Context: an optimization exercise on an open-source flow, tuned for small area and a short achievable clock period. The choices shown serve that exercise and are no tape-out recipe. Only simulation tests tie the RTL to the original design; equivalence was not proved. Some runs may be left out. An edit can pass the tests and still lose a function that they never use.

--- design.v ---
module PE #(
	parameter DATA_WIDTH = 16
) (
	input                           clk          ,
	input                           rst_n        ,
	input                           reset_pe     ,
	input                           write_out_en ,
	input      [DATA_WIDTH - 1 : 0] top_in       ,
	input      [DATA_WIDTH - 1 : 0] left_in      ,
	input      [DATA_WIDTH - 1 : 0] mac_in       ,
	output reg [DATA_WIDTH - 1 : 0] bottom_out   ,
	output reg [DATA_WIDTH - 1 : 0] right_out    ,
	output reg [DATA_WIDTH - 1 : 0] mac_out
);
	reg  [DATA_WIDTH - 1 : 0] result ;
	wire [DATA_WIDTH - 1 : 0] mult   ;
	always @(posedge clk or negedge rst_n) begin
		if (!rst_n) begin
			result     <= {DATA_WIDTH{1'b0}} ;
			bottom_out <= {DATA_WIDTH{1'b0}} ;
			right_out  <= {DATA_WIDTH{1'b0}} ;
			mac_out    <= {DATA_WIDTH{1'b0}} ;
		end
		else begin
			result     <= (reset_pe) ? {DATA_WIDTH{1'b0}} : (mult + result) ;  
			bottom_out <= top_in                                            ;
			right_out  <= left_in                                           ;
			mac_out    <= (write_out_en) ? mac_in : result                  ;
		end
	end
	assign mult = $signed(top_in) * $signed(left_in) ;
endmodule
module PE_array #(
    parameter DATA_WIDTH    = 16 , 
    parameter SYSTOLIC_SIZE = 4 
) (
    input                                       clk          ,
    input                                       rst_n        ,
    input                                       reset_pe     ,
    input                                       write_out_en ,
    input  [SYSTOLIC_SIZE * DATA_WIDTH - 1 : 0] wgt_in       ,
    input  [SYSTOLIC_SIZE * DATA_WIDTH - 1 : 0] ifm_in       ,
    output [SYSTOLIC_SIZE * DATA_WIDTH - 1 : 0] ofm_out
);
    wire [SYSTOLIC_SIZE * SYSTOLIC_SIZE * DATA_WIDTH - 1 : 0] right_out  ;  
    wire [SYSTOLIC_SIZE * SYSTOLIC_SIZE * DATA_WIDTH - 1 : 0] bottom_out ;
    wire [SYSTOLIC_SIZE * SYSTOLIC_SIZE * DATA_WIDTH - 1 : 0] mac_out    ;
    genvar i, j;
    generate
        for (i = 0; i < SYSTOLIC_SIZE; i = i + 1) begin : row
            for (j = 0; j < SYSTOLIC_SIZE; j = j + 1) begin : col
                PE #(.DATA_WIDTH (DATA_WIDTH)) pe_inst (
                    .clk          ( clk                                                                                                                                ) ,
                    .rst_n        ( rst_n                                                                                                                              ) ,
                    .write_out_en ( write_out_en                                                                                                                       ) , 
                    .reset_pe     ( reset_pe                                                                                                                           ) ,
                    .top_in       ( (i == 0                ) ? wgt_in [j*DATA_WIDTH +: DATA_WIDTH] : bottom_out [((i-1)*SYSTOLIC_SIZE + j) * DATA_WIDTH +: DATA_WIDTH] ) ,
                    .left_in      ( (j == 0                ) ? ifm_in [i*DATA_WIDTH +: DATA_WIDTH] : right_out  [(i*SYSTOLIC_SIZE + (j-1)) * DATA_WIDTH +: DATA_WIDTH] ) ,
                    .mac_in       ( (j == SYSTOLIC_SIZE - 1) ? {DATA_WIDTH{1'b0}}                  : mac_out    [(i*SYSTOLIC_SIZE + (j+1)) * DATA_WIDTH +: DATA_WIDTH] ) ,
                    .bottom_out   ( bottom_out [(i*SYSTOLIC_SIZE + j) * DATA_WIDTH +: DATA_WIDTH]                                                                      ) ,
                    .right_out    ( right_out  [(i*SYSTOLIC_SIZE + j) * DATA_WIDTH +: DATA_WIDTH]                                                                      ) ,
                    .mac_out      ( mac_out    [(i*SYSTOLIC_SIZE + j) * DATA_WIDTH +: DATA_WIDTH]                                                                      )
                );
            end
        end
    endgenerate
    generate
        for (i = 0; i < SYSTOLIC_SIZE; i = i + 1) begin : ofm
            assign ofm_out[i*DATA_WIDTH +: DATA_WIDTH] = mac_out[i*SYSTOLIC_SIZE*DATA_WIDTH +: DATA_WIDTH];
        end
    endgenerate    
endmodule
--- run.sh ---
#!/bin/bash
# synth_recipe.tcl (not shown) runs the flow's synth.tcl, then flattens the netlist and writes it again
# the make line also repeats each setting of config.mk as NAME=value (left out here)
make -C /OpenROAD-flow-scripts/flow DESIGN_CONFIG=/design/flow/config.mk WORK_HOME=/design/flow/orfs CLKGATE_MAP_FILE= SYNTH_SCRIPT=/design/flow/synth_recipe.tcl finish
--- config.mk ---
export PLATFORM = sky130hd
export DESIGN_NAME = PE_array
export DESIGN_NICKNAME = PE_array
export VERILOG_FILES = /design/flow/design.v
export SDC_FILE = /design/flow/constraint.sdc
export NUM_CORES = 4
export LEC_CHECK = 0
export CAP_MARGIN = 20
export CORE_MARGIN = 2
export CORE_UTILIZATION = 40
export PLACE_DENSITY = 0.6
export SLEW_MARGIN = 20
--- constraint.sdc ---
create_clock -name core_clock -period 6.5 [get_ports {clk}]
set_input_delay 1.3000 -clock core_clock [delete_from_list [all_inputs] [get_ports {clk}]]
set_output_delay 1.3000 -clock core_clock [all_outputs]
set_load 0.01 [all_outputs]
Figure 1. Routing view (run 1).
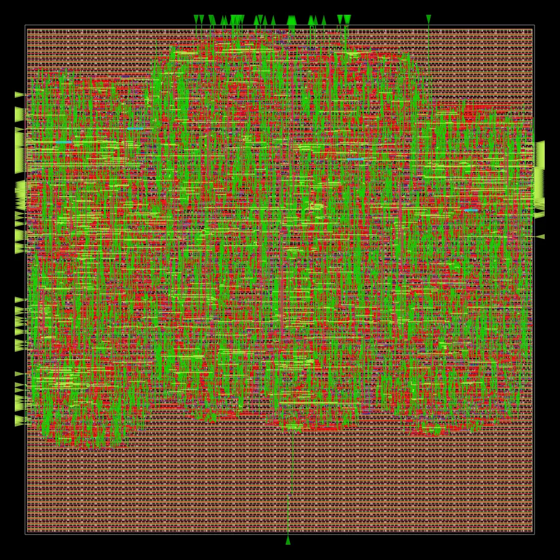
wire length on met2: 127000 um
vias: 68100
wl on met1: 115000 um
Post-Route WL: 264000 um
Tot GR Track Use: 0.211

Figure 2. Placed cells, one color a class (run 1).
Scale bar: 200 um.
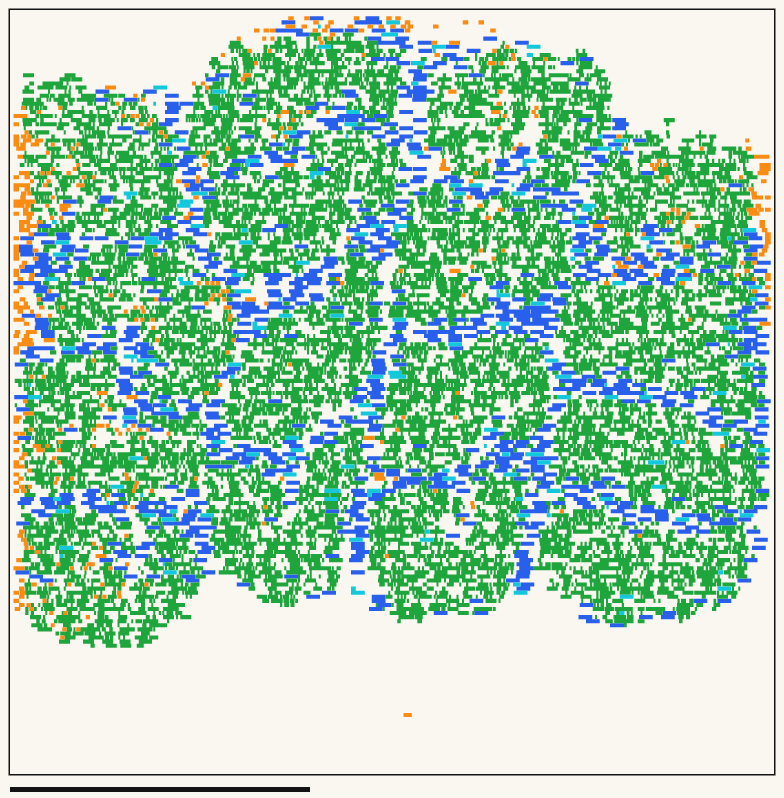
class	color	cells
clock drivers and dummy loads	cyan	186
remaining buffers and delay cells	orange	510
sequential cells	blue	896
combinational and other logic	green	9214

Figure 3. M4 wires (run 1).
Scale bar: 200 um.
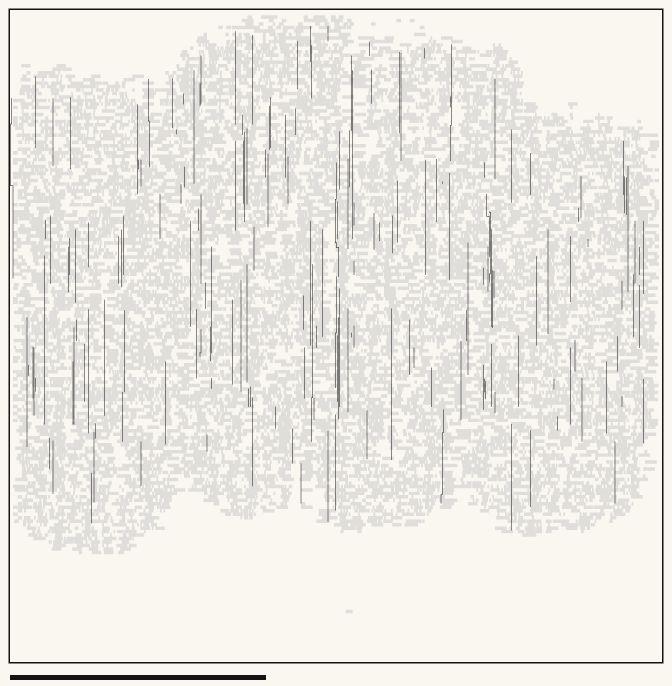
share of all routed wire	3.1%
longest straight run	132 um

==> results.sh, run 1 <==
export IMPL_status="complete, no violations"
export IMPL_synth_simple_area_share=0.137
export IMPL_clk_pin_slew_worst_paths_ns=0.07
export IMPL_crit_arrival_ns=6.75
export IMPL_n_fill_cell=24100
export IMPL_grt_pass1_vias=76000
export IMPL_highest_layer="met5"
export IMPL_fin_crit_ns=6.14
export IMPL_postSynthCellCount=10400
export IMPL_grtUsageMet2=0.356
export IMPL_yosys_warnings=1
export IMPL_worst_pin_slew_ns=0.911
export IMPL_synthAdderAreaFrac=0.420
export IMPL_use_met1=0.284
export IMPL_yosysMostFrequentCell="inv_1"
export IMPL_fin_nets=13400
export IMPL_slew_headroom=0.393
export IMPL_syn_cell_area_um2=102000
export IMPL_cts_hold_repair_buffers=0
export IMPL_worstReg2RegEnd="row[3].col[3].pe_inst.result[15]"
export IMPL_antenna_left=0
export IMPL_drt_pass1_iterations=5
export IMPL_chipHeight_um=510
export IMPL_r2r_cells=19
export IMPL_crit_path_end_kind="flip-flop"
export IMPL_synth_top_area_frac=0.291
export IMPL_place_inst=14000
export IMPL_start_kind="input pin"
export IMPL_fin_crit_sh=0.944
export IMPL_wl_per_cell_um=18.6
export IMPL_ys_ff_latch=896
export IMPL_hold_viol=0
export IMPL_cts_max_level=3
export IMPL_crit_path_max_incr_delay_ns=0.61
export IMPL_clockBufferDepth=3
export IMPL_crit_start="ifm_in[20]"
export IMPL_hp_start="row[1].col[0].pe_inst.right_out[14]"
export IMPL_wl_met3_um=12500
export IMPL_muxShareOfSynthArea=0.0211
export IMPL_critical_path_required_ns=7.11
export IMPL_io_pins=196
export IMPL_antenna_found_initial=27
export IMPL_synth_top_family_by_area="adder cells"
export IMPL_start_util=0.403
export IMPL_ys_types=43
export IMPL_ys_async_sr_fraction=1.00
export IMPL_cts_setup_buffers=0
export IMPL_grt_busiest_layer="met2"
export IMPL_final_util=0.445
export IMPL_gr_usage_met3=0.0279
export IMPL_holdPathEnd="row[1].col[1].pe_inst.right_out[14]"
export IMPL_critical_path_top_delay_family="adder cells"
export IMPL_dp_hpwl_um=212000
run 1: through the flow:
step	TNS (ns)	area [um^2]	hold slack, ns	setup slack (ns)
global route	0	113000	0.428	0.159
global placement	-2.54	110000	0.412	-0.416
floorplan	0	102000	0.352	0.328
finish	0	113000	0.421	0.364
CTS	0	113000	0.423	0.381
detailed placement	-3.83	110000	0.410	-0.393
run 1: layout by cell type (no fill, tap or decap), types with 14 or more instances in the layout:
master,n
and4_1,16
clkdlybuf4s50_1,192
clkbuf_16,103
xnor3_1,32
nand3_1,19
and2_2,42
fa_1,1488
nand2b_1,42
ha_1,1056
nor2b_1,160
mux2_2,192
buf_12,27
xnor2_1,456
and2_1,1254
clkinv_2,16
a21oi_1,123
a21o_1,128
nand2_2,16
nor2_1,195
nor3_1,18
o311a_1,14
o21ai_0,71
a31oi_1,23
inv_1,2753
nand2_1,851
a211oi_1,15
dfrtp_1,896
xor2_1,168
buf_4,288
run 1: registers in the layout (all words and copies together), names as in the netlist:
| name | cells |
|---|---|
| row.col.pe_inst.mac_out | 256 |
| row.col.pe_inst.result | 256 |
| row.col.pe_inst.bottom_out | 192 |
| row.col.pe_inst.right_out | 192 |
run 1: cells by family after synthesis:
| family | count (synthesis) |
|---|---|
| xor gates and xnor gates | 656 |
| muxes | 192 |
| DFF | 896 |
| AOI/OAI and AO/OA | 424 |
| adders and majority gates | 2544 |
| buffers and inverters | 3085 |
| and+or+nand+nor | 2645 |
run 1: how the worst max path moves through the flow:
stage,to,cells after the start
2_1_floorplan,row[1].col[0].pe_inst.result[15],20
3_3_place_gp,row[1].col[0].pe_inst.result[15],20
3_5_place_dp,row[1].col[0].pe_inst.result[15],20
4_1_cts,row[3].col[3].pe_inst.result[15],19
5_1_grt,row[1].col[0].pe_inst.result[15],20
6_report,row[1].col[0].pe_inst.result[15],20
run 1: cell type report:
cell class              count  area share
clock buffers             126      0.0246
well taps                3366      0.0372
multi-input cells        6461       0.601
repair buffers            510      0.0412
clock inverters            60     0.00625
inverters                2753      0.0912
flip-flops and latches    896       0.198
diodes                     12    0.000265
--- run 2 (changed files replaced; the others as in run 1) ---
==> design.v <==
module PE (
	input              clk          ,
	input              rst_n        ,
	input              reset_pe     ,
	input              write_out_en ,
	input      [15:0]  top_in       ,
	input      [15:0]  left_in      ,
	input      [15:0]  mac_in       ,
	output reg [15:0]  bottom_out   ,
	output reg [15:0]  right_out    ,
	output reg [15:0]  mac_out
);
	wire [15:0] pp0 = {16{left_in[0]}} & top_in[15:0];
	wire [14:0] pp1 = {15{left_in[1]}} & top_in[14:0];
	wire [13:0] pp2 = {14{left_in[2]}} & top_in[13:0];
	wire [12:0] pp3 = {13{left_in[3]}} & top_in[12:0];
	wire [11:0] pp4 = {12{left_in[4]}} & top_in[11:0];
	wire [10:0] pp5 = {11{left_in[5]}} & top_in[10:0];
	wire [9:0] pp6 = {10{left_in[6]}} & top_in[9:0];
	wire [8:0] pp7 = {9{left_in[7]}} & top_in[8:0];
	wire [7:0] pp8 = {8{left_in[8]}} & top_in[7:0];
	wire [6:0] pp9 = {7{left_in[9]}} & top_in[6:0];
	wire [5:0] pp10 = {6{left_in[10]}} & top_in[5:0];
	wire [4:0] pp11 = {5{left_in[11]}} & top_in[4:0];
	wire [3:0] pp12 = {4{left_in[12]}} & top_in[3:0];
	wire [2:0] pp13 = {3{left_in[13]}} & top_in[2:0];
	wire [1:0] pp14 = {2{left_in[14]}} & top_in[1:0];
	wire [0:0] pp15 = {1{left_in[15]}} & top_in[0:0];
	reg  [15:0] acc ;
	wire n0, n1;
	HA u_n0 (.a(acc[0]), .b(pp0[0]), .s(n0), .co(n1));
	wire n2, n3;
	FA u_n2 (.a(acc[1]), .b(pp0[1]), .c(pp1[0]), .s(n2), .co(n3));
	wire n4, n5;
	HA u_n4 (.a(n1), .b(n2), .s(n4), .co(n5));
	wire n6, n7;
	FA u_n6 (.a(acc[2]), .b(pp0[2]), .c(pp1[1]), .s(n6), .co(n7));
	wire n8, n9;
	FA u_n8 (.a(pp2[0]), .b(n3), .c(n6), .s(n8), .co(n9));
	wire n10, n11;
	HA u_n10 (.a(n5), .b(n8), .s(n10), .co(n11));
	wire n12, n13;
	FA u_n12 (.a(acc[3]), .b(pp0[3]), .c(pp1[2]), .s(n12), .co(n13));
	wire n14, n15;
	FA u_n14 (.a(pp2[1]), .b(pp3[0]), .c(n7), .s(n14), .co(n15));
	wire n16, n17;
	FA u_n16 (.a(n12), .b(n14), .c(n9), .s(n16), .co(n17));
	wire n18, n19;
	HA u_n18 (.a(n11), .b(n16), .s(n18), .co(n19));
	wire n20, n21;
	FA u_n20 (.a(acc[4]), .b(pp0[4]), .c(pp1[3]), .s(n20), .co(n21));
	wire n22, n23;
	FA u_n22 (.a(pp2[2]), .b(pp3[1]), .c(pp4[0]), .s(n22), .co(n23));
	wire n24, n25;
	FA u_n24 (.a(n13), .b(n20), .c(n22), .s(n24), .co(n25));
	wire n26, n27;
	FA u_n26 (.a(n15), .b(n24), .c(n17), .s(n26), .co(n27));
	wire n28, n29;
	HA u_n28 (.a(n19), .b(n26), .s(n28), .co(n29));
	wire n30, n31;
	FA u_n30 (.a(acc[5]), .b(pp0[5]), .c(pp1[4]), .s(n30), .co(n31));
	wire n32, n33;
	FA u_n32 (.a(pp2[3]), .b(pp3[2]), .c(pp4[1]), .s(n32), .co(n33));
	wire n34, n35;
	FA u_n34 (.a(pp5[0]), .b(n21), .c(n23), .s(n34), .co(n35));
	wire n36, n37;
	FA u_n36 (.a(n30), .b(n32), .c(n25), .s(n36), .co(n37));
	wire n38, n39;
	FA u_n38 (.a(n34), .b(n36), .c(n27), .s(n38), .co(n39));
	wire n40, n41;
	HA u_n40 (.a(n29), .b(n38), .s(n40), .co(n41));
	wire n42, n43;
	FA u_n42 (.a(acc[6]), .b(pp0[6]), .c(pp1[5]), .s(n42), .co(n43));
	wire n44, n45;
	FA u_n44 (.a(pp2[4]), .b(pp3[3]), .c(pp4[2]), .s(n44), .co(n45));
	wire n46, n47;
	FA u_n46 (.a(pp5[1]), .b(pp6[0]), .c(n31), .s(n46), .co(n47));
	wire n48, n49;
	FA u_n48 (.a(n33), .b(n42), .c(n44), .s(n48), .co(n49));
	wire n50, n51;
	FA u_n50 (.a(n35), .b(n46), .c(n48), .s(n50), .co(n51));
	wire n52, n53;
	FA u_n52 (.a(n37), .b(n50), .c(n39), .s(n52), .co(n53));
	wire n54, n55;
	FA u_n54 (.a(acc[7]), .b(pp0[7]), .c(pp1[6]), .s(n54), .co(n55));
	wire n56, n57;
	FA u_n56 (.a(pp2[5]), .b(pp3[4]), .c(pp4[3]), .s(n56), .co(n57));
	wire n58, n59;
	FA u_n58 (.a(pp5[2]), .b(pp6[1]), .c(pp7[0]), .s(n58), .co(n59));
	wire n60, n61;
	FA u_n60 (.a(n43), .b(n45), .c(n54), .s(n60), .co(n61));
	wire n62, n63;
	FA u_n62 (.a(n56), .b(n58), .c(n47), .s(n62), .co(n63));
	wire n64, n65;
	FA u_n64 (.a(n49), .b(n60), .c(n62), .s(n64), .co(n65));
	wire n66, n67;
	HA u_n66 (.a(n51), .b(n64), .s(n66), .co(n67));
	wire n68, n69;
	FA u_n68 (.a(acc[8]), .b(pp0[8]), .c(pp1[7]), .s(n68), .co(n69));
	wire n70, n71;
	FA u_n70 (.a(pp2[6]), .b(pp3[5]), .c(pp4[4]), .s(n70), .co(n71));
	wire n72, n73;
	FA u_n72 (.a(pp5[3]), .b(pp6[2]), .c(pp7[1]), .s(n72), .co(n73));
	wire n74, n75;
	FA u_n74 (.a(pp8[0]), .b(n55), .c(n57), .s(n74), .co(n75));
	wire n76, n77;
	FA u_n76 (.a(n59), .b(n68), .c(n70), .s(n76), .co(n77));
	wire n78, n79;
	FA u_n78 (.a(n72), .b(n61), .c(n74), .s(n78), .co(n79));
	wire n80, n81;
	FA u_n80 (.a(n76), .b(n63), .c(n78), .s(n80), .co(n81));
	wire n82, n83;
	HA u_n82 (.a(n65), .b(n80), .s(n82), .co(n83));
	wire n84, n85;
	FA u_n84 (.a(acc[9]), .b(pp0[9]), .c(pp1[8]), .s(n84), .co(n85));
	wire n86, n87;
	FA u_n86 (.a(pp2[7]), .b(pp3[6]), .c(pp4[5]), .s(n86), .co(n87));
	wire n88, n89;
	FA u_n88 (.a(pp5[4]), .b(pp6[3]), .c(pp7[2]), .s(n88), .co(n89));
	wire n90, n91;
	FA u_n90 (.a(pp8[1]), .b(pp9[0]), .c(n69), .s(n90), .co(n91));
	wire n92, n93;
	FA u_n92 (.a(n71), .b(n73), .c(n84), .s(n92), .co(n93));
	wire n94, n95;
	FA u_n94 (.a(n86), .b(n88), .c(n75), .s(n94), .co(n95));
	wire n96, n97;
	FA u_n96 (.a(n77), .b(n90), .c(n92), .s(n96), .co(n97));
	wire n98, n99;
	FA u_n98 (.a(n79), .b(n94), .c(n96), .s(n98), .co(n99));
	wire n100, n101;
	HA u_n100 (.a(n81), .b(n98), .s(n100), .co(n101));
	wire n102, n103;
	FA u_n102 (.a(acc[10]), .b(pp0[10]), .c(pp10[0]), .s(n102), .co(n103));
	wire n104, n105;
	FA u_n104 (.a(pp1[9]), .b(pp2[8]), .c(pp3[7]), .s(n104), .co(n105));
	wire n106, n107;
	FA u_n106 (.a(pp4[6]), .b(pp5[5]), .c(pp6[4]), .s(n106), .co(n107));
	wire n108, n109;
	FA u_n108 (.a(pp7[3]), .b(pp8[2]), .c(pp9[1]), .s(n108), .co(n109));
	wire n110, n111;
	FA u_n110 (.a(n85), .b(n87), .c(n89), .s(n110), .co(n111));
	wire n112, n113;
	FA u_n112 (.a(n102), .b(n104), .c(n106), .s(n112), .co(n113));
	wire n114, n115;
	FA u_n114 (.a(n108), .b(n91), .c(n110), .s(n114), .co(n115));
	wire n116, n117;
	FA u_n116 (.a(n93), .b(n112), .c(n95), .s(n116), .co(n117));
	wire n118, n119;
	FA u_n118 (.a(n114), .b(n97), .c(n116), .s(n118), .co(n119));
	wire n120, n121;
	HA u_n120 (.a(n99), .b(n101), .s(n120), .co(n121));
	wire n122, n123;
	FA u_n122 (.a(acc[11]), .b(pp0[11]), .c(pp10[1]), .s(n122), .co(n123));
	wire n124, n125;
	FA u_n124 (.a(pp11[0]), .b(pp1[10]), .c(pp2[9]), .s(n124), .co(n125));
	wire n126, n127;
	FA u_n126 (.a(pp3[8]), .b(pp4[7]), .c(pp5[6]), .s(n126), .co(n127));
	wire n128, n129;
	FA u_n128 (.a(pp6[5]), .b(pp7[4]), .c(pp8[3]), .s(n128), .co(n129));
	wire n130, n131;
	FA u_n130 (.a(pp9[2]), .b(n103), .c(n105), .s(n130), .co(n131));
	wire n132, n133;
	FA u_n132 (.a(n107), .b(n109), .c(n122), .s(n132), .co(n133));
	wire n134, n135;
	FA u_n134 (.a(n124), .b(n126), .c(n128), .s(n134), .co(n135));
	wire n136, n137;
	FA u_n136 (.a(n111), .b(n113), .c(n130), .s(n136), .co(n137));
	wire n138, n139;
	FA u_n138 (.a(n132), .b(n134), .c(n115), .s(n138), .co(n139));
	wire n140, n141;
	FA u_n140 (.a(n136), .b(n117), .c(n138), .s(n140), .co(n141));
	wire n142, n143;
	HA u_n142 (.a(n119), .b(n140), .s(n142), .co(n143));
	wire n144, n145;
	FA u_n144 (.a(acc[12]), .b(pp0[12]), .c(pp10[2]), .s(n144), .co(n145));
	wire n146, n147;
	FA u_n146 (.a(pp11[1]), .b(pp12[0]), .c(pp1[11]), .s(n146), .co(n147));
	wire n148, n149;
	FA u_n148 (.a(pp2[10]), .b(pp3[9]), .c(pp4[8]), .s(n148), .co(n149));
	wire n150, n151;
	FA u_n150 (.a(pp5[7]), .b(pp6[6]), .c(pp7[5]), .s(n150), .co(n151));
	wire n152, n153;
	FA u_n152 (.a(pp8[4]), .b(pp9[3]), .c(n123), .s(n152), .co(n153));
	wire n154, n155;
	FA u_n154 (.a(n125), .b(n127), .c(n129), .s(n154), .co(n155));
	wire n156, n157;
	FA u_n156 (.a(n144), .b(n146), .c(n148), .s(n156), .co(n157));
	wire n158, n159;
	FA u_n158 (.a(n150), .b(n131), .c(n133), .s(n158), .co(n159));
	wire n160, n161;
	FA u_n160 (.a(n135), .b(n152), .c(n154), .s(n160), .co(n161));
	wire n162, n163;
	FA u_n162 (.a(n156), .b(n137), .c(n158), .s(n162), .co(n163));
	wire n164, n165;
	FA u_n164 (.a(n160), .b(n139), .c(n162), .s(n164), .co(n165));
	wire n166, n167;
	HA u_n166 (.a(n141), .b(n164), .s(n166), .co(n167));
	wire n168, n169;
	FA u_n168 (.a(acc[13]), .b(pp0[13]), .c(pp10[3]), .s(n168), .co(n169));
	wire n170, n171;
	FA u_n170 (.a(pp11[2]), .b(pp12[1]), .c(pp13[0]), .s(n170), .co(n171));
	wire n172, n173;
	FA u_n172 (.a(pp1[12]), .b(pp2[11]), .c(pp3[10]), .s(n172), .co(n173));
	wire n174, n175;
	FA u_n174 (.a(pp4[9]), .b(pp5[8]), .c(pp6[7]), .s(n174), .co(n175));
	wire n176, n177;
	FA u_n176 (.a(pp7[6]), .b(pp8[5]), .c(pp9[4]), .s(n176), .co(n177));
	wire n178, n179;
	FA u_n178 (.a(n145), .b(n147), .c(n149), .s(n178), .co(n179));
	wire n180, n181;
	FA u_n180 (.a(n151), .b(n168), .c(n170), .s(n180), .co(n181));
	wire n182, n183;
	FA u_n182 (.a(n172), .b(n174), .c(n176), .s(n182), .co(n183));
	wire n184, n185;
	FA u_n184 (.a(n153), .b(n155), .c(n157), .s(n184), .co(n185));
	wire n186, n187;
	FA u_n186 (.a(n178), .b(n180), .c(n182), .s(n186), .co(n187));
	wire n188, n189;
	FA u_n188 (.a(n159), .b(n161), .c(n184), .s(n188), .co(n189));
	wire n190, n191;
	FA u_n190 (.a(n186), .b(n163), .c(n188), .s(n190), .co(n191));
	wire n192, n193;
	HA u_n192 (.a(n165), .b(n190), .s(n192), .co(n193));
	wire n194, n195;
	FA u_n194 (.a(acc[14]), .b(pp0[14]), .c(pp10[4]), .s(n194), .co(n195));
	wire n196, n197;
	FA u_n196 (.a(pp11[3]), .b(pp12[2]), .c(pp13[1]), .s(n196), .co(n197));
	wire n198, n199;
	FA u_n198 (.a(pp14[0]), .b(pp1[13]), .c(pp2[12]), .s(n198), .co(n199));
	wire n200, n201;
	FA u_n200 (.a(pp3[11]), .b(pp4[10]), .c(pp5[9]), .s(n200), .co(n201));
	wire n202, n203;
	FA u_n202 (.a(pp6[8]), .b(pp7[7]), .c(pp8[6]), .s(n202), .co(n203));
	wire n204, n205;
	FA u_n204 (.a(pp9[5]), .b(n169), .c(n171), .s(n204), .co(n205));
	wire n206, n207;
	FA u_n206 (.a(n173), .b(n175), .c(n177), .s(n206), .co(n207));
	wire n208, n209;
	FA u_n208 (.a(n194), .b(n196), .c(n198), .s(n208), .co(n209));
	wire n210, n211;
	FA u_n210 (.a(n200), .b(n202), .c(n179), .s(n210), .co(n211));
	wire n212, n213;
	FA u_n212 (.a(n181), .b(n183), .c(n204), .s(n212), .co(n213));
	wire n214, n215;
	FA u_n214 (.a(n206), .b(n208), .c(n185), .s(n214), .co(n215));
	wire n216, n217;
	FA u_n216 (.a(n210), .b(n187), .c(n212), .s(n216), .co(n217));
	wire n218, n219;
	FA u_n218 (.a(n189), .b(n214), .c(n216), .s(n218), .co(n219));
	wire n220, n221;
	HA u_n220 (.a(n191), .b(n218), .s(n220), .co(n221));
	wire n222 = acc[15] ^ pp0[15] ^ pp10[5] ^ pp11[4] ^ pp12[3] ^ pp13[2] ^ pp14[1] ^ pp15[0] ^ pp1[14] ^ pp2[13] ^ pp3[12] ^ pp4[11] ^ pp5[10] ^ pp6[9] ^ pp7[8] ^ pp8[7] ^ pp9[6] ^ n195 ^ n197 ^ n199 ^ n201 ^ n203 ^ n205 ^ n207 ^ n209 ^ n211 ^ n213 ^ n215 ^ n217 ^ n219;
	wire [15:0] ra = {n221, n193, n167, n143, n121, n118, n83, n67, n66, n41, n40, n28, n18, n10, n4, n0};
	wire [15:0] rb = {n222, n220, n192, n166, n142, n120, n100, n82, n53, n52, 1'b0, 1'b0, 1'b0, 1'b0, 1'b0, 1'b0};
	wire [15:0] nxt;
	assign nxt[5:0] = ra[5:0];
	assign nxt[15:6] = ra[15:6] + rb[15:6];
	always @(posedge clk or negedge rst_n) begin
		if (!rst_n) begin
			acc        <= 16'd0 ;
			bottom_out <= 16'd0 ;
			right_out  <= 16'd0 ;
			mac_out    <= 16'd0 ;
		end
		else begin
			acc        <= reset_pe ? 16'd0 : nxt ;
			bottom_out <= top_in ;
			right_out  <= left_in ;
			mac_out    <= write_out_en ? mac_in : acc ;
		end
	end
endmodule
module FA (input a, input b, input c, output s, output co);
	assign s  = a ^ b ^ c ;
	assign co = (a & b) | (a & c) | (b & c) ;
endmodule
module HA (input a, input b, output s, output co);
	assign s  = a ^ b ;
	assign co = a & b ;
endmodule
module PE_array #(
    parameter DATA_WIDTH    = 16 ,
    parameter SYSTOLIC_SIZE = 4
) (
    input                                       clk          ,
    input                                       rst_n        ,
    input                                       reset_pe     ,
    input                                       write_out_en ,
    input  [SYSTOLIC_SIZE * DATA_WIDTH - 1 : 0] wgt_in       ,
    input  [SYSTOLIC_SIZE * DATA_WIDTH - 1 : 0] ifm_in       ,
    output [SYSTOLIC_SIZE * DATA_WIDTH - 1 : 0] ofm_out
);
    wire [15:0] dn  [0:3][0:3] ;
    wire [15:0] rt  [0:3][0:3] ;
    wire [15:0] mo  [0:3][0:3] ;
    PE pe_0_0 (
        .clk (clk), .rst_n (rst_n), .reset_pe (reset_pe), .write_out_en (write_out_en),
        .top_in (wgt_in[15:0]), .left_in (ifm_in[15:0]), .mac_in (mo[0][1]),
        .bottom_out (dn[0][0]), .right_out (rt[0][0]), .mac_out (mo[0][0])
    );
    PE pe_0_1 (
        .clk (clk), .rst_n (rst_n), .reset_pe (reset_pe), .write_out_en (write_out_en),
        .top_in (wgt_in[31:16]), .left_in (rt[0][0]), .mac_in (mo[0][2]),
        .bottom_out (dn[0][1]), .right_out (rt[0][1]), .mac_out (mo[0][1])
    );
    PE pe_0_2 (
        .clk (clk), .rst_n (rst_n), .reset_pe (reset_pe), .write_out_en (write_out_en),
        .top_in (wgt_in[47:32]), .left_in (rt[0][1]), .mac_in (mo[0][3]),
        .bottom_out (dn[0][2]), .right_out (rt[0][2]), .mac_out (mo[0][2])
    );
    PE pe_0_3 (
        .clk (clk), .rst_n (rst_n), .reset_pe (reset_pe), .write_out_en (write_out_en),
        .top_in (wgt_in[63:48]), .left_in (rt[0][2]), .mac_in (16'd0),
        .bottom_out (dn[0][3]), .right_out (rt[0][3]), .mac_out (mo[0][3])
    );
    PE pe_1_0 (
        .clk (clk), .rst_n (rst_n), .reset_pe (reset_pe), .write_out_en (write_out_en),
        .top_in (dn[0][0]), .left_in (ifm_in[31:16]), .mac_in (mo[1][1]),
        .bottom_out (dn[1][0]), .right_out (rt[1][0]), .mac_out (mo[1][0])
    );
    PE pe_1_1 (
        .clk (clk), .rst_n (rst_n), .reset_pe (reset_pe), .write_out_en (write_out_en),
        .top_in (dn[0][1]), .left_in (rt[1][0]), .mac_in (mo[1][2]),
        .bottom_out (dn[1][1]), .right_out (rt[1][1]), .mac_out (mo[1][1])
    );
    PE pe_1_2 (
        .clk (clk), .rst_n (rst_n), .reset_pe (reset_pe), .write_out_en (write_out_en),
        .top_in (dn[0][2]), .left_in (rt[1][1]), .mac_in (mo[1][3]),
        .bottom_out (dn[1][2]), .right_out (rt[1][2]), .mac_out (mo[1][2])
    );
    PE pe_1_3 (
        .clk (clk), .rst_n (rst_n), .reset_pe (reset_pe), .write_out_en (write_out_en),
        .top_in (dn[0][3]), .left_in (rt[1][2]), .mac_in (16'd0),
        .bottom_out (dn[1][3]), .right_out (rt[1][3]), .mac_out (mo[1][3])
    );
    PE pe_2_0 (
        .clk (clk), .rst_n (rst_n), .reset_pe (reset_pe), .write_out_en (write_out_en),
        .top_in (dn[1][0]), .left_in (ifm_in[47:32]), .mac_in (mo[2][1]),
        .bottom_out (dn[2][0]), .right_out (rt[2][0]), .mac_out (mo[2][0])
    );
    PE pe_2_1 (
        .clk (clk), .rst_n (rst_n), .reset_pe (reset_pe), .write_out_en (write_out_en),
        .top_in (dn[1][1]), .left_in (rt[2][0]), .mac_in (mo[2][2]),
        .bottom_out (dn[2][1]), .right_out (rt[2][1]), .mac_out (mo[2][1])
    );
    PE pe_2_2 (
        .clk (clk), .rst_n (rst_n), .reset_pe (reset_pe), .write_out_en (write_out_en),
        .top_in (dn[1][2]), .left_in (rt[2][1]), .mac_in (mo[2][3]),
        .bottom_out (dn[2][2]), .right_out (rt[2][2]), .mac_out (mo[2][2])
    );
    PE pe_2_3 (
        .clk (clk), .rst_n (rst_n), .reset_pe (reset_pe), .write_out_en (write_out_en),
        .top_in (dn[1][3]), .left_in (rt[2][2]), .mac_in (16'd0),
        .bottom_out (dn[2][3]), .right_out (rt[2][3]), .mac_out (mo[2][3])
    );
    PE pe_3_0 (
        .clk (clk), .rst_n (rst_n), .reset_pe (reset_pe), .write_out_en (write_out_en),
        .top_in (dn[2][0]), .left_in (ifm_in[63:48]), .mac_in (mo[3][1]),
        .bottom_out (dn[3][0]), .right_out (rt[3][0]), .mac_out (mo[3][0])
    );
    PE pe_3_1 (
        .clk (clk), .rst_n (rst_n), .reset_pe (reset_pe), .write_out_en (write_out_en),
        .top_in (dn[2][1]), .left_in (rt[3][0]), .mac_in (mo[3][2]),
        .bottom_out (dn[3][1]), .right_out (rt[3][1]), .mac_out (mo[3][1])
    );
    PE pe_3_2 (
        .clk (clk), .rst_n (rst_n), .reset_pe (reset_pe), .write_out_en (write_out_en),
        .top_in (dn[2][2]), .left_in (rt[3][1]), .mac_in (mo[3][3]),
        .bottom_out (dn[3][2]), .right_out (rt[3][2]), .mac_out (mo[3][2])
    );
    PE pe_3_3 (
        .clk (clk), .rst_n (rst_n), .reset_pe (reset_pe), .write_out_en (write_out_en),
        .top_in (dn[2][3]), .left_in (rt[3][2]), .mac_in (16'd0),
        .bottom_out (dn[3][3]), .right_out (rt[3][3]), .mac_out (mo[3][3])
    );
    assign ofm_out[15:0] = mo[0][0] ;
    assign ofm_out[31:16] = mo[1][0] ;
    assign ofm_out[47:32] = mo[2][0] ;
    assign ofm_out[63:48] = mo[3][0] ;
endmodule
==> config.mk <==
export PLATFORM = sky130hd
export DESIGN_NAME = PE_array
export DESIGN_NICKNAME = PE_array
export VERILOG_FILES = /design/flow/design.v
export SDC_FILE = /design/flow/constraint.sdc
export NUM_CORES = 4
export LEC_CHECK = 0
export CAP_MARGIN = 20
export CORE_MARGIN = 2
export CORE_UTILIZATION = 40
export PLACE_DENSITY = 0.6
export SLEW_MARGIN = 20
export SYNTH_HIERARCHICAL = 1
export SYNTH_MINIMUM_KEEP_SIZE = 0
Figure 4. M4 wires (run 2).
Scale bar: 100 um.
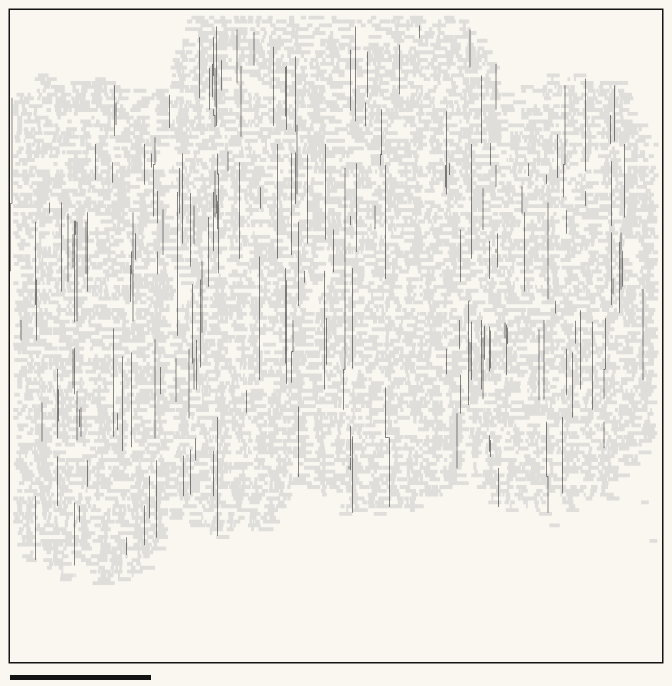
main direction	vertical
nets with wire on the layer	148
vias: 50300
Post-Route WL: 226000 um

Figure 5. Cell outlines without signal wires (run 2).
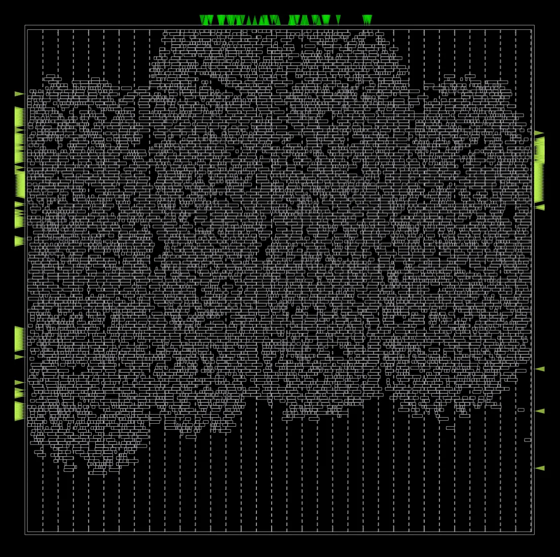
fillers: 19100
FF+latch count: 896
TAP cells: 2788

==> results.sh, run 2 <==
export IMPL_fin_crit_ns=5.71
export IMPL_maxClockFrequency_mhz=175
export IMPL_final_util=0.449
export IMPL_cts_max_level=3
export IMPL_std_cell_rows=167
export IMPL_chipHeight_um=461
export IMPL_port_buffers=195
export IMPL_crit_path_end_kind="flip-flop"
export IMPL_yosys_warnings=8
export IMPL_insertion_delay_ns=0.74
export IMPL_cts_hold_repair_buffers=0
export IMPL_antenna_found_initial=10
export IMPL_antenna_left=0
export IMPL_worst_pin_slew_ns=1.06
export IMPL_slew_headroom=0.296
export IMPL_syn_cell_area_um2=83500
export IMPL_hold_viol=0
export IMPL_cts_root_buf="clkbuf_16"
export IMPL_dieArea_um2=213000
export IMPL_drt_iter0_drc=3044
export IMPL_io_pins=196
export IMPL_finalSetupTns_ns=0
export IMPL_place_congestion=0.889
export IMPL_cts_setup_buffers=0
export IMPL_dp_hpwl_um=171000
export IMPL_setup_viol=0
export IMPL_rsz0062_at_grt="no"
export IMPL_synth_avg_cell_area_um2=12.5
export IMPL_hold_path_class="flip-flop to flip-flop"
export IMPL_clk_pin_slew_worst_paths_ns=0.07
export IMPL_path_max_fanout=5
export IMPL_cts_sinks=896
export IMPL_clockBufferDepth=3
export IMPL_fin_nets=9006
export IMPL_grt_pass1_vias=58100
export IMPL_die_x_um=461
export IMPL_crit_arrival_ns=6.27
export IMPL_critical_path_required_ns=7.05
export IMPL_drcViolationCount=0
export IMPL_grt_overflow_total=0
export IMPL_drive_gt1_frac=0.0875
export IMPL_cap_violations=0
export IMPL_start_util=0.403
export IMPL_multi_input_area_um2=60400
export IMPL_cts_tree="built"
export IMPL_finalMaxSlewViolations=0
export IMPL_grt_pass1_wl_um=357000
export IMPL_fin_skew_ns=0.0343
export IMPL_status="complete, no violations"
export IMPL_final_common_cell="and2_1"
export IMPL_start_kind="input pin"
export IMPL_grt_use_total=0.221
export IMPL_numCtsBuffers=100
export IMPL_syn2layout_area_growth_pct=11.4
export IMPL_fin_crit_sh=0.879
export IMPL_core_um2=207000
export IMPL_postSynthCellCount=6657
export IMPL_viasPerCell=5.13
export IMPL_grt_max_degree=169
export IMPL_seqCellArea_um2=22400
export IMPL_layout_common_cells="1920 x and2_1, 1568 x fa_1, 896 x dfrtp_1"
export IMPL_cts_resized=0
export IMPL_crit_type="input pin to flip-flop"
export IMPL_wl_per_cell_um=23.1
export IMPL_drt_pass1_iterations=5
-- run 2: path summary, 6_finish.rpt --
| path | startpoint | endpoint | slack, ns | cells past startpoint |
|---|---|---|---|---|
| max in group asynchronous | rst_n | pe_1_0.mac_out[12] | 4.41 | 2 |
| max reg2reg | pe_2_0.right_out[0] | pe_2_1.acc[14] | 0.91 | 16 |
| min reg2reg | pe_0_1.bottom_out[15] | pe_1_1.bottom_out[15] | 0.41 | 0 |
| min in group asynchronous | rst_n | pe_3_3.acc[7] | 0.49 | 1 |
| min | pe_0_1.bottom_out[15] | pe_1_1.bottom_out[15] | 0.41 | 0 |
| max | ifm_in[0] | pe_0_0.acc[14] | 0.79 | 17 |
-- run 2: area by class of cell --
type                            count  share of cell area
Antenna cell                        3           0.0000806
Clock buffer                      117              0.0286
Clock inverter                     68             0.00820
Inverter                           16            0.000645
Multi-Input combinational cell   5568               0.649
Sequential cell                   896               0.241
Tap cell                         2788              0.0375
Timing Repair Buffer              356              0.0353
-- run 2: critical path, stage by stage --
cell and delay [ns]:
clkdlybuf4s50_1 0.47, and2_1 0.20, fa_1 0.42, fa_1 0.47
fa_1 0.45, fa_1 0.41, fa_1 0.41, fa_1 0.44
ha_1 0.22, fa_1 0.42, a21o_1 0.18, a21oi_1 0.21
o21bai_1 0.09, a21oi_1 0.22, o21ai_0 0.15, xnor2_1 0.16
nor2_1 0.06
-- run 2: stage by stage --
stage	cells	hold slack [ns]	instance area (um^2)	worst slack (ns)
6_report	9812	0.407	93100	0.786
5_1_grt	9809	0.409	93100	0.548
4_1_cts	9809	0.403	93100	0.869
3_5_place_dp	9624	0.380	89700	0.0813
3_3_place_gp	9624	0.380	89700	0.0177
2_1_floorplan	6720	0.354	83800	0.929
-- run 2: routing by layer --
metal  routed length, um  GRT usage
met5                  13          0
met4                7470     0.0676
met3               11400     0.0315
met2              111000      0.368
met1               95900      0.300
--- run 3 (diff from run 2) ---
--- a/config.mk
+++ b/config.mk
@@ -10,4 +10,5 @@
 export CORE_UTILIZATION = 40
 export PLACE_DENSITY = 0.6
+export SETUP_SLACK_MARGIN = 1.0
 export SLEW_MARGIN = 20
 export SYNTH_HIERARCHICAL = 1
Figure 6. Clock wires, drivers and flops (run 3).
Scale bar: 100 um.
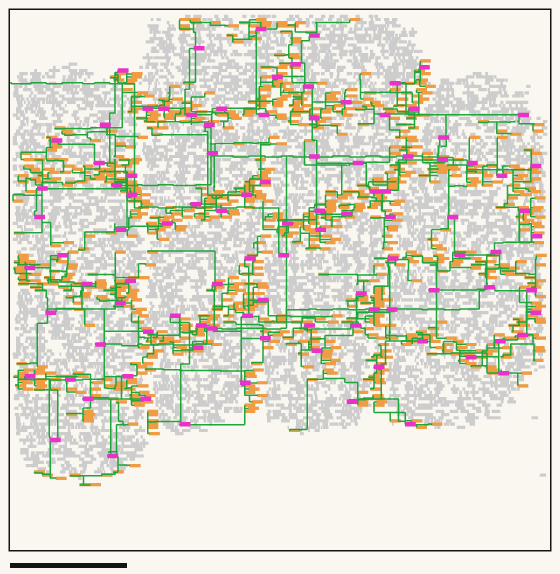
[flip-flops] orange | count: 896
[clock drivers] magenta | count: 101
[clock wires] green | length: 13700 um
routed clock nets	102

Figure 7. Cell outlines without signal wires (run 3).
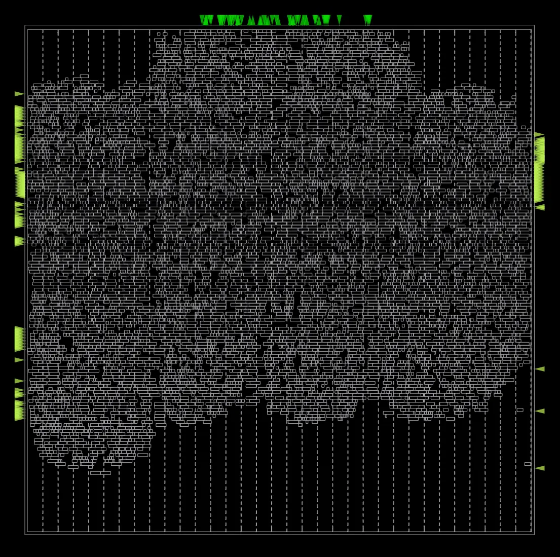
Placement Rows: 167
core area: 207000 um^2

==> results.sh, run 3 <==
export IMPL_postSynthCellCount=6657
export IMPL_finalMaxSlewViolations=0
export IMPL_crit_arrival_ns=6.01
export IMPL_detailroute_via_count=50300
export IMPL_finalSetupTns_ns=0
export IMPL_hold_viol=0
export IMPL_dp_hpwl_um=173000
export IMPL_numCtsBuffers=101
export IMPL_fin_skew_ns=0.0450
export IMPL_worst_pin_slew_ns=0.904
export IMPL_cts_hold_repair_buffers=0
export IMPL_n_fill_cell=18900
export IMPL_drcViolationCount=0
export IMPL_antenna_left=0
export IMPL_drive_gt1_frac=0.0971
export IMPL_grt_use_total=0.223
export IMPL_start_kind="input pin"
export IMPL_cts_root_buf="clkbuf_16"
export IMPL_antenna_found_initial=12
export IMPL_layout_common_cells="1920 x and2_1, 1547 x fa_1, 879 x dfrtp_1"
export IMPL_slew_headroom=0.397
export IMPL_die_x_um=461
export IMPL_r2r_cells=16
export IMPL_chipHeight_um=461
export IMPL_crit_type="input pin to flip-flop"
export IMPL_rsz0062_at_grt="yes"
export IMPL_status="complete, no violations"
export IMPL_hold_depth=0
export IMPL_fin_crit_ns=5.42
export IMPL_wirelength_um=229000
export IMPL_final_util=0.452
export IMPL_critical_path_required_ns=7.09
export IMPL_seqCellArea_um2=22500
export IMPL_cts_sinks=896
export IMPL_path_max_fanout=5
export IMPL_grt_pass1_vias=58600
export IMPL_r2r_setup_slack_ns=1.19
export IMPL_fin_crit_sh=0.834
export IMPL_fin_nets=9007
export IMPL_cts_max_level=3
export IMPL_hold_path_class="flip-flop to flip-flop"
export IMPL_cap_violations=0
export IMPL_clk_pin_slew_worst_paths_ns=0.07
export IMPL_crit_path_end_kind="flip-flop"
export IMPL_place_congestion=0.888
export IMPL_insertion_delay_ns=0.77
export IMPL_multi_input_area_um2=60600
export IMPL_synth_avg_cell_area_um2=12.5
export IMPL_viasPerCell=5.13
export IMPL_yosys_warnings=8
export IMPL_syn2layout_area_growth_pct=12.2
export IMPL_dieArea_um2=213000
export IMPL_io_pins=196
run 3: cell types whose count changed in the layout (fill, tap and decap cells not counted), sizes merged, moves of 5 or more:
cell           previous run  this run
bufinv                    9        14
dlygate4sd2               0         6
clkinv                   33        20
diode                     3         8
dlymetal6s2s              0        56
clkdlybuf4s50           192       130
clkbuf                  117       126
run 3: per-stage QoR:
step	setup WS (ns)	cell area [um^2]	std cells
3_5_place_dp	0.116	89500	9606
2_1_floorplan	1.00	83800	6720
3_3_place_gp	0.178	89500	9606
5_1_grt	0.986	93700	9812
4_1_cts	1.01	93200	9793
6_report	1.08	93700	9819
run 3: cell type report:
class	instances	area share
antenna	8	0.000214
clock buffer	126	0.0298
clock inverter	61	0.00868
inverter	16	0.000641
multi-input combinational	5568	0.646
sequential	896	0.240
tap	2788	0.0372
timing repair buffer	356	0.0373
run 3: worst max-delay path, stage by stage:
cell and delay [ns]:
clkdlybuf4s50_1 0.55, and2_1 0.25, fa_1 0.54, fa_1 0.44, fa_1 0.43, fa_1 0.55
fa_1 0.45, ha_1 0.24, xnor2_2 0.16, xnor2_2 0.14, xnor2_1 0.20, xnor2_1 0.14
xnor3_1 0.41, xnor2_1 0.15, nor2_1 0.05
run 3: worst paths after layout:
path / to / from
min: pe_0_1.right_out[15] / pe_0_0.right_out[15]
min reg2reg: pe_0_1.right_out[15] / pe_0_0.right_out[15]
max: pe_2_0.acc[15] / ifm_in[44]
max reg2reg: pe_3_3.acc[14] / pe_3_2.right_out[0]
max in group asynchronous: pe_1_0.right_out[1] / rst_n
min in group asynchronous: pe_3_3.acc[6] / rst_n
run 3: what timing repair did:
item,CTS,global route
buffers inserted,0,17
setup endpoints to repair,6,48
gates resized for setup,10,133
hold endpoints to repair,0,0
pin swaps,0,15
run 3: routing by layer:
layer / part of all wire / up-vias / track usage
li1: - / 21300 / -
met1: 0.42 / 27200 / 0.297
met2: 0.50 / 1456 / 0.380
met3: 0.050 / 403 / 0.0314
met4: 0.030 / 2 / 0.0633
met5: 0.000066 / - / 0
--- run 4 (diff from run 3) ---
--- a/config.mk
+++ b/config.mk
@@ -10,5 +10,5 @@
 export CORE_UTILIZATION = 40
 export PLACE_DENSITY = 0.6
-export SETUP_SLACK_MARGIN = 1.0
+export SETUP_SLACK_MARGIN = 1.5
 export SLEW_MARGIN = 20
 export SYNTH_HIERARCHICAL = 1
Figure 8. Placed cells, one color a class (run 4).
Scale bar: 100 um.
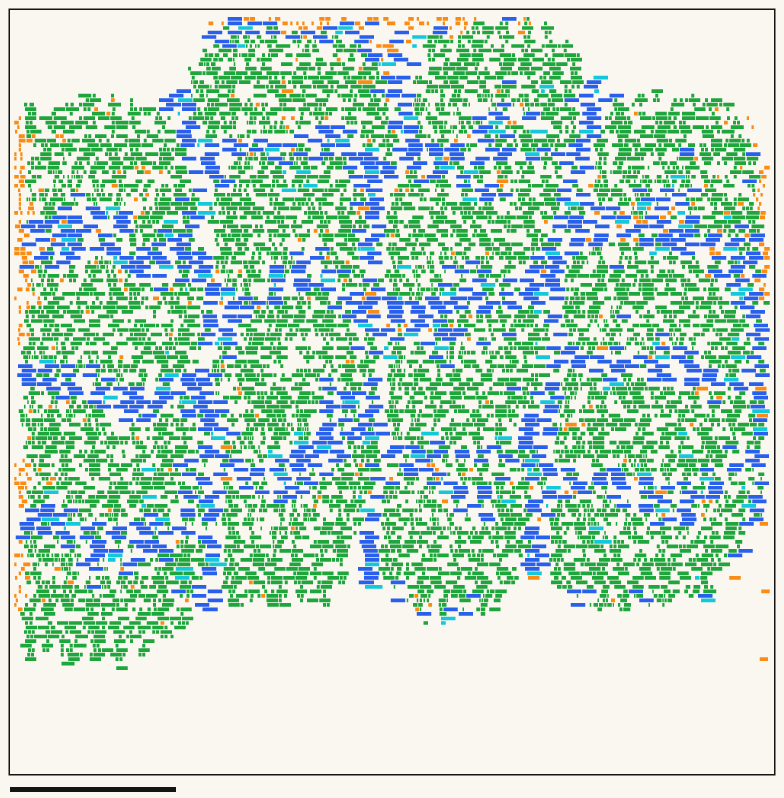
class	color	cells
remaining buffers and delay cells	orange	392
combinational and other logic	green	5584
sequential cells	blue	896
clock drivers and dummy loads	cyan	178
fin area: 94500 um^2
post-layout util: 0.456
Seq area share: 0.239

Figure 9. M4 wires (run 4).
Scale bar: 100 um.
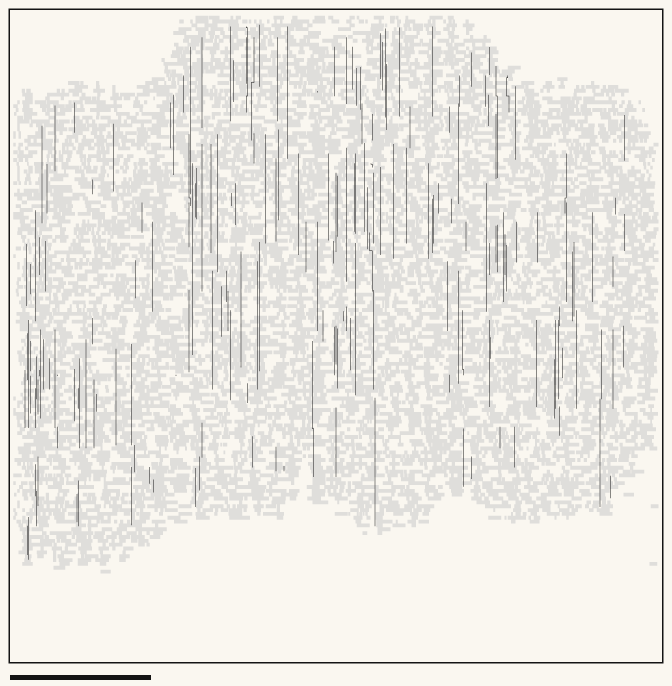
nets with wire on the layer	153
longest straight run	135 um
wire length on this layer	8330 um
main direction	vertical

==> results.sh, run 4 <==
export IMPL_instances_no_fill=9841
export IMPL_drive_gt1_frac=0.163
export IMPL_whs_ns=0.427
export IMPL_hold_viol=0
export IMPL_fin_skew_ns=0.0450
export IMPL_viasPerCell=5.11
export IMPL_grt_use_total=0.221
export IMPL_io_pins=196
export IMPL_layout_setup_ws_ns=1.53
export IMPL_syn2layout_area_growth_pct=13.1
export IMPL_yosys_warnings=8
export IMPL_grt_pass1_wl_um=358000
export IMPL_die_x_um=461
export IMPL_place_congestion=0.883
export IMPL_crit_arrival_ns=5.54
export IMPL_status="complete, no violations"
export IMPL_place_inst=9584
export IMPL_cts_sinks=896
export IMPL_n_fill_cell=18900
export IMPL_maxClockFrequency_mhz=201
export IMPL_syn_cell_area_um2=83500
export IMPL_dieArea_um2=213000
export IMPL_clockBufferDepth=3
export IMPL_pre_cts_ws_ns=0.221
export IMPL_crit_type="input pin to flip-flop"
export IMPL_wirelength_um=227000
export IMPL_cap_violations=0
export IMPL_dp_hpwl_um=170000
export IMPL_slew_headroom=0.329
export IMPL_path_max_fanout=8
export IMPL_detailroute_via_count=50300
export IMPL_fin_crit_ns=4.97
export IMPL_cts_tree="built"
export IMPL_chipHeight_um=461
export IMPL_cts_root_buf="clkbuf_16"
export IMPL_grt_overflow_total=0
export IMPL_synth_avg_cell_area_um2=12.5
export IMPL_critical_path_required_ns=7.08
export IMPL_clk_pin_slew_worst_paths_ns=0.06
export IMPL_final_common_cell="and2_1"
export IMPL_worst_pin_slew_ns=1.01
export IMPL_hold_path_class="flip-flop to flip-flop"
export IMPL_finalSetupTns_ns=0
export IMPL_port_buffers=195
export IMPL_drt_iter0_drc=2637
export IMPL_antenna_found_initial=20
export IMPL_std_cell_rows=167
export IMPL_finalMaxSlewViolations=0
export IMPL_antenna_left=0
export IMPL_start_util=0.403
export IMPL_setup_viol=0
export IMPL_cts_max_level=3
## run 4: path summary, 6_finish.rpt
| kind | startpoint | end | slack (ns) | cells past startpoint |
|---|---|---|---|---|
| min in group asynchronous | rst_n | pe_3_3.acc[7] | 0.51 | 1 |
| worst min register to register | pe_0_1.bottom_out[15] | pe_1_1.bottom_out[15] | 0.43 | 0 |
| worst max register to register | pe_3_1.right_out[7] | pe_3_2.acc[15] | 1.58 | 14 |
| worst min-delay path | pe_0_1.bottom_out[15] | pe_1_1.bottom_out[15] | 0.43 | 0 |
| max in group asynchronous | rst_n | pe_3_2.right_out[2] | 4.48 | 3 |
| worst max-delay path | wgt_in[38] | pe_0_2.acc[15] | 1.53 | 16 |
## run 4: repair_timing
| action | in CTS | in global routing |
|---|---|---|
| cloned | 3 | 1 |
| pin swaps | 35 | 123 |
| gates resized for setup | 318 | 344 |
| setup buffers | 47 | 25 |
| endpoints found under the setup margin | 71 | 59 |
## run 4: critical path, stage by stage
cell and delay, ns:
dlygate4sd2_1 0.31, buf_6 0.18, and2_1 0.16, fa_1 0.51, fa_1 0.41, fa_1 0.43
fa_1 0.53, fa_1 0.42, ha_1 0.32, ha_4 0.29, o21ai_0 0.08, nand2b_1 0.13
o31ai_4 0.10, o21ai_2 0.18, xnor2_1 0.14, nor2_1 0.06
## run 4: metal layers
layer / GRT usage / wire length [um]
met2: 0.374 / 113000
met5: 0 / 32
met3: 0.0314 / 10200
met4: 0.0718 / 8330
met1: 0.294 / 95500
## run 4: area by class of cell
| type | count | area [um^2] | share of cell area |
|---|---|---|---|
| Multi-Input combinational cell | 5568 | 61700 | 0.653 |
| Sequential cell | 896 | 22500 | 0.239 |
| Tap cell | 2788 | 3490 | 0.0369 |
| Timing Repair Buffer | 392 | 3320 | 0.0352 |
| Clock buffer | 134 | 2760 | 0.0292 |
| Clock inverter | 44 | 571 | 0.00604 |
| Inverter | 16 | 60.1 | 0.000636 |
| Antenna cell | 3 | 7.51 | 0.0000795 |
--- run 5 (diff from run 4) ---
--- a/config.mk
+++ b/config.mk
@@ -10,5 +10,5 @@
 export CORE_UTILIZATION = 40
 export PLACE_DENSITY = 0.6
-export SETUP_SLACK_MARGIN = 1.5
+export SETUP_SLACK_MARGIN = 2.0
 export SLEW_MARGIN = 20
 export SYNTH_HIERARCHICAL = 1
Figure 10. Clock wires, drivers and flops (run 5).
Scale bar: 100 um.
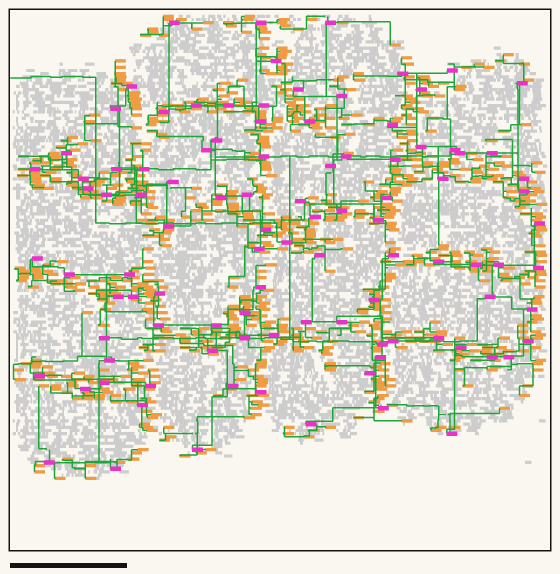
[clock drivers] magenta | count: 101
[clock wires] green | length: 13500 um
[flip-flops] orange | count: 896
routed clock nets	102

Figure 11. M2 wires (run 5).
Scale bar: 100 um.
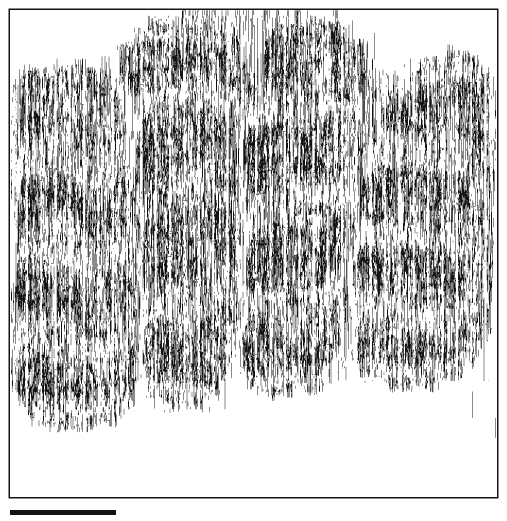
wire length on this layer	117 mm
nets with wire on the layer	8259
share of all routed wire	50%
main direction	vertical
longest straight run	105 um

==> results.sh, run 5 <==
export IMPL_cts_tree="built"
export IMPL_r2r_start="pe_0_1.bottom_out[1]"
export IMPL_grt_max_degree=161
export IMPL_finalMaxSlewViolations=0
export IMPL_maxClockFrequency_mhz=204
export IMPL_cap_violations=0
export IMPL_synth_avg_cell_area_um2=12.5
export IMPL_dieArea_um2=213000
export IMPL_worst_pin_slew_ns=0.959
export IMPL_pre_cts_ws_ns=0.194
export IMPL_cts_max_level=3
export IMPL_detailroute_via_count=51700
export IMPL_dp_hpwl_um=170000
export IMPL_holdPathEnd="pe_1_2.bottom_out[15]"
export IMPL_wl_per_cell_um=23.2
export IMPL_layout_setup_ws_ns=1.61
export IMPL_io_pins=196
export IMPL_viasPerCell=5.12
export IMPL_finalSetupTns_ns=0
export IMPL_hold_viol=0
export IMPL_postSynthCellCount=6657
export IMPL_critical_path_required_ns=7.08
export IMPL_drt_iter0_drc=3102
export IMPL_crit_type="input pin to flip-flop"
export IMPL_n_fill_cell=18400
export IMPL_crit_path_end_kind="flip-flop"
export IMPL_syn2layout_area_growth_pct=19.2
export IMPL_grt_pass1_wl_um=365000
export IMPL_yosys_warnings=8
export IMPL_r2r_cells=17
export IMPL_core_um2=207000
export IMPL_r2r_setup_slack_ns=1.69
export IMPL_drcViolationCount=0
export IMPL_cts_sinks=896
export IMPL_clockBufferDepth=3
export IMPL_start_kind="input pin"
export IMPL_hp_start="pe_0_2.bottom_out[15]"
export IMPL_grt_overflow_total=0
export IMPL_rsz0062_at_grt="yes"
export IMPL_start_util=0.403
export IMPL_hold_depth=0
export IMPL_clk_pin_slew_worst_paths_ns=0.06
export IMPL_setup_viol=0
export IMPL_layout_common_cells="1835 x and2_1, 1127 x fa_1, 712 x dfrtp_1"
export IMPL_path_max_fanout=5
export IMPL_crit_arrival_ns=5.48
export IMPL_antenna_found_initial=10
export IMPL_worstReg2RegEnd="pe_1_1.acc[14]"
export IMPL_port_buffers=195
export IMPL_insertion_delay_ns=0.75
export IMPL_numCtsBuffers=101
export IMPL_multi_input_area_um2=64000
export IMPL_wirelength_um=234000
export IMPL_syn_cell_area_um2=83500
export IMPL_chipHeight_um=461
export IMPL_fin_crit_sh=0.753
export IMPL_seqCellArea_um2=22700
export IMPL_std_cell_rows=167
export IMPL_die_x_um=461
export IMPL_antenna_left=0
export IMPL_fin_skew_ns=0.0324
export IMPL_fin_nets=9282
export IMPL_grt_pass1_vias=60400
export IMPL_status="complete, no violations"
export IMPL_slew_headroom=0.361
export IMPL_final_common_cell="and2_1"
export IMPL_drt_pass1_iterations=7
export IMPL_cts_root_buf="clkbuf_16"
[run 5: per-layer routing]
metal | track usage | up-vias | wire, um
met4 | 0.0775 | 6 | 8910
met1 | 0.299 | 27900 | 97800
li1 | - | 21900 | -
met3 | 0.0320 | 452 | 11000
met2 | 0.382 | 1445 | 117000
met5 | 0 | - | 34
[run 5: repair_timing]
action,in CTS,in global routing
pin swaps,335,295
endpoints found under the setup margin,129,76
cloned,0,1
resized for setup,1225,252
setup buffers,253,89
[run 5: worst max-delay path, stage by stage]
cell	delay (ns)
buf_6	0.09
buf_8	0.12
and2_4	0.15
fa_1	0.49
fa_2	0.41
fa_1	0.51
fa_1	0.55
fa_1	0.42
ha_2	0.22
xnor2_2	0.13
xnor2_1	0.13
xnor2_1	0.26
xnor2_1	0.18
xnor3_1	0.26
xnor2_1	0.18
nor2_1	0.05
[run 5: how the worst max path moves through the flow]
stage | slack, ns | depth (start not counted) | end | from
final | 1.61 | 16 | pe_0_0.acc[15] | ifm_in[4]
after global routing | 1.48 | 16 | pe_0_0.acc[15] | ifm_in[4]
after CTS | 1.58 | 15 | pe_0_0.acc[15] | ifm_in[11]
after detailed placement | 0.19 | 15 | pe_0_0.acc[15] | ifm_in[6]
after global placement | 0.24 | 17 | pe_0_2.acc[14] | wgt_in[32]
after floorplan | 1.30 | 15 | pe_0_0.acc[15] | wgt_in[0]
[run 5: metrics by stage]
stage                util  hold WS (ns)  instance area (um^2)  std cells
finish              0.480         0.407                 99600      10100
global route        0.480         0.423                 99500      10100
CTS                 0.472         0.407                 97900       9992
detailed placement  0.437         0.391                 90600       9556
global placement    0.437         0.373                 90600       9556
floorplan               -         0.354                 85300       6720
[run 5: layout make-up]
class / instances / share of cell area
Timing Repair Buffer: 631 / 0.0579
Clock buffer: 134 / 0.0284
Clock inverter: 49 / 0.00643
Antenna cell: 5 / 0.000126
Sequential cell: 896 / 0.228
Multi-Input combinational cell: 5568 / 0.643
Tap cell: 2788 / 0.0350
Inverter: 16 / 0.000603
--- run 6 (diff from run 5) ---
--- a/config.mk
+++ b/config.mk
@@ -8,7 +8,7 @@
 export CAP_MARGIN = 20
 export CORE_MARGIN = 2
-export CORE_UTILIZATION = 40
-export PLACE_DENSITY = 0.6
-export SETUP_SLACK_MARGIN = 2.0
+export CORE_UTILIZATION = 55
+export PLACE_DENSITY = 0.75
+export SETUP_SLACK_MARGIN = 1.5
 export SLEW_MARGIN = 20
 export SYNTH_HIERARCHICAL = 1
Figure 12. M2 wires (run 6).
Scale bar: 100 um.
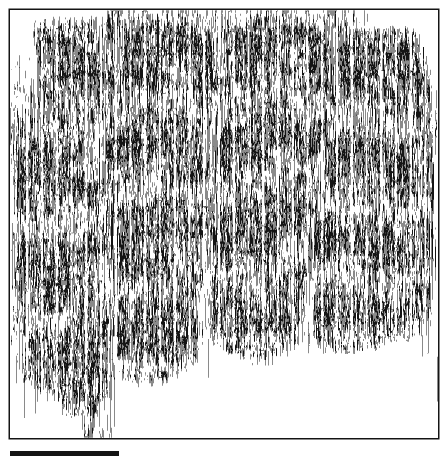
main direction	vertical
longest straight run	132 um
share of all routed wire	50%

Figure 13. Routing view (run 6).
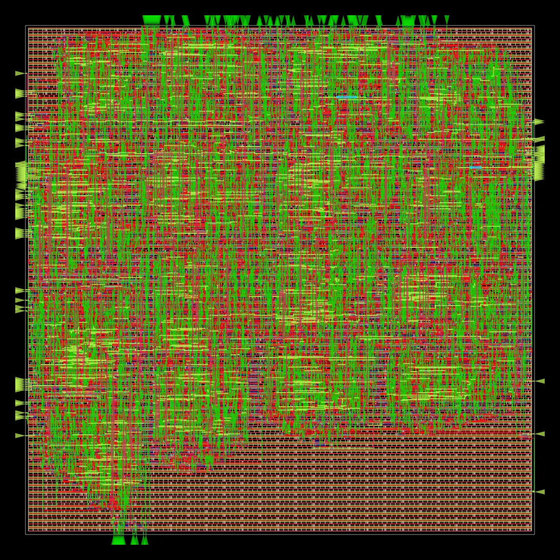
Max Used Layer: met5
Tot GR Track Use: 0.293
wl on met1: 82700 um
Post-Route WL: 220000 um
Avg WL per Cell: 24.2 um

==> results.sh, run 6 <==
export IMPL_status="complete, no violations"
export IMPL_cts_tree="built"
export IMPL_cts_root_buf="clkbuf_16"
export IMPL_crit_start="wgt_in[17]"
export IMPL_layout_common_cells="1881 x and2_1, 1379 x fa_1, 821 x dfrtp_1"
export IMPL_r2r_start="pe_0_0.right_out[1]"
export IMPL_instances_no_fill=9090
export IMPL_cts_sinks=896
export IMPL_postSynthCellCount=6657
export IMPL_antenna_found_initial=8
export IMPL_viasPerCell=5.68
export IMPL_grt_max_degree=168
export IMPL_crit_type="input pin to flip-flop"
export IMPL_final_common_cell="and2_1"
export IMPL_worst_pin_slew_ns=0.867
export IMPL_chipHeight_um=394
export IMPL_place_congestion=0.942
export IMPL_crit_arrival_ns=5.59
export IMPL_drt_pass1_iterations=5
export IMPL_grt_pass1_vias=60100
export IMPL_grt_pass1_wl_um=349000
export IMPL_cpMostUsedCell="fa_2"
export IMPL_drt_iter0_drc=3395
export IMPL_hold_path_class="flip-flop to flip-flop"
export IMPL_cts_max_level=3
export IMPL_maxClockFrequency_mhz=199
export IMPL_drive_gt1_frac=0.169
export IMPL_slew_headroom=0.422
export IMPL_syn_cell_area_um2=83500
export IMPL_finalSetupTns_ns=0
export IMPL_dpl_cell_area_um2=89000
export IMPL_io_pins=196
export IMPL_detailroute_via_count=51700
export IMPL_grt_overflow_total=0
export IMPL_crit_path_max_incr_delay_ns=0.46
export IMPL_place_inst=8809
export IMPL_clockBufferDepth=3
export IMPL_cap_violations=0
export IMPL_start_util=0.552
export IMPL_r2r_cells=16
export IMPL_clk_pin_slew_worst_paths_ns=0.06
export IMPL_hold_depth=0
export IMPL_crit_path_end_kind="flip-flop"
export IMPL_drcViolationCount=0
export IMPL_path_cells="buf_6 > and2_4 > fa_2 > fa_2 > fa_2 > fa_2 > fa_2 > fa_2 > ha_4 > fa_2 > a21o_1 > a21oi_2 > o21bai_1 > a21oi_2 > o21ai_2 > xnor2_1 > nor2_1"
export IMPL_post_route_cell_area_um2=93600
export IMPL_fin_skew_ns=0.0308
export IMPL_pre_cts_ws_ns=0.224
export IMPL_fin_crit_sh=0.772
export IMPL_path_max_fanout=11
export IMPL_n_fill_cell=11600
export IMPL_fin_nets=9042
export IMPL_rsz0062_at_grt="yes"
export IMPL_critical_path_required_ns=7.07
export IMPL_layout_setup_ws_ns=1.48
export IMPL_std_cell_rows=143
export IMPL_finalMaxSlewViolations=0
export IMPL_insertion_delay_ns=0.72
export IMPL_cp_slowest_cell="fa_2"
export IMPL_synth_avg_cell_area_um2=12.5
export IMPL_hp_start="pe_1_2.bottom_out[15]"
export IMPL_antenna_left=0
export IMPL_port_buffers=195
export IMPL_syn2layout_area_growth_pct=12.1
export IMPL_yosys_warnings=8
export IMPL_cts_hold_repair_buffers=0
export IMPL_dp_hpwl_um=164000
export IMPL_core_um2=151000
export IMPL_hold_viol=0
export IMPL_dieArea_um2=155000
export IMPL_fin_crit_ns=5.02
export IMPL_die_x_um=394
export IMPL_numCtsBuffers=98
export IMPL_start_kind="input pin"
export IMPL_setup_viol=0
run 6: repair_timing:
| item | CTS | global route |
|---|---|---|
| gates resized for setup | 360 | 412 |
| pin swaps | 59 | 155 |
| gates cloned | 2 | 1 |
| endpoints found under the setup margin | 73 | 61 |
| hold endpoints to repair | 0 | 0 |
| buffers inserted | 54 | 38 |
run 6: area by class of cell:
type                            count  area, um^2  share of cell area
Clock buffer                      123        2720              0.0290
Multi-Input combinational cell   5568       61700               0.660
Timing Repair Buffer              394        3350              0.0357
Clock inverter                     58         667             0.00712
Inverter                           16        60.1            0.000642
Sequential cell                   896       22500               0.241
Antenna cell                        5        12.5            0.000134
Tap cell                         2030        2540              0.0271
run 6: path summary, 6_finish.rpt:
kind                                         endpoint  slack [ns]
worst min-delay path            pe_2_2.bottom_out[15]        0.44
worst max-delay path                   pe_0_1.acc[14]        1.48
worst min register to register  pe_2_2.bottom_out[15]        0.44
worst max register to register         pe_0_1.acc[14]        1.52
max in group asynchronous         pe_0_1.right_out[2]        4.44
min in group asynchronous               pe_3_3.acc[7]        0.65
run 6: worst max-delay path: cells and delay by family:
family	cells	cell delay [ns]
compound gates	5	0.76
xor+xnor	1	0.20
simple gates	2	0.22
fa+ha+maj	8	2.98
buf+inv	1	0.12
run 6: layer usage:
metal	wire length [um]	GRT usage	vias to the layer above
li1	-	-	21400
met1	82700	0.371	27400
met2	110000	0.485	2136
met3	13100	0.0499	724
met4	13600	0.156	4
met5	21	0	-
run 6: through the flow:
| step | util | hold slack [ns] |
|---|---|---|
| 2_1_floorplan | - | 0.354 |
| 3_3_place_gp | 0.588 | 0.431 |
| 3_5_place_dp | 0.588 | 0.436 |
| 4_1_cts | 0.614 | 0.438 |
| 5_1_grt | 0.618 | 0.451 |
| 6_report | 0.618 | 0.440 |
--- run 7 (changed files replaced; the others as in run 6) ---
==> design.v <==
module PE (
	input              clk          ,
	input              rst_n        ,
	input              reset_pe     ,
	input              write_out_en ,
	input      [15:0]  top_in       ,
	input      [15:0]  left_in      ,
	input      [15:0]  mac_in       ,
	output reg [15:0]  bottom_out   ,
	output reg [15:0]  right_out    ,
	output reg [15:0]  mac_out
);
	wire [15:0] pp0 = ~({16{left_in[0]}} & top_in[15:0]);
	wire [14:0] pp1 = ~({15{left_in[1]}} & top_in[14:0]);
	wire [13:0] pp2 = ~({14{left_in[2]}} & top_in[13:0]);
	wire [12:0] pp3 = ~({13{left_in[3]}} & top_in[12:0]);
	wire [11:0] pp4 = ~({12{left_in[4]}} & top_in[11:0]);
	wire [10:0] pp5 = ~({11{left_in[5]}} & top_in[10:0]);
	wire [9:0] pp6 = ~({10{left_in[6]}} & top_in[9:0]);
	wire [8:0] pp7 = ~({9{left_in[7]}} & top_in[8:0]);
	wire [7:0] pp8 = ~({8{left_in[8]}} & top_in[7:0]);
	wire [6:0] pp9 = ~({7{left_in[9]}} & top_in[6:0]);
	wire [5:0] pp10 = ~({6{left_in[10]}} & top_in[5:0]);
	wire [4:0] pp11 = ~({5{left_in[11]}} & top_in[4:0]);
	wire [3:0] pp12 = ~({4{left_in[12]}} & top_in[3:0]);
	wire [2:0] pp13 = ~({3{left_in[13]}} & top_in[2:0]);
	wire [1:0] pp14 = ~({2{left_in[14]}} & top_in[1:0]);
	wire [0:0] pp15 = ~({1{left_in[15]}} & top_in[0:0]);
	reg  [15:0] acc ;
	wire [15:0] acc_n = ~acc ;
	wire n0, n1;
	FA u_n0 (.a(acc_n[0]), .b(pp0[0]), .c(1'b1), .s(n0), .co(n1));
	wire n2, n3;
	FA u_n2 (.a(acc_n[1]), .b(pp0[1]), .c(pp1[0]), .s(n2), .co(n3));
	wire n4, n5;
	FA u_n4 (.a(n1), .b(n2), .c(1'b1), .s(n4), .co(n5));
	wire n6, n7;
	FA u_n6 (.a(acc_n[2]), .b(pp0[2]), .c(pp1[1]), .s(n6), .co(n7));
	wire n8, n9;
	FA u_n8 (.a(pp2[0]), .b(n3), .c(n6), .s(n8), .co(n9));
	wire n10, n11;
	FA u_n10 (.a(n5), .b(n8), .c(1'b1), .s(n10), .co(n11));
	wire n12, n13;
	FA u_n12 (.a(acc_n[3]), .b(pp0[3]), .c(pp1[2]), .s(n12), .co(n13));
	wire n14, n15;
	FA u_n14 (.a(pp2[1]), .b(pp3[0]), .c(n7), .s(n14), .co(n15));
	wire n16, n17;
	FA u_n16 (.a(n12), .b(n14), .c(n9), .s(n16), .co(n17));
	wire n18, n19;
	FA u_n18 (.a(n11), .b(n16), .c(1'b1), .s(n18), .co(n19));
	wire n20, n21;
	FA u_n20 (.a(acc_n[4]), .b(pp0[4]), .c(pp1[3]), .s(n20), .co(n21));
	wire n22, n23;
	FA u_n22 (.a(pp2[2]), .b(pp3[1]), .c(pp4[0]), .s(n22), .co(n23));
	wire n24, n25;
	FA u_n24 (.a(n13), .b(n20), .c(n22), .s(n24), .co(n25));
	wire n26, n27;
	FA u_n26 (.a(n15), .b(n24), .c(n17), .s(n26), .co(n27));
	wire n28, n29;
	FA u_n28 (.a(n19), .b(n26), .c(1'b1), .s(n28), .co(n29));
	wire n30, n31;
	FA u_n30 (.a(acc_n[5]), .b(pp0[5]), .c(pp1[4]), .s(n30), .co(n31));
	wire n32, n33;
	FA u_n32 (.a(pp2[3]), .b(pp3[2]), .c(pp4[1]), .s(n32), .co(n33));
	wire n34, n35;
	FA u_n34 (.a(pp5[0]), .b(n21), .c(n23), .s(n34), .co(n35));
	wire n36, n37;
	FA u_n36 (.a(n30), .b(n32), .c(n25), .s(n36), .co(n37));
	wire n38, n39;
	FA u_n38 (.a(n34), .b(n36), .c(n27), .s(n38), .co(n39));
	wire n40, n41;
	FA u_n40 (.a(n29), .b(n38), .c(1'b1), .s(n40), .co(n41));
	wire n42, n43;
	FA u_n42 (.a(acc_n[6]), .b(pp0[6]), .c(pp1[5]), .s(n42), .co(n43));
	wire n44, n45;
	FA u_n44 (.a(pp2[4]), .b(pp3[3]), .c(pp4[2]), .s(n44), .co(n45));
	wire n46, n47;
	FA u_n46 (.a(pp5[1]), .b(pp6[0]), .c(n31), .s(n46), .co(n47));
	wire n48, n49;
	FA u_n48 (.a(n33), .b(n42), .c(n44), .s(n48), .co(n49));
	wire n50, n51;
	FA u_n50 (.a(n35), .b(n46), .c(n48), .s(n50), .co(n51));
	wire n52, n53;
	FA u_n52 (.a(n37), .b(n50), .c(n39), .s(n52), .co(n53));
	wire n54, n55;
	FA u_n54 (.a(acc_n[7]), .b(pp0[7]), .c(pp1[6]), .s(n54), .co(n55));
	wire n56, n57;
	FA u_n56 (.a(pp2[5]), .b(pp3[4]), .c(pp4[3]), .s(n56), .co(n57));
	wire n58, n59;
	FA u_n58 (.a(pp5[2]), .b(pp6[1]), .c(pp7[0]), .s(n58), .co(n59));
	wire n60, n61;
	FA u_n60 (.a(n43), .b(n45), .c(n54), .s(n60), .co(n61));
	wire n62, n63;
	FA u_n62 (.a(n56), .b(n58), .c(n47), .s(n62), .co(n63));
	wire n64, n65;
	FA u_n64 (.a(n49), .b(n60), .c(n62), .s(n64), .co(n65));
	wire n66, n67;
	FA u_n66 (.a(n51), .b(n64), .c(1'b1), .s(n66), .co(n67));
	wire n68, n69;
	FA u_n68 (.a(acc_n[8]), .b(pp0[8]), .c(pp1[7]), .s(n68), .co(n69));
	wire n70, n71;
	FA u_n70 (.a(pp2[6]), .b(pp3[5]), .c(pp4[4]), .s(n70), .co(n71));
	wire n72, n73;
	FA u_n72 (.a(pp5[3]), .b(pp6[2]), .c(pp7[1]), .s(n72), .co(n73));
	wire n74, n75;
	FA u_n74 (.a(pp8[0]), .b(n55), .c(n57), .s(n74), .co(n75));
	wire n76, n77;
	FA u_n76 (.a(n59), .b(n68), .c(n70), .s(n76), .co(n77));
	wire n78, n79;
	FA u_n78 (.a(n72), .b(n61), .c(n74), .s(n78), .co(n79));
	wire n80, n81;
	FA u_n80 (.a(n76), .b(n63), .c(n78), .s(n80), .co(n81));
	wire n82, n83;
	FA u_n82 (.a(n65), .b(n80), .c(1'b1), .s(n82), .co(n83));
	wire n84, n85;
	FA u_n84 (.a(acc_n[9]), .b(pp0[9]), .c(pp1[8]), .s(n84), .co(n85));
	wire n86, n87;
	FA u_n86 (.a(pp2[7]), .b(pp3[6]), .c(pp4[5]), .s(n86), .co(n87));
	wire n88, n89;
	FA u_n88 (.a(pp5[4]), .b(pp6[3]), .c(pp7[2]), .s(n88), .co(n89));
	wire n90, n91;
	FA u_n90 (.a(pp8[1]), .b(pp9[0]), .c(n69), .s(n90), .co(n91));
	wire n92, n93;
	FA u_n92 (.a(n71), .b(n73), .c(n84), .s(n92), .co(n93));
	wire n94, n95;
	FA u_n94 (.a(n86), .b(n88), .c(n75), .s(n94), .co(n95));
	wire n96, n97;
	FA u_n96 (.a(n77), .b(n90), .c(n92), .s(n96), .co(n97));
	wire n98, n99;
	FA u_n98 (.a(n79), .b(n94), .c(n96), .s(n98), .co(n99));
	wire n100, n101;
	FA u_n100 (.a(n81), .b(n98), .c(1'b1), .s(n100), .co(n101));
	wire n102, n103;
	FA u_n102 (.a(acc_n[10]), .b(pp0[10]), .c(pp10[0]), .s(n102), .co(n103));
	wire n104, n105;
	FA u_n104 (.a(pp1[9]), .b(pp2[8]), .c(pp3[7]), .s(n104), .co(n105));
	wire n106, n107;
	FA u_n106 (.a(pp4[6]), .b(pp5[5]), .c(pp6[4]), .s(n106), .co(n107));
	wire n108, n109;
	FA u_n108 (.a(pp7[3]), .b(pp8[2]), .c(pp9[1]), .s(n108), .co(n109));
	wire n110, n111;
	FA u_n110 (.a(n85), .b(n87), .c(n89), .s(n110), .co(n111));
	wire n112, n113;
	FA u_n112 (.a(n102), .b(n104), .c(n106), .s(n112), .co(n113));
	wire n114, n115;
	FA u_n114 (.a(n108), .b(n91), .c(n110), .s(n114), .co(n115));
	wire n116, n117;
	FA u_n116 (.a(n93), .b(n112), .c(n95), .s(n116), .co(n117));
	wire n118, n119;
	FA u_n118 (.a(n114), .b(n97), .c(n116), .s(n118), .co(n119));
	wire n120, n121;
	FA u_n120 (.a(n99), .b(n101), .c(1'b1), .s(n120), .co(n121));
	wire n122, n123;
	FA u_n122 (.a(acc_n[11]), .b(pp0[11]), .c(pp10[1]), .s(n122), .co(n123));
	wire n124, n125;
	FA u_n124 (.a(pp11[0]), .b(pp1[10]), .c(pp2[9]), .s(n124), .co(n125));
	wire n126, n127;
	FA u_n126 (.a(pp3[8]), .b(pp4[7]), .c(pp5[6]), .s(n126), .co(n127));
	wire n128, n129;
	FA u_n128 (.a(pp6[5]), .b(pp7[4]), .c(pp8[3]), .s(n128), .co(n129));
	wire n130, n131;
	FA u_n130 (.a(pp9[2]), .b(n103), .c(n105), .s(n130), .co(n131));
	wire n132, n133;
	FA u_n132 (.a(n107), .b(n109), .c(n122), .s(n132), .co(n133));
	wire n134, n135;
	FA u_n134 (.a(n124), .b(n126), .c(n128), .s(n134), .co(n135));
	wire n136, n137;
	FA u_n136 (.a(n111), .b(n113), .c(n130), .s(n136), .co(n137));
	wire n138, n139;
	FA u_n138 (.a(n132), .b(n134), .c(n115), .s(n138), .co(n139));
	wire n140, n141;
	FA u_n140 (.a(n136), .b(n117), .c(n138), .s(n140), .co(n141));
	wire n142, n143;
	FA u_n142 (.a(n119), .b(n140), .c(1'b1), .s(n142), .co(n143));
	wire n144, n145;
	FA u_n144 (.a(acc_n[12]), .b(pp0[12]), .c(pp10[2]), .s(n144), .co(n145));
	wire n146, n147;
	FA u_n146 (.a(pp11[1]), .b(pp12[0]), .c(pp1[11]), .s(n146), .co(n147));
	wire n148, n149;
	FA u_n148 (.a(pp2[10]), .b(pp3[9]), .c(pp4[8]), .s(n148), .co(n149));
	wire n150, n151;
	FA u_n150 (.a(pp5[7]), .b(pp6[6]), .c(pp7[5]), .s(n150), .co(n151));
	wire n152, n153;
	FA u_n152 (.a(pp8[4]), .b(pp9[3]), .c(n123), .s(n152), .co(n153));
	wire n154, n155;
	FA u_n154 (.a(n125), .b(n127), .c(n129), .s(n154), .co(n155));
	wire n156, n157;
	FA u_n156 (.a(n144), .b(n146), .c(n148), .s(n156), .co(n157));
	wire n158, n159;
	FA u_n158 (.a(n150), .b(n131), .c(n133), .s(n158), .co(n159));
	wire n160, n161;
	FA u_n160 (.a(n135), .b(n152), .c(n154), .s(n160), .co(n161));
	wire n162, n163;
	FA u_n162 (.a(n156), .b(n137), .c(n158), .s(n162), .co(n163));
	wire n164, n165;
	FA u_n164 (.a(n160), .b(n139), .c(n162), .s(n164), .co(n165));
	wire n166, n167;
	FA u_n166 (.a(n141), .b(n164), .c(1'b1), .s(n166), .co(n167));
	wire n168, n169;
	FA u_n168 (.a(acc_n[13]), .b(pp0[13]), .c(pp10[3]), .s(n168), .co(n169));
	wire n170, n171;
	FA u_n170 (.a(pp11[2]), .b(pp12[1]), .c(pp13[0]), .s(n170), .co(n171));
	wire n172, n173;
	FA u_n172 (.a(pp1[12]), .b(pp2[11]), .c(pp3[10]), .s(n172), .co(n173));
	wire n174, n175;
	FA u_n174 (.a(pp4[9]), .b(pp5[8]), .c(pp6[7]), .s(n174), .co(n175));
	wire n176, n177;
	FA u_n176 (.a(pp7[6]), .b(pp8[5]), .c(pp9[4]), .s(n176), .co(n177));
	wire n178, n179;
	FA u_n178 (.a(n145), .b(n147), .c(n149), .s(n178), .co(n179));
	wire n180, n181;
	FA u_n180 (.a(n151), .b(n168), .c(n170), .s(n180), .co(n181));
	wire n182, n183;
	FA u_n182 (.a(n172), .b(n174), .c(n176), .s(n182), .co(n183));
	wire n184, n185;
	FA u_n184 (.a(n153), .b(n155), .c(n157), .s(n184), .co(n185));
	wire n186, n187;
	FA u_n186 (.a(n178), .b(n180), .c(n182), .s(n186), .co(n187));
	wire n188, n189;
	FA u_n188 (.a(n159), .b(n161), .c(n184), .s(n188), .co(n189));
	wire n190, n191;
	FA u_n190 (.a(n186), .b(n163), .c(n188), .s(n190), .co(n191));
	wire n192, n193;
	FA u_n192 (.a(n165), .b(n190), .c(1'b1), .s(n192), .co(n193));
	wire n194, n195;
	FA u_n194 (.a(acc_n[14]), .b(pp0[14]), .c(pp10[4]), .s(n194), .co(n195));
	wire n196, n197;
	FA u_n196 (.a(pp11[3]), .b(pp12[2]), .c(pp13[1]), .s(n196), .co(n197));
	wire n198, n199;
	FA u_n198 (.a(pp14[0]), .b(pp1[13]), .c(pp2[12]), .s(n198), .co(n199));
	wire n200, n201;
	FA u_n200 (.a(pp3[11]), .b(pp4[10]), .c(pp5[9]), .s(n200), .co(n201));
	wire n202, n203;
	FA u_n202 (.a(pp6[8]), .b(pp7[7]), .c(pp8[6]), .s(n202), .co(n203));
	wire n204, n205;
	FA u_n204 (.a(pp9[5]), .b(n169), .c(n171), .s(n204), .co(n205));
	wire n206, n207;
	FA u_n206 (.a(n173), .b(n175), .c(n177), .s(n206), .co(n207));
	wire n208, n209;
	FA u_n208 (.a(n194), .b(n196), .c(n198), .s(n208), .co(n209));
	wire n210, n211;
	FA u_n210 (.a(n200), .b(n202), .c(n179), .s(n210), .co(n211));
	wire n212, n213;
	FA u_n212 (.a(n181), .b(n183), .c(n204), .s(n212), .co(n213));
	wire n214, n215;
	FA u_n214 (.a(n206), .b(n208), .c(n185), .s(n214), .co(n215));
	wire n216, n217;
	FA u_n216 (.a(n210), .b(n187), .c(n212), .s(n216), .co(n217));
	wire n218, n219;
	FA u_n218 (.a(n189), .b(n214), .c(n216), .s(n218), .co(n219));
	wire n220, n221;
	FA u_n220 (.a(n191), .b(n218), .c(1'b1), .s(n220), .co(n221));
	wire n222 = ~(acc_n[15] ^ pp0[15] ^ pp10[5] ^ pp11[4] ^ pp12[3] ^ pp13[2] ^ pp14[1] ^ pp15[0] ^ pp1[14] ^ pp2[13] ^ pp3[12] ^ pp4[11] ^ pp5[10] ^ pp6[9] ^ pp7[8] ^ pp8[7] ^ pp9[6] ^ n195 ^ n197 ^ n199 ^ n201 ^ n203 ^ n205 ^ n207 ^ n209 ^ n211 ^ n213 ^ n215 ^ n217 ^ n219);
	wire [15:0] ra = {n221, n193, n167, n143, n121, n118, n83, n67, n66, n41, n40, n28, n18, n10, n4, n0};
	wire [15:0] rb = {n222, n220, n192, n166, n142, n120, n100, n82, n53, n52, 1'b1, 1'b1, 1'b1, 1'b1, 1'b1, 1'b1};
	wire [15:0] nxt;
	assign nxt[5:0] = ~ra[5:0];
	assign nxt[15:6] = ~(ra[15:6] + rb[15:6] + 1'b1);
	always @(posedge clk or negedge rst_n) begin
		if (!rst_n) begin
			acc        <= 16'd0 ;
			bottom_out <= 16'd0 ;
			right_out  <= 16'd0 ;
			mac_out    <= 16'd0 ;
		end
		else begin
			acc        <= reset_pe ? 16'd0 : nxt ;
			bottom_out <= top_in ;
			right_out  <= left_in ;
			mac_out    <= write_out_en ? mac_in : acc ;
		end
	end
endmodule
module FA (input a, input b, input c, output s, output co);
	assign s  = a ^ b ^ c ;
	assign co = (a & b) | (a & c) | (b & c) ;
endmodule
module BS (input a1, input a0, input one, input two, input neg, output y);
	assign y = ((one & a1) | (two & a0)) ^ neg ;
endmodule
module HA (input a, input b, output s, output co);
	assign s  = a ^ b ;
	assign co = a & b ;
endmodule
module PE_array #(
    parameter DATA_WIDTH    = 16 ,
    parameter SYSTOLIC_SIZE = 4
) (
    input                                       clk          ,
    input                                       rst_n        ,
    input                                       reset_pe     ,
    input                                       write_out_en ,
    input  [SYSTOLIC_SIZE * DATA_WIDTH - 1 : 0] wgt_in       ,
    input  [SYSTOLIC_SIZE * DATA_WIDTH - 1 : 0] ifm_in       ,
    output [SYSTOLIC_SIZE * DATA_WIDTH - 1 : 0] ofm_out
);
    wire [15:0] dn  [0:3][0:3] ;
    wire [15:0] rt  [0:3][0:3] ;
    wire [15:0] mo  [0:3][0:3] ;
    PE pe_0_0 (
        .clk (clk), .rst_n (rst_n), .reset_pe (reset_pe), .write_out_en (write_out_en),
        .top_in (wgt_in[15:0]), .left_in (ifm_in[15:0]), .mac_in (mo[0][1]),
        .bottom_out (dn[0][0]), .right_out (rt[0][0]), .mac_out (mo[0][0])
    );
    PE pe_0_1 (
        .clk (clk), .rst_n (rst_n), .reset_pe (reset_pe), .write_out_en (write_out_en),
        .top_in (wgt_in[31:16]), .left_in (rt[0][0]), .mac_in (mo[0][2]),
        .bottom_out (dn[0][1]), .right_out (rt[0][1]), .mac_out (mo[0][1])
    );
    PE pe_0_2 (
        .clk (clk), .rst_n (rst_n), .reset_pe (reset_pe), .write_out_en (write_out_en),
        .top_in (wgt_in[47:32]), .left_in (rt[0][1]), .mac_in (mo[0][3]),
        .bottom_out (dn[0][2]), .right_out (rt[0][2]), .mac_out (mo[0][2])
    );
    PE pe_0_3 (
        .clk (clk), .rst_n (rst_n), .reset_pe (reset_pe), .write_out_en (write_out_en),
        .top_in (wgt_in[63:48]), .left_in (rt[0][2]), .mac_in (16'd0),
        .bottom_out (dn[0][3]), .right_out (rt[0][3]), .mac_out (mo[0][3])
    );
    PE pe_1_0 (
        .clk (clk), .rst_n (rst_n), .reset_pe (reset_pe), .write_out_en (write_out_en),
        .top_in (dn[0][0]), .left_in (ifm_in[31:16]), .mac_in (mo[1][1]),
        .bottom_out (dn[1][0]), .right_out (rt[1][0]), .mac_out (mo[1][0])
    );
    PE pe_1_1 (
        .clk (clk), .rst_n (rst_n), .reset_pe (reset_pe), .write_out_en (write_out_en),
        .top_in (dn[0][1]), .left_in (rt[1][0]), .mac_in (mo[1][2]),
        .bottom_out (dn[1][1]), .right_out (rt[1][1]), .mac_out (mo[1][1])
    );
    PE pe_1_2 (
        .clk (clk), .rst_n (rst_n), .reset_pe (reset_pe), .write_out_en (write_out_en),
        .top_in (dn[0][2]), .left_in (rt[1][1]), .mac_in (mo[1][3]),
        .bottom_out (dn[1][2]), .right_out (rt[1][2]), .mac_out (mo[1][2])
    );
    PE pe_1_3 (
        .clk (clk), .rst_n (rst_n), .reset_pe (reset_pe), .write_out_en (write_out_en),
        .top_in (dn[0][3]), .left_in (rt[1][2]), .mac_in (16'd0),
        .bottom_out (dn[1][3]), .right_out (rt[1][3]), .mac_out (mo[1][3])
    );
    PE pe_2_0 (
        .clk (clk), .rst_n (rst_n), .reset_pe (reset_pe), .write_out_en (write_out_en),
        .top_in (dn[1][0]), .left_in (ifm_in[47:32]), .mac_in (mo[2][1]),
        .bottom_out (dn[2][0]), .right_out (rt[2][0]), .mac_out (mo[2][0])
    );
    PE pe_2_1 (
        .clk (clk), .rst_n (rst_n), .reset_pe (reset_pe), .write_out_en (write_out_en),
        .top_in (dn[1][1]), .left_in (rt[2][0]), .mac_in (mo[2][2]),
        .bottom_out (dn[2][1]), .right_out (rt[2][1]), .mac_out (mo[2][1])
    );
    PE pe_2_2 (
        .clk (clk), .rst_n (rst_n), .reset_pe (reset_pe), .write_out_en (write_out_en),
        .top_in (dn[1][2]), .left_in (rt[2][1]), .mac_in (mo[2][3]),
        .bottom_out (dn[2][2]), .right_out (rt[2][2]), .mac_out (mo[2][2])
    );
    PE pe_2_3 (
        .clk (clk), .rst_n (rst_n), .reset_pe (reset_pe), .write_out_en (write_out_en),
        .top_in (dn[1][3]), .left_in (rt[2][2]), .mac_in (16'd0),
        .bottom_out (dn[2][3]), .right_out (rt[2][3]), .mac_out (mo[2][3])
    );
    PE pe_3_0 (
        .clk (clk), .rst_n (rst_n), .reset_pe (reset_pe), .write_out_en (write_out_en),
        .top_in (dn[2][0]), .left_in (ifm_in[63:48]), .mac_in (mo[3][1]),
        .bottom_out (dn[3][0]), .right_out (rt[3][0]), .mac_out (mo[3][0])
    );
    PE pe_3_1 (
        .clk (clk), .rst_n (rst_n), .reset_pe (reset_pe), .write_out_en (write_out_en),
        .top_in (dn[2][1]), .left_in (rt[3][0]), .mac_in (mo[3][2]),
        .bottom_out (dn[3][1]), .right_out (rt[3][1]), .mac_out (mo[3][1])
    );
    PE pe_3_2 (
        .clk (clk), .rst_n (rst_n), .reset_pe (reset_pe), .write_out_en (write_out_en),
        .top_in (dn[2][2]), .left_in (rt[3][1]), .mac_in (mo[3][3]),
        .bottom_out (dn[3][2]), .right_out (rt[3][2]), .mac_out (mo[3][2])
    );
    PE pe_3_3 (
        .clk (clk), .rst_n (rst_n), .reset_pe (reset_pe), .write_out_en (write_out_en),
        .top_in (dn[2][3]), .left_in (rt[3][2]), .mac_in (16'd0),
        .bottom_out (dn[3][3]), .right_out (rt[3][3]), .mac_out (mo[3][3])
    );
    assign ofm_out[15:0] = mo[0][0] ;
    assign ofm_out[31:16] = mo[1][0] ;
    assign ofm_out[47:32] = mo[2][0] ;
    assign ofm_out[63:48] = mo[3][0] ;
endmodule
==> config.mk <==
export PLATFORM = sky130hd
export DESIGN_NAME = PE_array
export DESIGN_NICKNAME = PE_array
export VERILOG_FILES = /design/flow/design.v
export SDC_FILE = /design/flow/constraint.sdc
export NUM_CORES = 4
export LEC_CHECK = 0
export CAP_MARGIN = 20
export CORE_MARGIN = 2
export CORE_UTILIZATION = 40
export PLACE_DENSITY = 0.6
export SETUP_SLACK_MARGIN = 1.5
export SLEW_MARGIN = 20
export SYNTH_HIERARCHICAL = 1
export SYNTH_MINIMUM_KEEP_SIZE = 0
Figure 14. Cell outlines without signal wires (run 7).
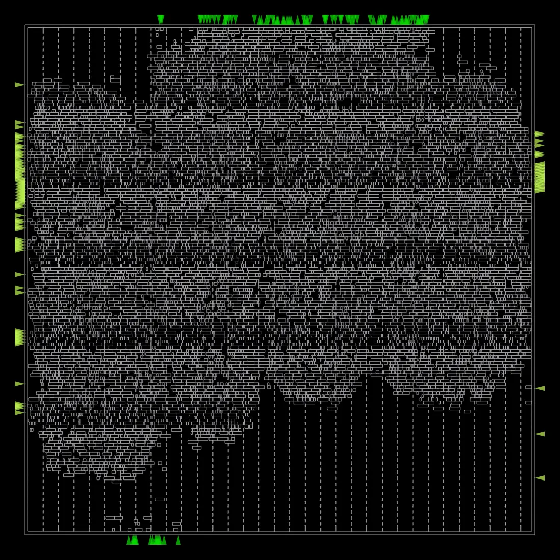
core area: 204000 um^2
fillers: 18400
TAP cells: 2688

Figure 15. Placed cells, one color a class (run 7).
Scale bar: 100 um.
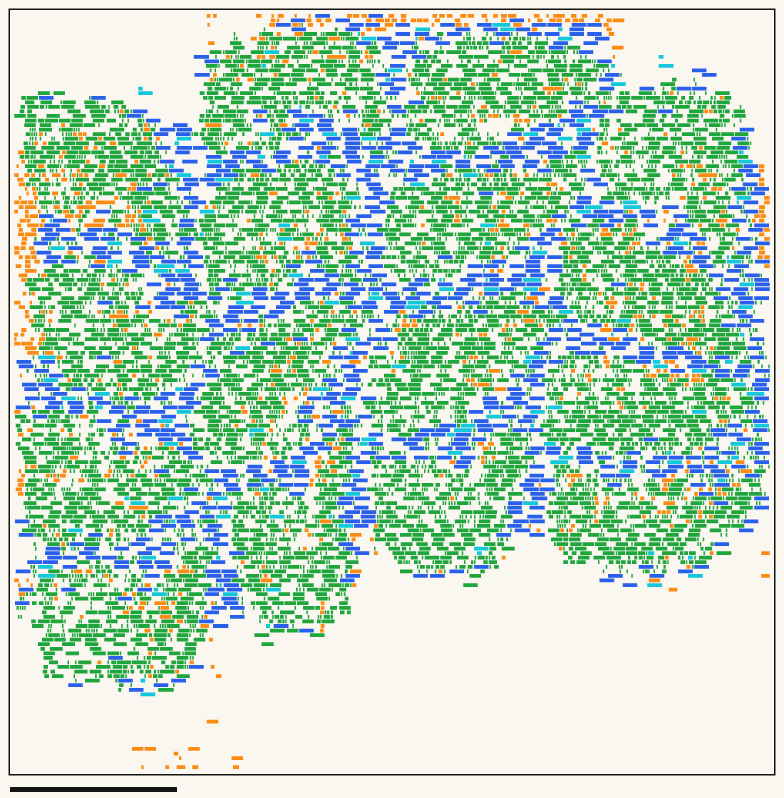
class	color	cells
clock drivers and dummy loads	cyan	189
combinational and other logic	green	6416
remaining buffers and delay cells	orange	833
sequential cells	blue	896

==> results.sh, run 7 <==
export IMPL_crit_type="input pin to flip-flop"
export IMPL_numCtsBuffers=101
export IMPL_crit_arrival_ns=5.75
export IMPL_dpl_cell_area_um2=90000
export IMPL_post_route_cell_area_um2=99700
export IMPL_port_buffers=195
export IMPL_path_max_fanout=3
export IMPL_grt_pass1_vias=63900
export IMPL_yosys_warnings=8
export IMPL_crit_path_end_kind="flip-flop"
export IMPL_layout_common_cells="2346 x nand2_1, 1325 x fa_1, 722 x dfrtp_1"
export IMPL_critical_path_required_ns=7.08
export IMPL_final_common_cell="nand2_1"
export IMPL_drive_gt1_frac=0.229
export IMPL_status="complete, no violations"
export IMPL_antenna_left=0
export IMPL_grt_use_total=0.232
export IMPL_antenna_found_initial=4
export IMPL_rsz0062_at_grt="yes"
export IMPL_io_pins=196
export IMPL_cap_violations=0
export IMPL_clockBufferDepth=3
export IMPL_start_kind="input pin"
export IMPL_finalMaxSlewViolations=0
export IMPL_dp_hpwl_um=178000
export IMPL_wirelength_um=238000
export IMPL_hold_viol=0
export IMPL_fin_skew_ns=0.0368
export IMPL_grt_max_degree=173
export IMPL_cts_max_level=3
export IMPL_place_congestion=0.928
export IMPL_chipHeight_um=456
export IMPL_cts_hold_repair_buffers=0
export IMPL_synth_avg_cell_area_um2=11.0
export IMPL_syn_cell_area_um2=81800
export IMPL_final_util=0.489
export IMPL_dieArea_um2=208000
export IMPL_cts_tree="built"
export IMPL_fin_nets=10300
export IMPL_wl_per_cell_um=21.5
export IMPL_pre_cts_ws_ns=-0.0527
export IMPL_std_cell_rows=166
export IMPL_drt_pass1_iterations=6
export IMPL_grt_overflow_total=0
export IMPL_cts_sinks=896
export IMPL_insertion_delay_ns=0.76
export IMPL_postSynthCellCount=7425
export IMPL_syn2layout_area_growth_pct=21.9
export IMPL_grt_pass1_wl_um=372000
export IMPL_layout_setup_ws_ns=1.34
export IMPL_worst_pin_slew_ns=1.14
export IMPL_fin_crit_ns=5.16
export IMPL_clk_pin_slew_worst_paths_ns=0.07
export IMPL_die_x_um=456
export IMPL_viasPerCell=5.16
export IMPL_drt_iter0_drc=4231
export IMPL_drcViolationCount=0
export IMPL_hold_path_class="flip-flop to flip-flop"
export IMPL_cts_root_buf="clkbuf_16"
export IMPL_fin_crit_sh=0.794
export IMPL_slew_headroom=0.237
export IMPL_detailroute_via_count=56900
export IMPL_finalSetupTns_ns=0
export IMPL_maxClockFrequency_mhz=194
export IMPL_setup_viol=0
export IMPL_start_util=0.401
run 7: final cells by class:
| class | instances | area, um^2 |
|---|---|---|
| Timing Repair Buffer | 833 | 7940 |
| Clock buffer | 124 | 2790 |
| Inverter | 304 | 1140 |
| Tap cell | 2688 | 3360 |
| Multi-Input combinational cell | 6112 | 61000 |
| Clock inverter | 65 | 821 |
| Fill cell | 18400 | 104000 |
| Antenna cell | 2 | 5.00 |
| Sequential cell | 896 | 22700 |
run 7: critical path: stages:
cell	delay, ns
clkdlybuf4s50_1	0.61
nand2_1	0.12
fa_1	0.51
fa_1	0.62
fa_1	0.47
fa_1	0.53
fa_2	0.42
xnor2_2	0.16
xnor2_1	0.14
xnor2_1	0.30
xnor2_2	0.19
xnor2_1	0.17
xnor2_1	0.14
nor2_1	0.06
run 7: per-stage QoR:
stage,hold slack [ns],std cells
after floorplan,0.349,7696
after global placement,0.439,10500
after detailed placement,0.444,10500
after CTS,0.456,10900
after global routing,0.458,11000
final,0.452,11000
run 7: routing by layer:
| metal | wire (um) | part of all wire | vias to the layer above | GRT usage |
|---|---|---|---|---|
| met1 | 92800 | 0.39 | 30000 | 0.302 |
| met2 | 118000 | 0.50 | 2469 | 0.389 |
| li1 | - | - | 23800 | - |
| met3 | 15100 | 0.064 | 636 | 0.0363 |
| met4 | 11300 | 0.048 | 10 | 0.0970 |
| met5 | 62 | 0.00026 | - | 0 |
run 7: worst paths after layout:
check	startpoint	endpoint	slack, ns	cells past startpoint
min in group asynchronous	rst_n	pe_2_3.acc[13]	0.62	1
worst min register to register	pe_0_1.mac_out[12]	pe_0_0.mac_out[12]	0.45	2
worst min-delay path	pe_0_1.mac_out[12]	pe_0_0.mac_out[12]	0.45	2
max in group asynchronous	rst_n	pe_2_0.bottom_out[3]	4.20	2
worst max-delay path	wgt_in[46]	pe_0_2.acc[15]	1.34	14
worst max register to register	pe_2_0.right_out[1]	pe_2_1.acc[15]	1.42	15
run 7: repair_timing:
action                     4_1_cts  5_1_grt
setup endpoints to repair       87       59
resized for setup             1017      425
buffers inserted               222      148
gates cloned                     9        0
pin swaps                      306      420
## Run 8: large edit since run 7, in outline
design.v: 384 -> 704 lines; modules unchanged: 2
  PE: edited, 273 -> 272 lines
  PE_cs: new, 324 lines
  PE_array: edited, 100 -> 100 lines
  removed: BS
--- a/config.mk
+++ b/config.mk
@@ -10,5 +10,4 @@
 export CORE_UTILIZATION = 40
 export PLACE_DENSITY = 0.6
-export SETUP_SLACK_MARGIN = 1.5
 export SLEW_MARGIN = 20
 export SYNTH_HIERARCHICAL = 1
Figure 16. M4 wires (run 8).
Scale bar: 100 um.
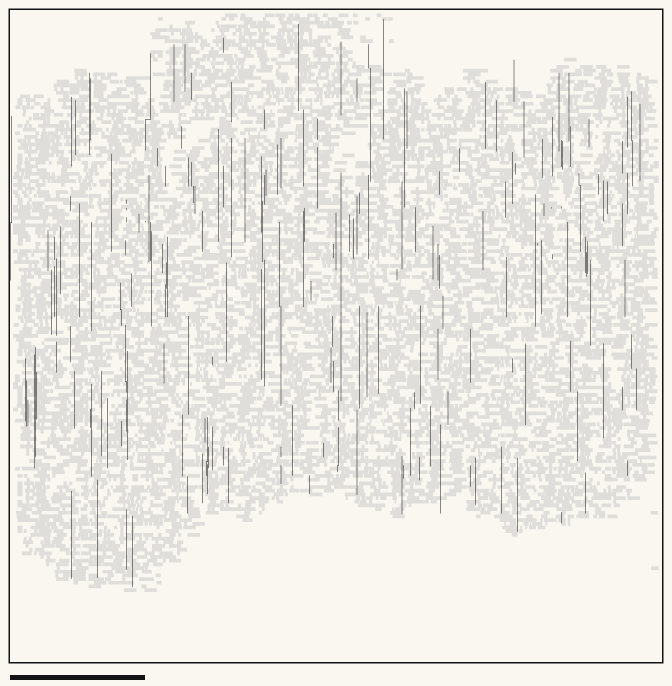
main direction	vertical
longest straight run	169 um

Figure 17. M2 wires (run 8).
Scale bar: 100 um.
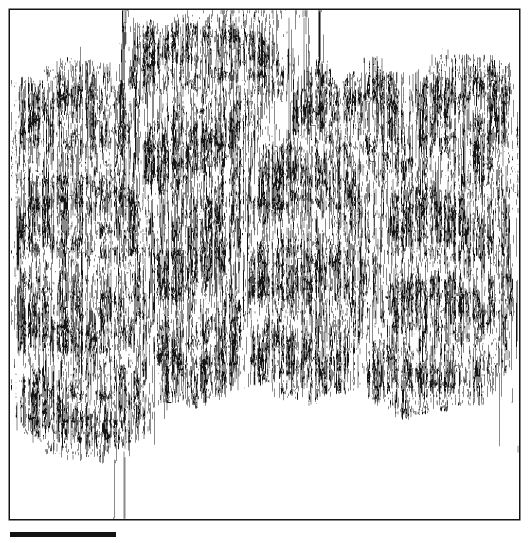
wire length on this layer	122 mm
main direction	vertical
longest straight run	115 um

==> results.sh, run 8 <==
export IMPL_syn2layout_area_growth_pct=10.8
export IMPL_hold_depth=0
export IMPL_layout_common_cells="2039 x and2_1, 1729 x fa_1, 1001 x dfrtp_1"
export IMPL_rsz0062_at_grt="no"
export IMPL_wl_per_cell_um=23.1
export IMPL_syn_cell_area_um2=91100
export IMPL_wirelength_um=245000
export IMPL_instances_no_fill=10600
export IMPL_status="complete, no violations"
export IMPL_cts_sinks=1001
export IMPL_worst_pin_slew_ns=0.946
export IMPL_numCtsBuffers=116
export IMPL_path_cells="and2_1 > fa_1 > fa_1 > fa_1 > fa_1 > fa_1 > fa_1 > ha_1 > fa_1 > a21o_1 > a21oi_1 > o21bai_1 > a21oi_1 > o21ai_0 > xnor2_1 > nor2_1"
export IMPL_crit_arrival_ns=6.04
export IMPL_fin_nets=9775
export IMPL_grt_overflow_total=0
export IMPL_clockBufferDepth=3
export IMPL_port_buffers=195
export IMPL_path_max_fanout=16
export IMPL_dp_hpwl_um=186000
export IMPL_crit_path_max_incr_delay_ns=0.83
export IMPL_cpMostUsedCell="fa_1"
export IMPL_grt_pass1_wl_um=390000
export IMPL_drive_gt1_frac=0.0657
export IMPL_final_common_cell="and2_1"
export IMPL_cp_slowest_cell="dfrtp_1"
export IMPL_slew_headroom=0.369
export IMPL_grt_max_degree=157
export IMPL_postSynthCellCount=7301
export IMPL_std_cell_rows=175
export IMPL_place_inst=10400
export IMPL_r2r_cells=16
export IMPL_antenna_left=0
export IMPL_start_util=0.402
export IMPL_cts_setup_buffers=0
export IMPL_grt_busiest_layer="met2"
export IMPL_drt_pass1_iterations=7
export IMPL_insertion_delay_ns=0.80
export IMPL_cap_violations=0
export IMPL_cts_max_level=3
export IMPL_yosys_warnings=9
export IMPL_n_fill_cell=20700
export IMPL_synth_avg_cell_area_um2=12.5
export IMPL_cts_resized=0
export IMPL_crit_type="flip-flop to flip-flop"
export IMPL_finalSetupTns_ns=0
export IMPL_start_kind="flip-flop"
export IMPL_grtUsageMet2=0.372
export IMPL_hold_path_class="flip-flop to flip-flop"
export IMPL_whs_ns=0.382
## run 8: area by class of cell
| cell class | instances | area, um^2 | area share |
|---|---|---|---|
| inverter | 44 | 165 | 0.00164 |
| multi-input combinational | 6058 | 65200 | 0.645 |
| clock buffer | 146 | 3200 | 0.0316 |
| antenna | 9 | 22.5 | 0.000223 |
| sequential | 1001 | 25000 | 0.248 |
| tap | 3009 | 3760 | 0.0373 |
| timing repair buffer | 276 | 2710 | 0.0269 |
| clock inverter | 72 | 888 | 0.00880 |
## run 8: path summary, 6_finish.rpt
| kind | startpoint | endpoint | slack [ns] |
|---|---|---|---|
| setup / recovery | pe_2_1.right_out[1] | pe_2_2.acc[14] | 1.07 |
| hold / removal | pe_3_1.right_out[15] | pe_3_2.right_out[15] | 0.38 |
| setup reg to reg | pe_2_1.right_out[1] | pe_2_2.acc[14] | 1.07 |
| hold reg to reg | pe_3_1.right_out[15] | pe_3_2.right_out[15] | 0.38 |
| max in group asynchronous | rst_n | pe_2_0.accc[7] | 4.51 |
| min in group asynchronous | rst_n | pe_3_3.acc[6] | 0.54 |
## run 8: through the flow
| stage | utilization | instance area [um^2] | worst slack [ns] |
|---|---|---|---|
| floorplan | - | 91400 | 1.75 |
| global placement | 0.427 | 96900 | 0.760 |
| detailed placement | 0.427 | 96900 | 0.701 |
| CTS | 0.445 | 101000 | 1.10 |
| global route | 0.445 | 101000 | 0.826 |
| finish | 0.445 | 101000 | 1.07 |
## run 8: worst register-to-register path, delay by kind of cell (launching register included)
family          cells  cell delay, ns
compound gates      5            0.87
xor+xnor            1            0.15
fa+ha+maj           8            3.12
flops               1            0.83
simple gates        2            0.31
## run 8: metal layers
| layer | up-vias | part of all wire |
|---|---|---|
| li1 | 23300 | - |
| met1 | 29700 | 0.42 |
| met2 | 1561 | 0.50 |
| met3 | 455 | 0.050 |
| met4 | 12 | 0.032 |
| met5 | - | 0.00028 |
--- run 9: outline of the changes from run 8 ---
design.v: 704 -> 432 lines; modules unchanged: 3
  PE_array: edited, 100 -> 100 lines
  removed: PE
Figure 18. M2 wires (run 9).
Scale bar: 200 um.
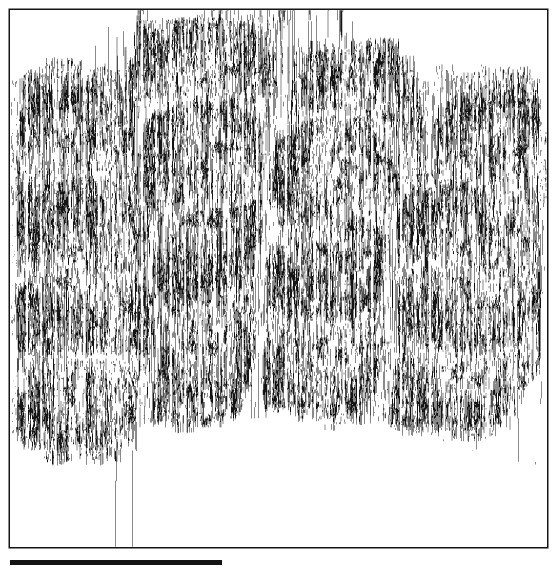
main direction	vertical
longest straight run	102 um
share of all routed wire	50%
wire length on this layer	133 mm
nets with wire on the layer	9375

Figure 19. Placed cells, one color a class (run 9).
Scale bar: 200 um.
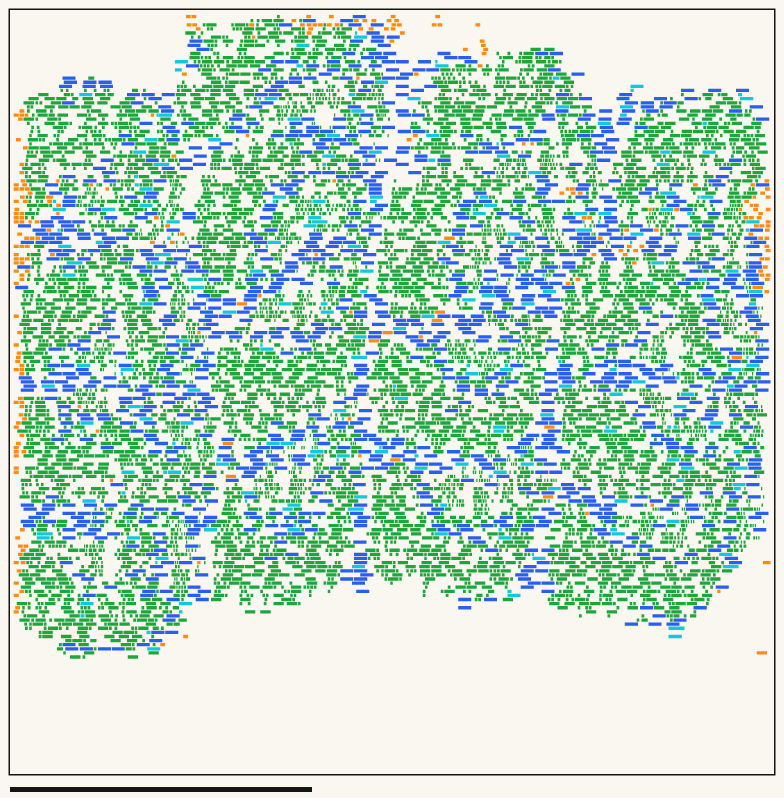
class	color	cells
clock drivers and dummy loads	cyan	242
remaining buffers and delay cells	orange	241
sequential cells	blue	1136
combinational and other logic	green	6768

==> results.sh, run 9 <==
export IMPL_insertion_delay_ns=0.81
export IMPL_hold_path_class="flip-flop to flip-flop"
export IMPL_drive_gt1_frac=0.0483
export IMPL_antenna_left=0
export IMPL_path_max_fanout=15
export IMPL_numCtsBuffers=135
export IMPL_dpl_cell_area_um2=107000
export IMPL_crit_type="input pin to flip-flop"
export IMPL_fin_skew_ns=0.0333
export IMPL_io_pins=196
export IMPL_crit_arrival_ns=5.60
export IMPL_grt_pass1_wl_um=426000
export IMPL_clk_pin_slew_worst_paths_ns=0.05
export IMPL_rsz0062_at_grt="no"
export IMPL_n_fill_cell=22800
export IMPL_finalMaxSlewViolations=0
export IMPL_cts_setup_buffers=0
export IMPL_cap_violations=0
export IMPL_cts_max_level=4
export IMPL_drcViolationCount=0
export IMPL_cts_tree="built"
export IMPL_crit_path_end_kind="flip-flop"
export IMPL_setup_viol=0
export IMPL_yosys_warnings=8
export IMPL_fin_nets=10800
export IMPL_detailroute_via_count=60800
export IMPL_layout_common_cells="2192 x and2_1, 1936 x fa_1, 1136 x dfrtp_1"
export IMPL_cts_sinks=1136
export IMPL_drt_pass1_iterations=5
export IMPL_grt_use_total=0.217
export IMPL_hold_viol=0
export IMPL_fin_crit_ns=4.96
export IMPL_syn_cell_area_um2=101000
export IMPL_core_um2=251000
export IMPL_grt_pass1_vias=71000
export IMPL_postSynthCellCount=8129
export IMPL_drt_iter0_drc=3966
export IMPL_cts_root_buf="clkbuf_16"
export IMPL_worst_pin_slew_ns=0.913
export IMPL_cts_hold_repair_buffers=0
export IMPL_place_congestion=0.892
export IMPL_dp_hpwl_um=203000
export IMPL_clockBufferDepth=3
export IMPL_slew_headroom=0.391
export IMPL_final_common_cell="and2_1"
export IMPL_grt_max_degree=155
export IMPL_wl_per_cell_um=22.7
export IMPL_start_util=0.402
export IMPL_viasPerCell=5.17
export IMPL_status="complete, no violations"
export IMPL_maxClockFrequency_mhz=202
export IMPL_die_x_um=506
export IMPL_port_buffers=195
export IMPL_antenna_found_initial=33
export IMPL_chipHeight_um=506
export IMPL_start_kind="input pin"
export IMPL_syn2layout_area_growth_pct=10.3
[run 9: final timing paths]
path	startpoint	cells past startpoint	to	slack, ns
setup / recovery	ifm_in[18]	10	pe_1_0.accc[15]	1.54
setup reg to reg	pe_2_0.right_out[2]	9	pe_2_1.accc[15]	2.10
hold reg to reg	pe_0_0.right_out[15]	0	pe_0_1.right_out[15]	0.38
max in group asynchronous	rst_n	3	pe_1_3.bottom_out[6]	4.50
hold / removal	pe_0_0.right_out[15]	0	pe_0_1.right_out[15]	0.38
min in group asynchronous	rst_n	1	pe_3_3.accc[6]	0.42
[run 9: stage by stage]
stage	util	worst slack [ns]	instances	hold WS (ns)
2_1_floorplan	-	1.75	8192	0.347
3_3_place_gp	0.425	0.786	11500	0.367
3_5_place_dp	0.425	0.758	11500	0.364
4_1_cts	0.443	1.59	11700	0.377
5_1_grt	0.443	1.47	11700	0.395
6_report	0.443	1.54	11700	0.376
[run 9: per-layer routing]
metal	part of all wire	up-vias	routed length [um]	global-route usage
met1	0.42	32700	112000	0.289
met4	0.031	10	8390	0.0655
met5	0.00021	-	55	0
met2	0.50	1622	133000	0.367
li1	-	25900	-	-
met3	0.047	486	12600	0.0315
[run 9: critical path, stage by stage]
cell	delay (ns)
clkdlybuf4s50_1	0.77
and2_1	0.37
fa_1	0.51
fa_1	0.48
fa_1	0.42
fa_1	0.39
fa_1	0.51
fa_1	0.42
ha_1	0.29
nor2b_1	0.13
[run 9: cell type report]
type,count,area (um^2),share of cell area
tap,3348,4190,0.0376
timing repair buffer,241,2480,0.0223
multi-input combinational,6688,71300,0.641
clock buffer,168,3700,0.0333
antenna,10,25.0,0.000225
clock inverter,74,862,0.00775
sequential,1136,28400,0.255
inverter,80,300,0.00270

-- what the ideal ports hide --
No port has a modelled driver above. Below, the same layouts with a new extraction and two added sets of constraints.
Step 1 sets driving cells, clkbuf_16 on the clock port and buf_2 on the other inputs (assumed; they add their load-dependent delay and slew).
Step 2 also shifts input and output timing later by t, the mid clock arrival at the registers, as if the neighbouring blocks saw the same clock.
Slacks: ideal ports / drivers / drivers and shift; pairs: ideal ports / drivers.
run	t, ns	slack for setup (ns)	worst setup path at the end
run 1	0.831	0.364 / 0.405 / -0.426	input to register
run 2	0.808	0.786 / 0.840 / 0.032	input to register
run 3	0.832	1.080 / 1.141 / 0.309	input to register
run 4	0.800	1.534 / 1.581 / 0.801	input to register
run 5	0.821	1.606 / 1.664 / 0.843	input to register
run 6	0.788	1.485 / 1.518 / 0.729	input to register
run 7	0.825	1.338 / 1.390 / 0.566	input to register
run 8	0.851	1.074 / 1.074 / 0.614	input to register
run 9	0.877	1.540 / 1.578 / 0.701	input to register
Met with ideal ports but missed after step 2: setup timing in run 1. For run 9, which loses most, drivers alone change the setup slack by +0.038 ns; drivers and shift together by -0.839 ns.
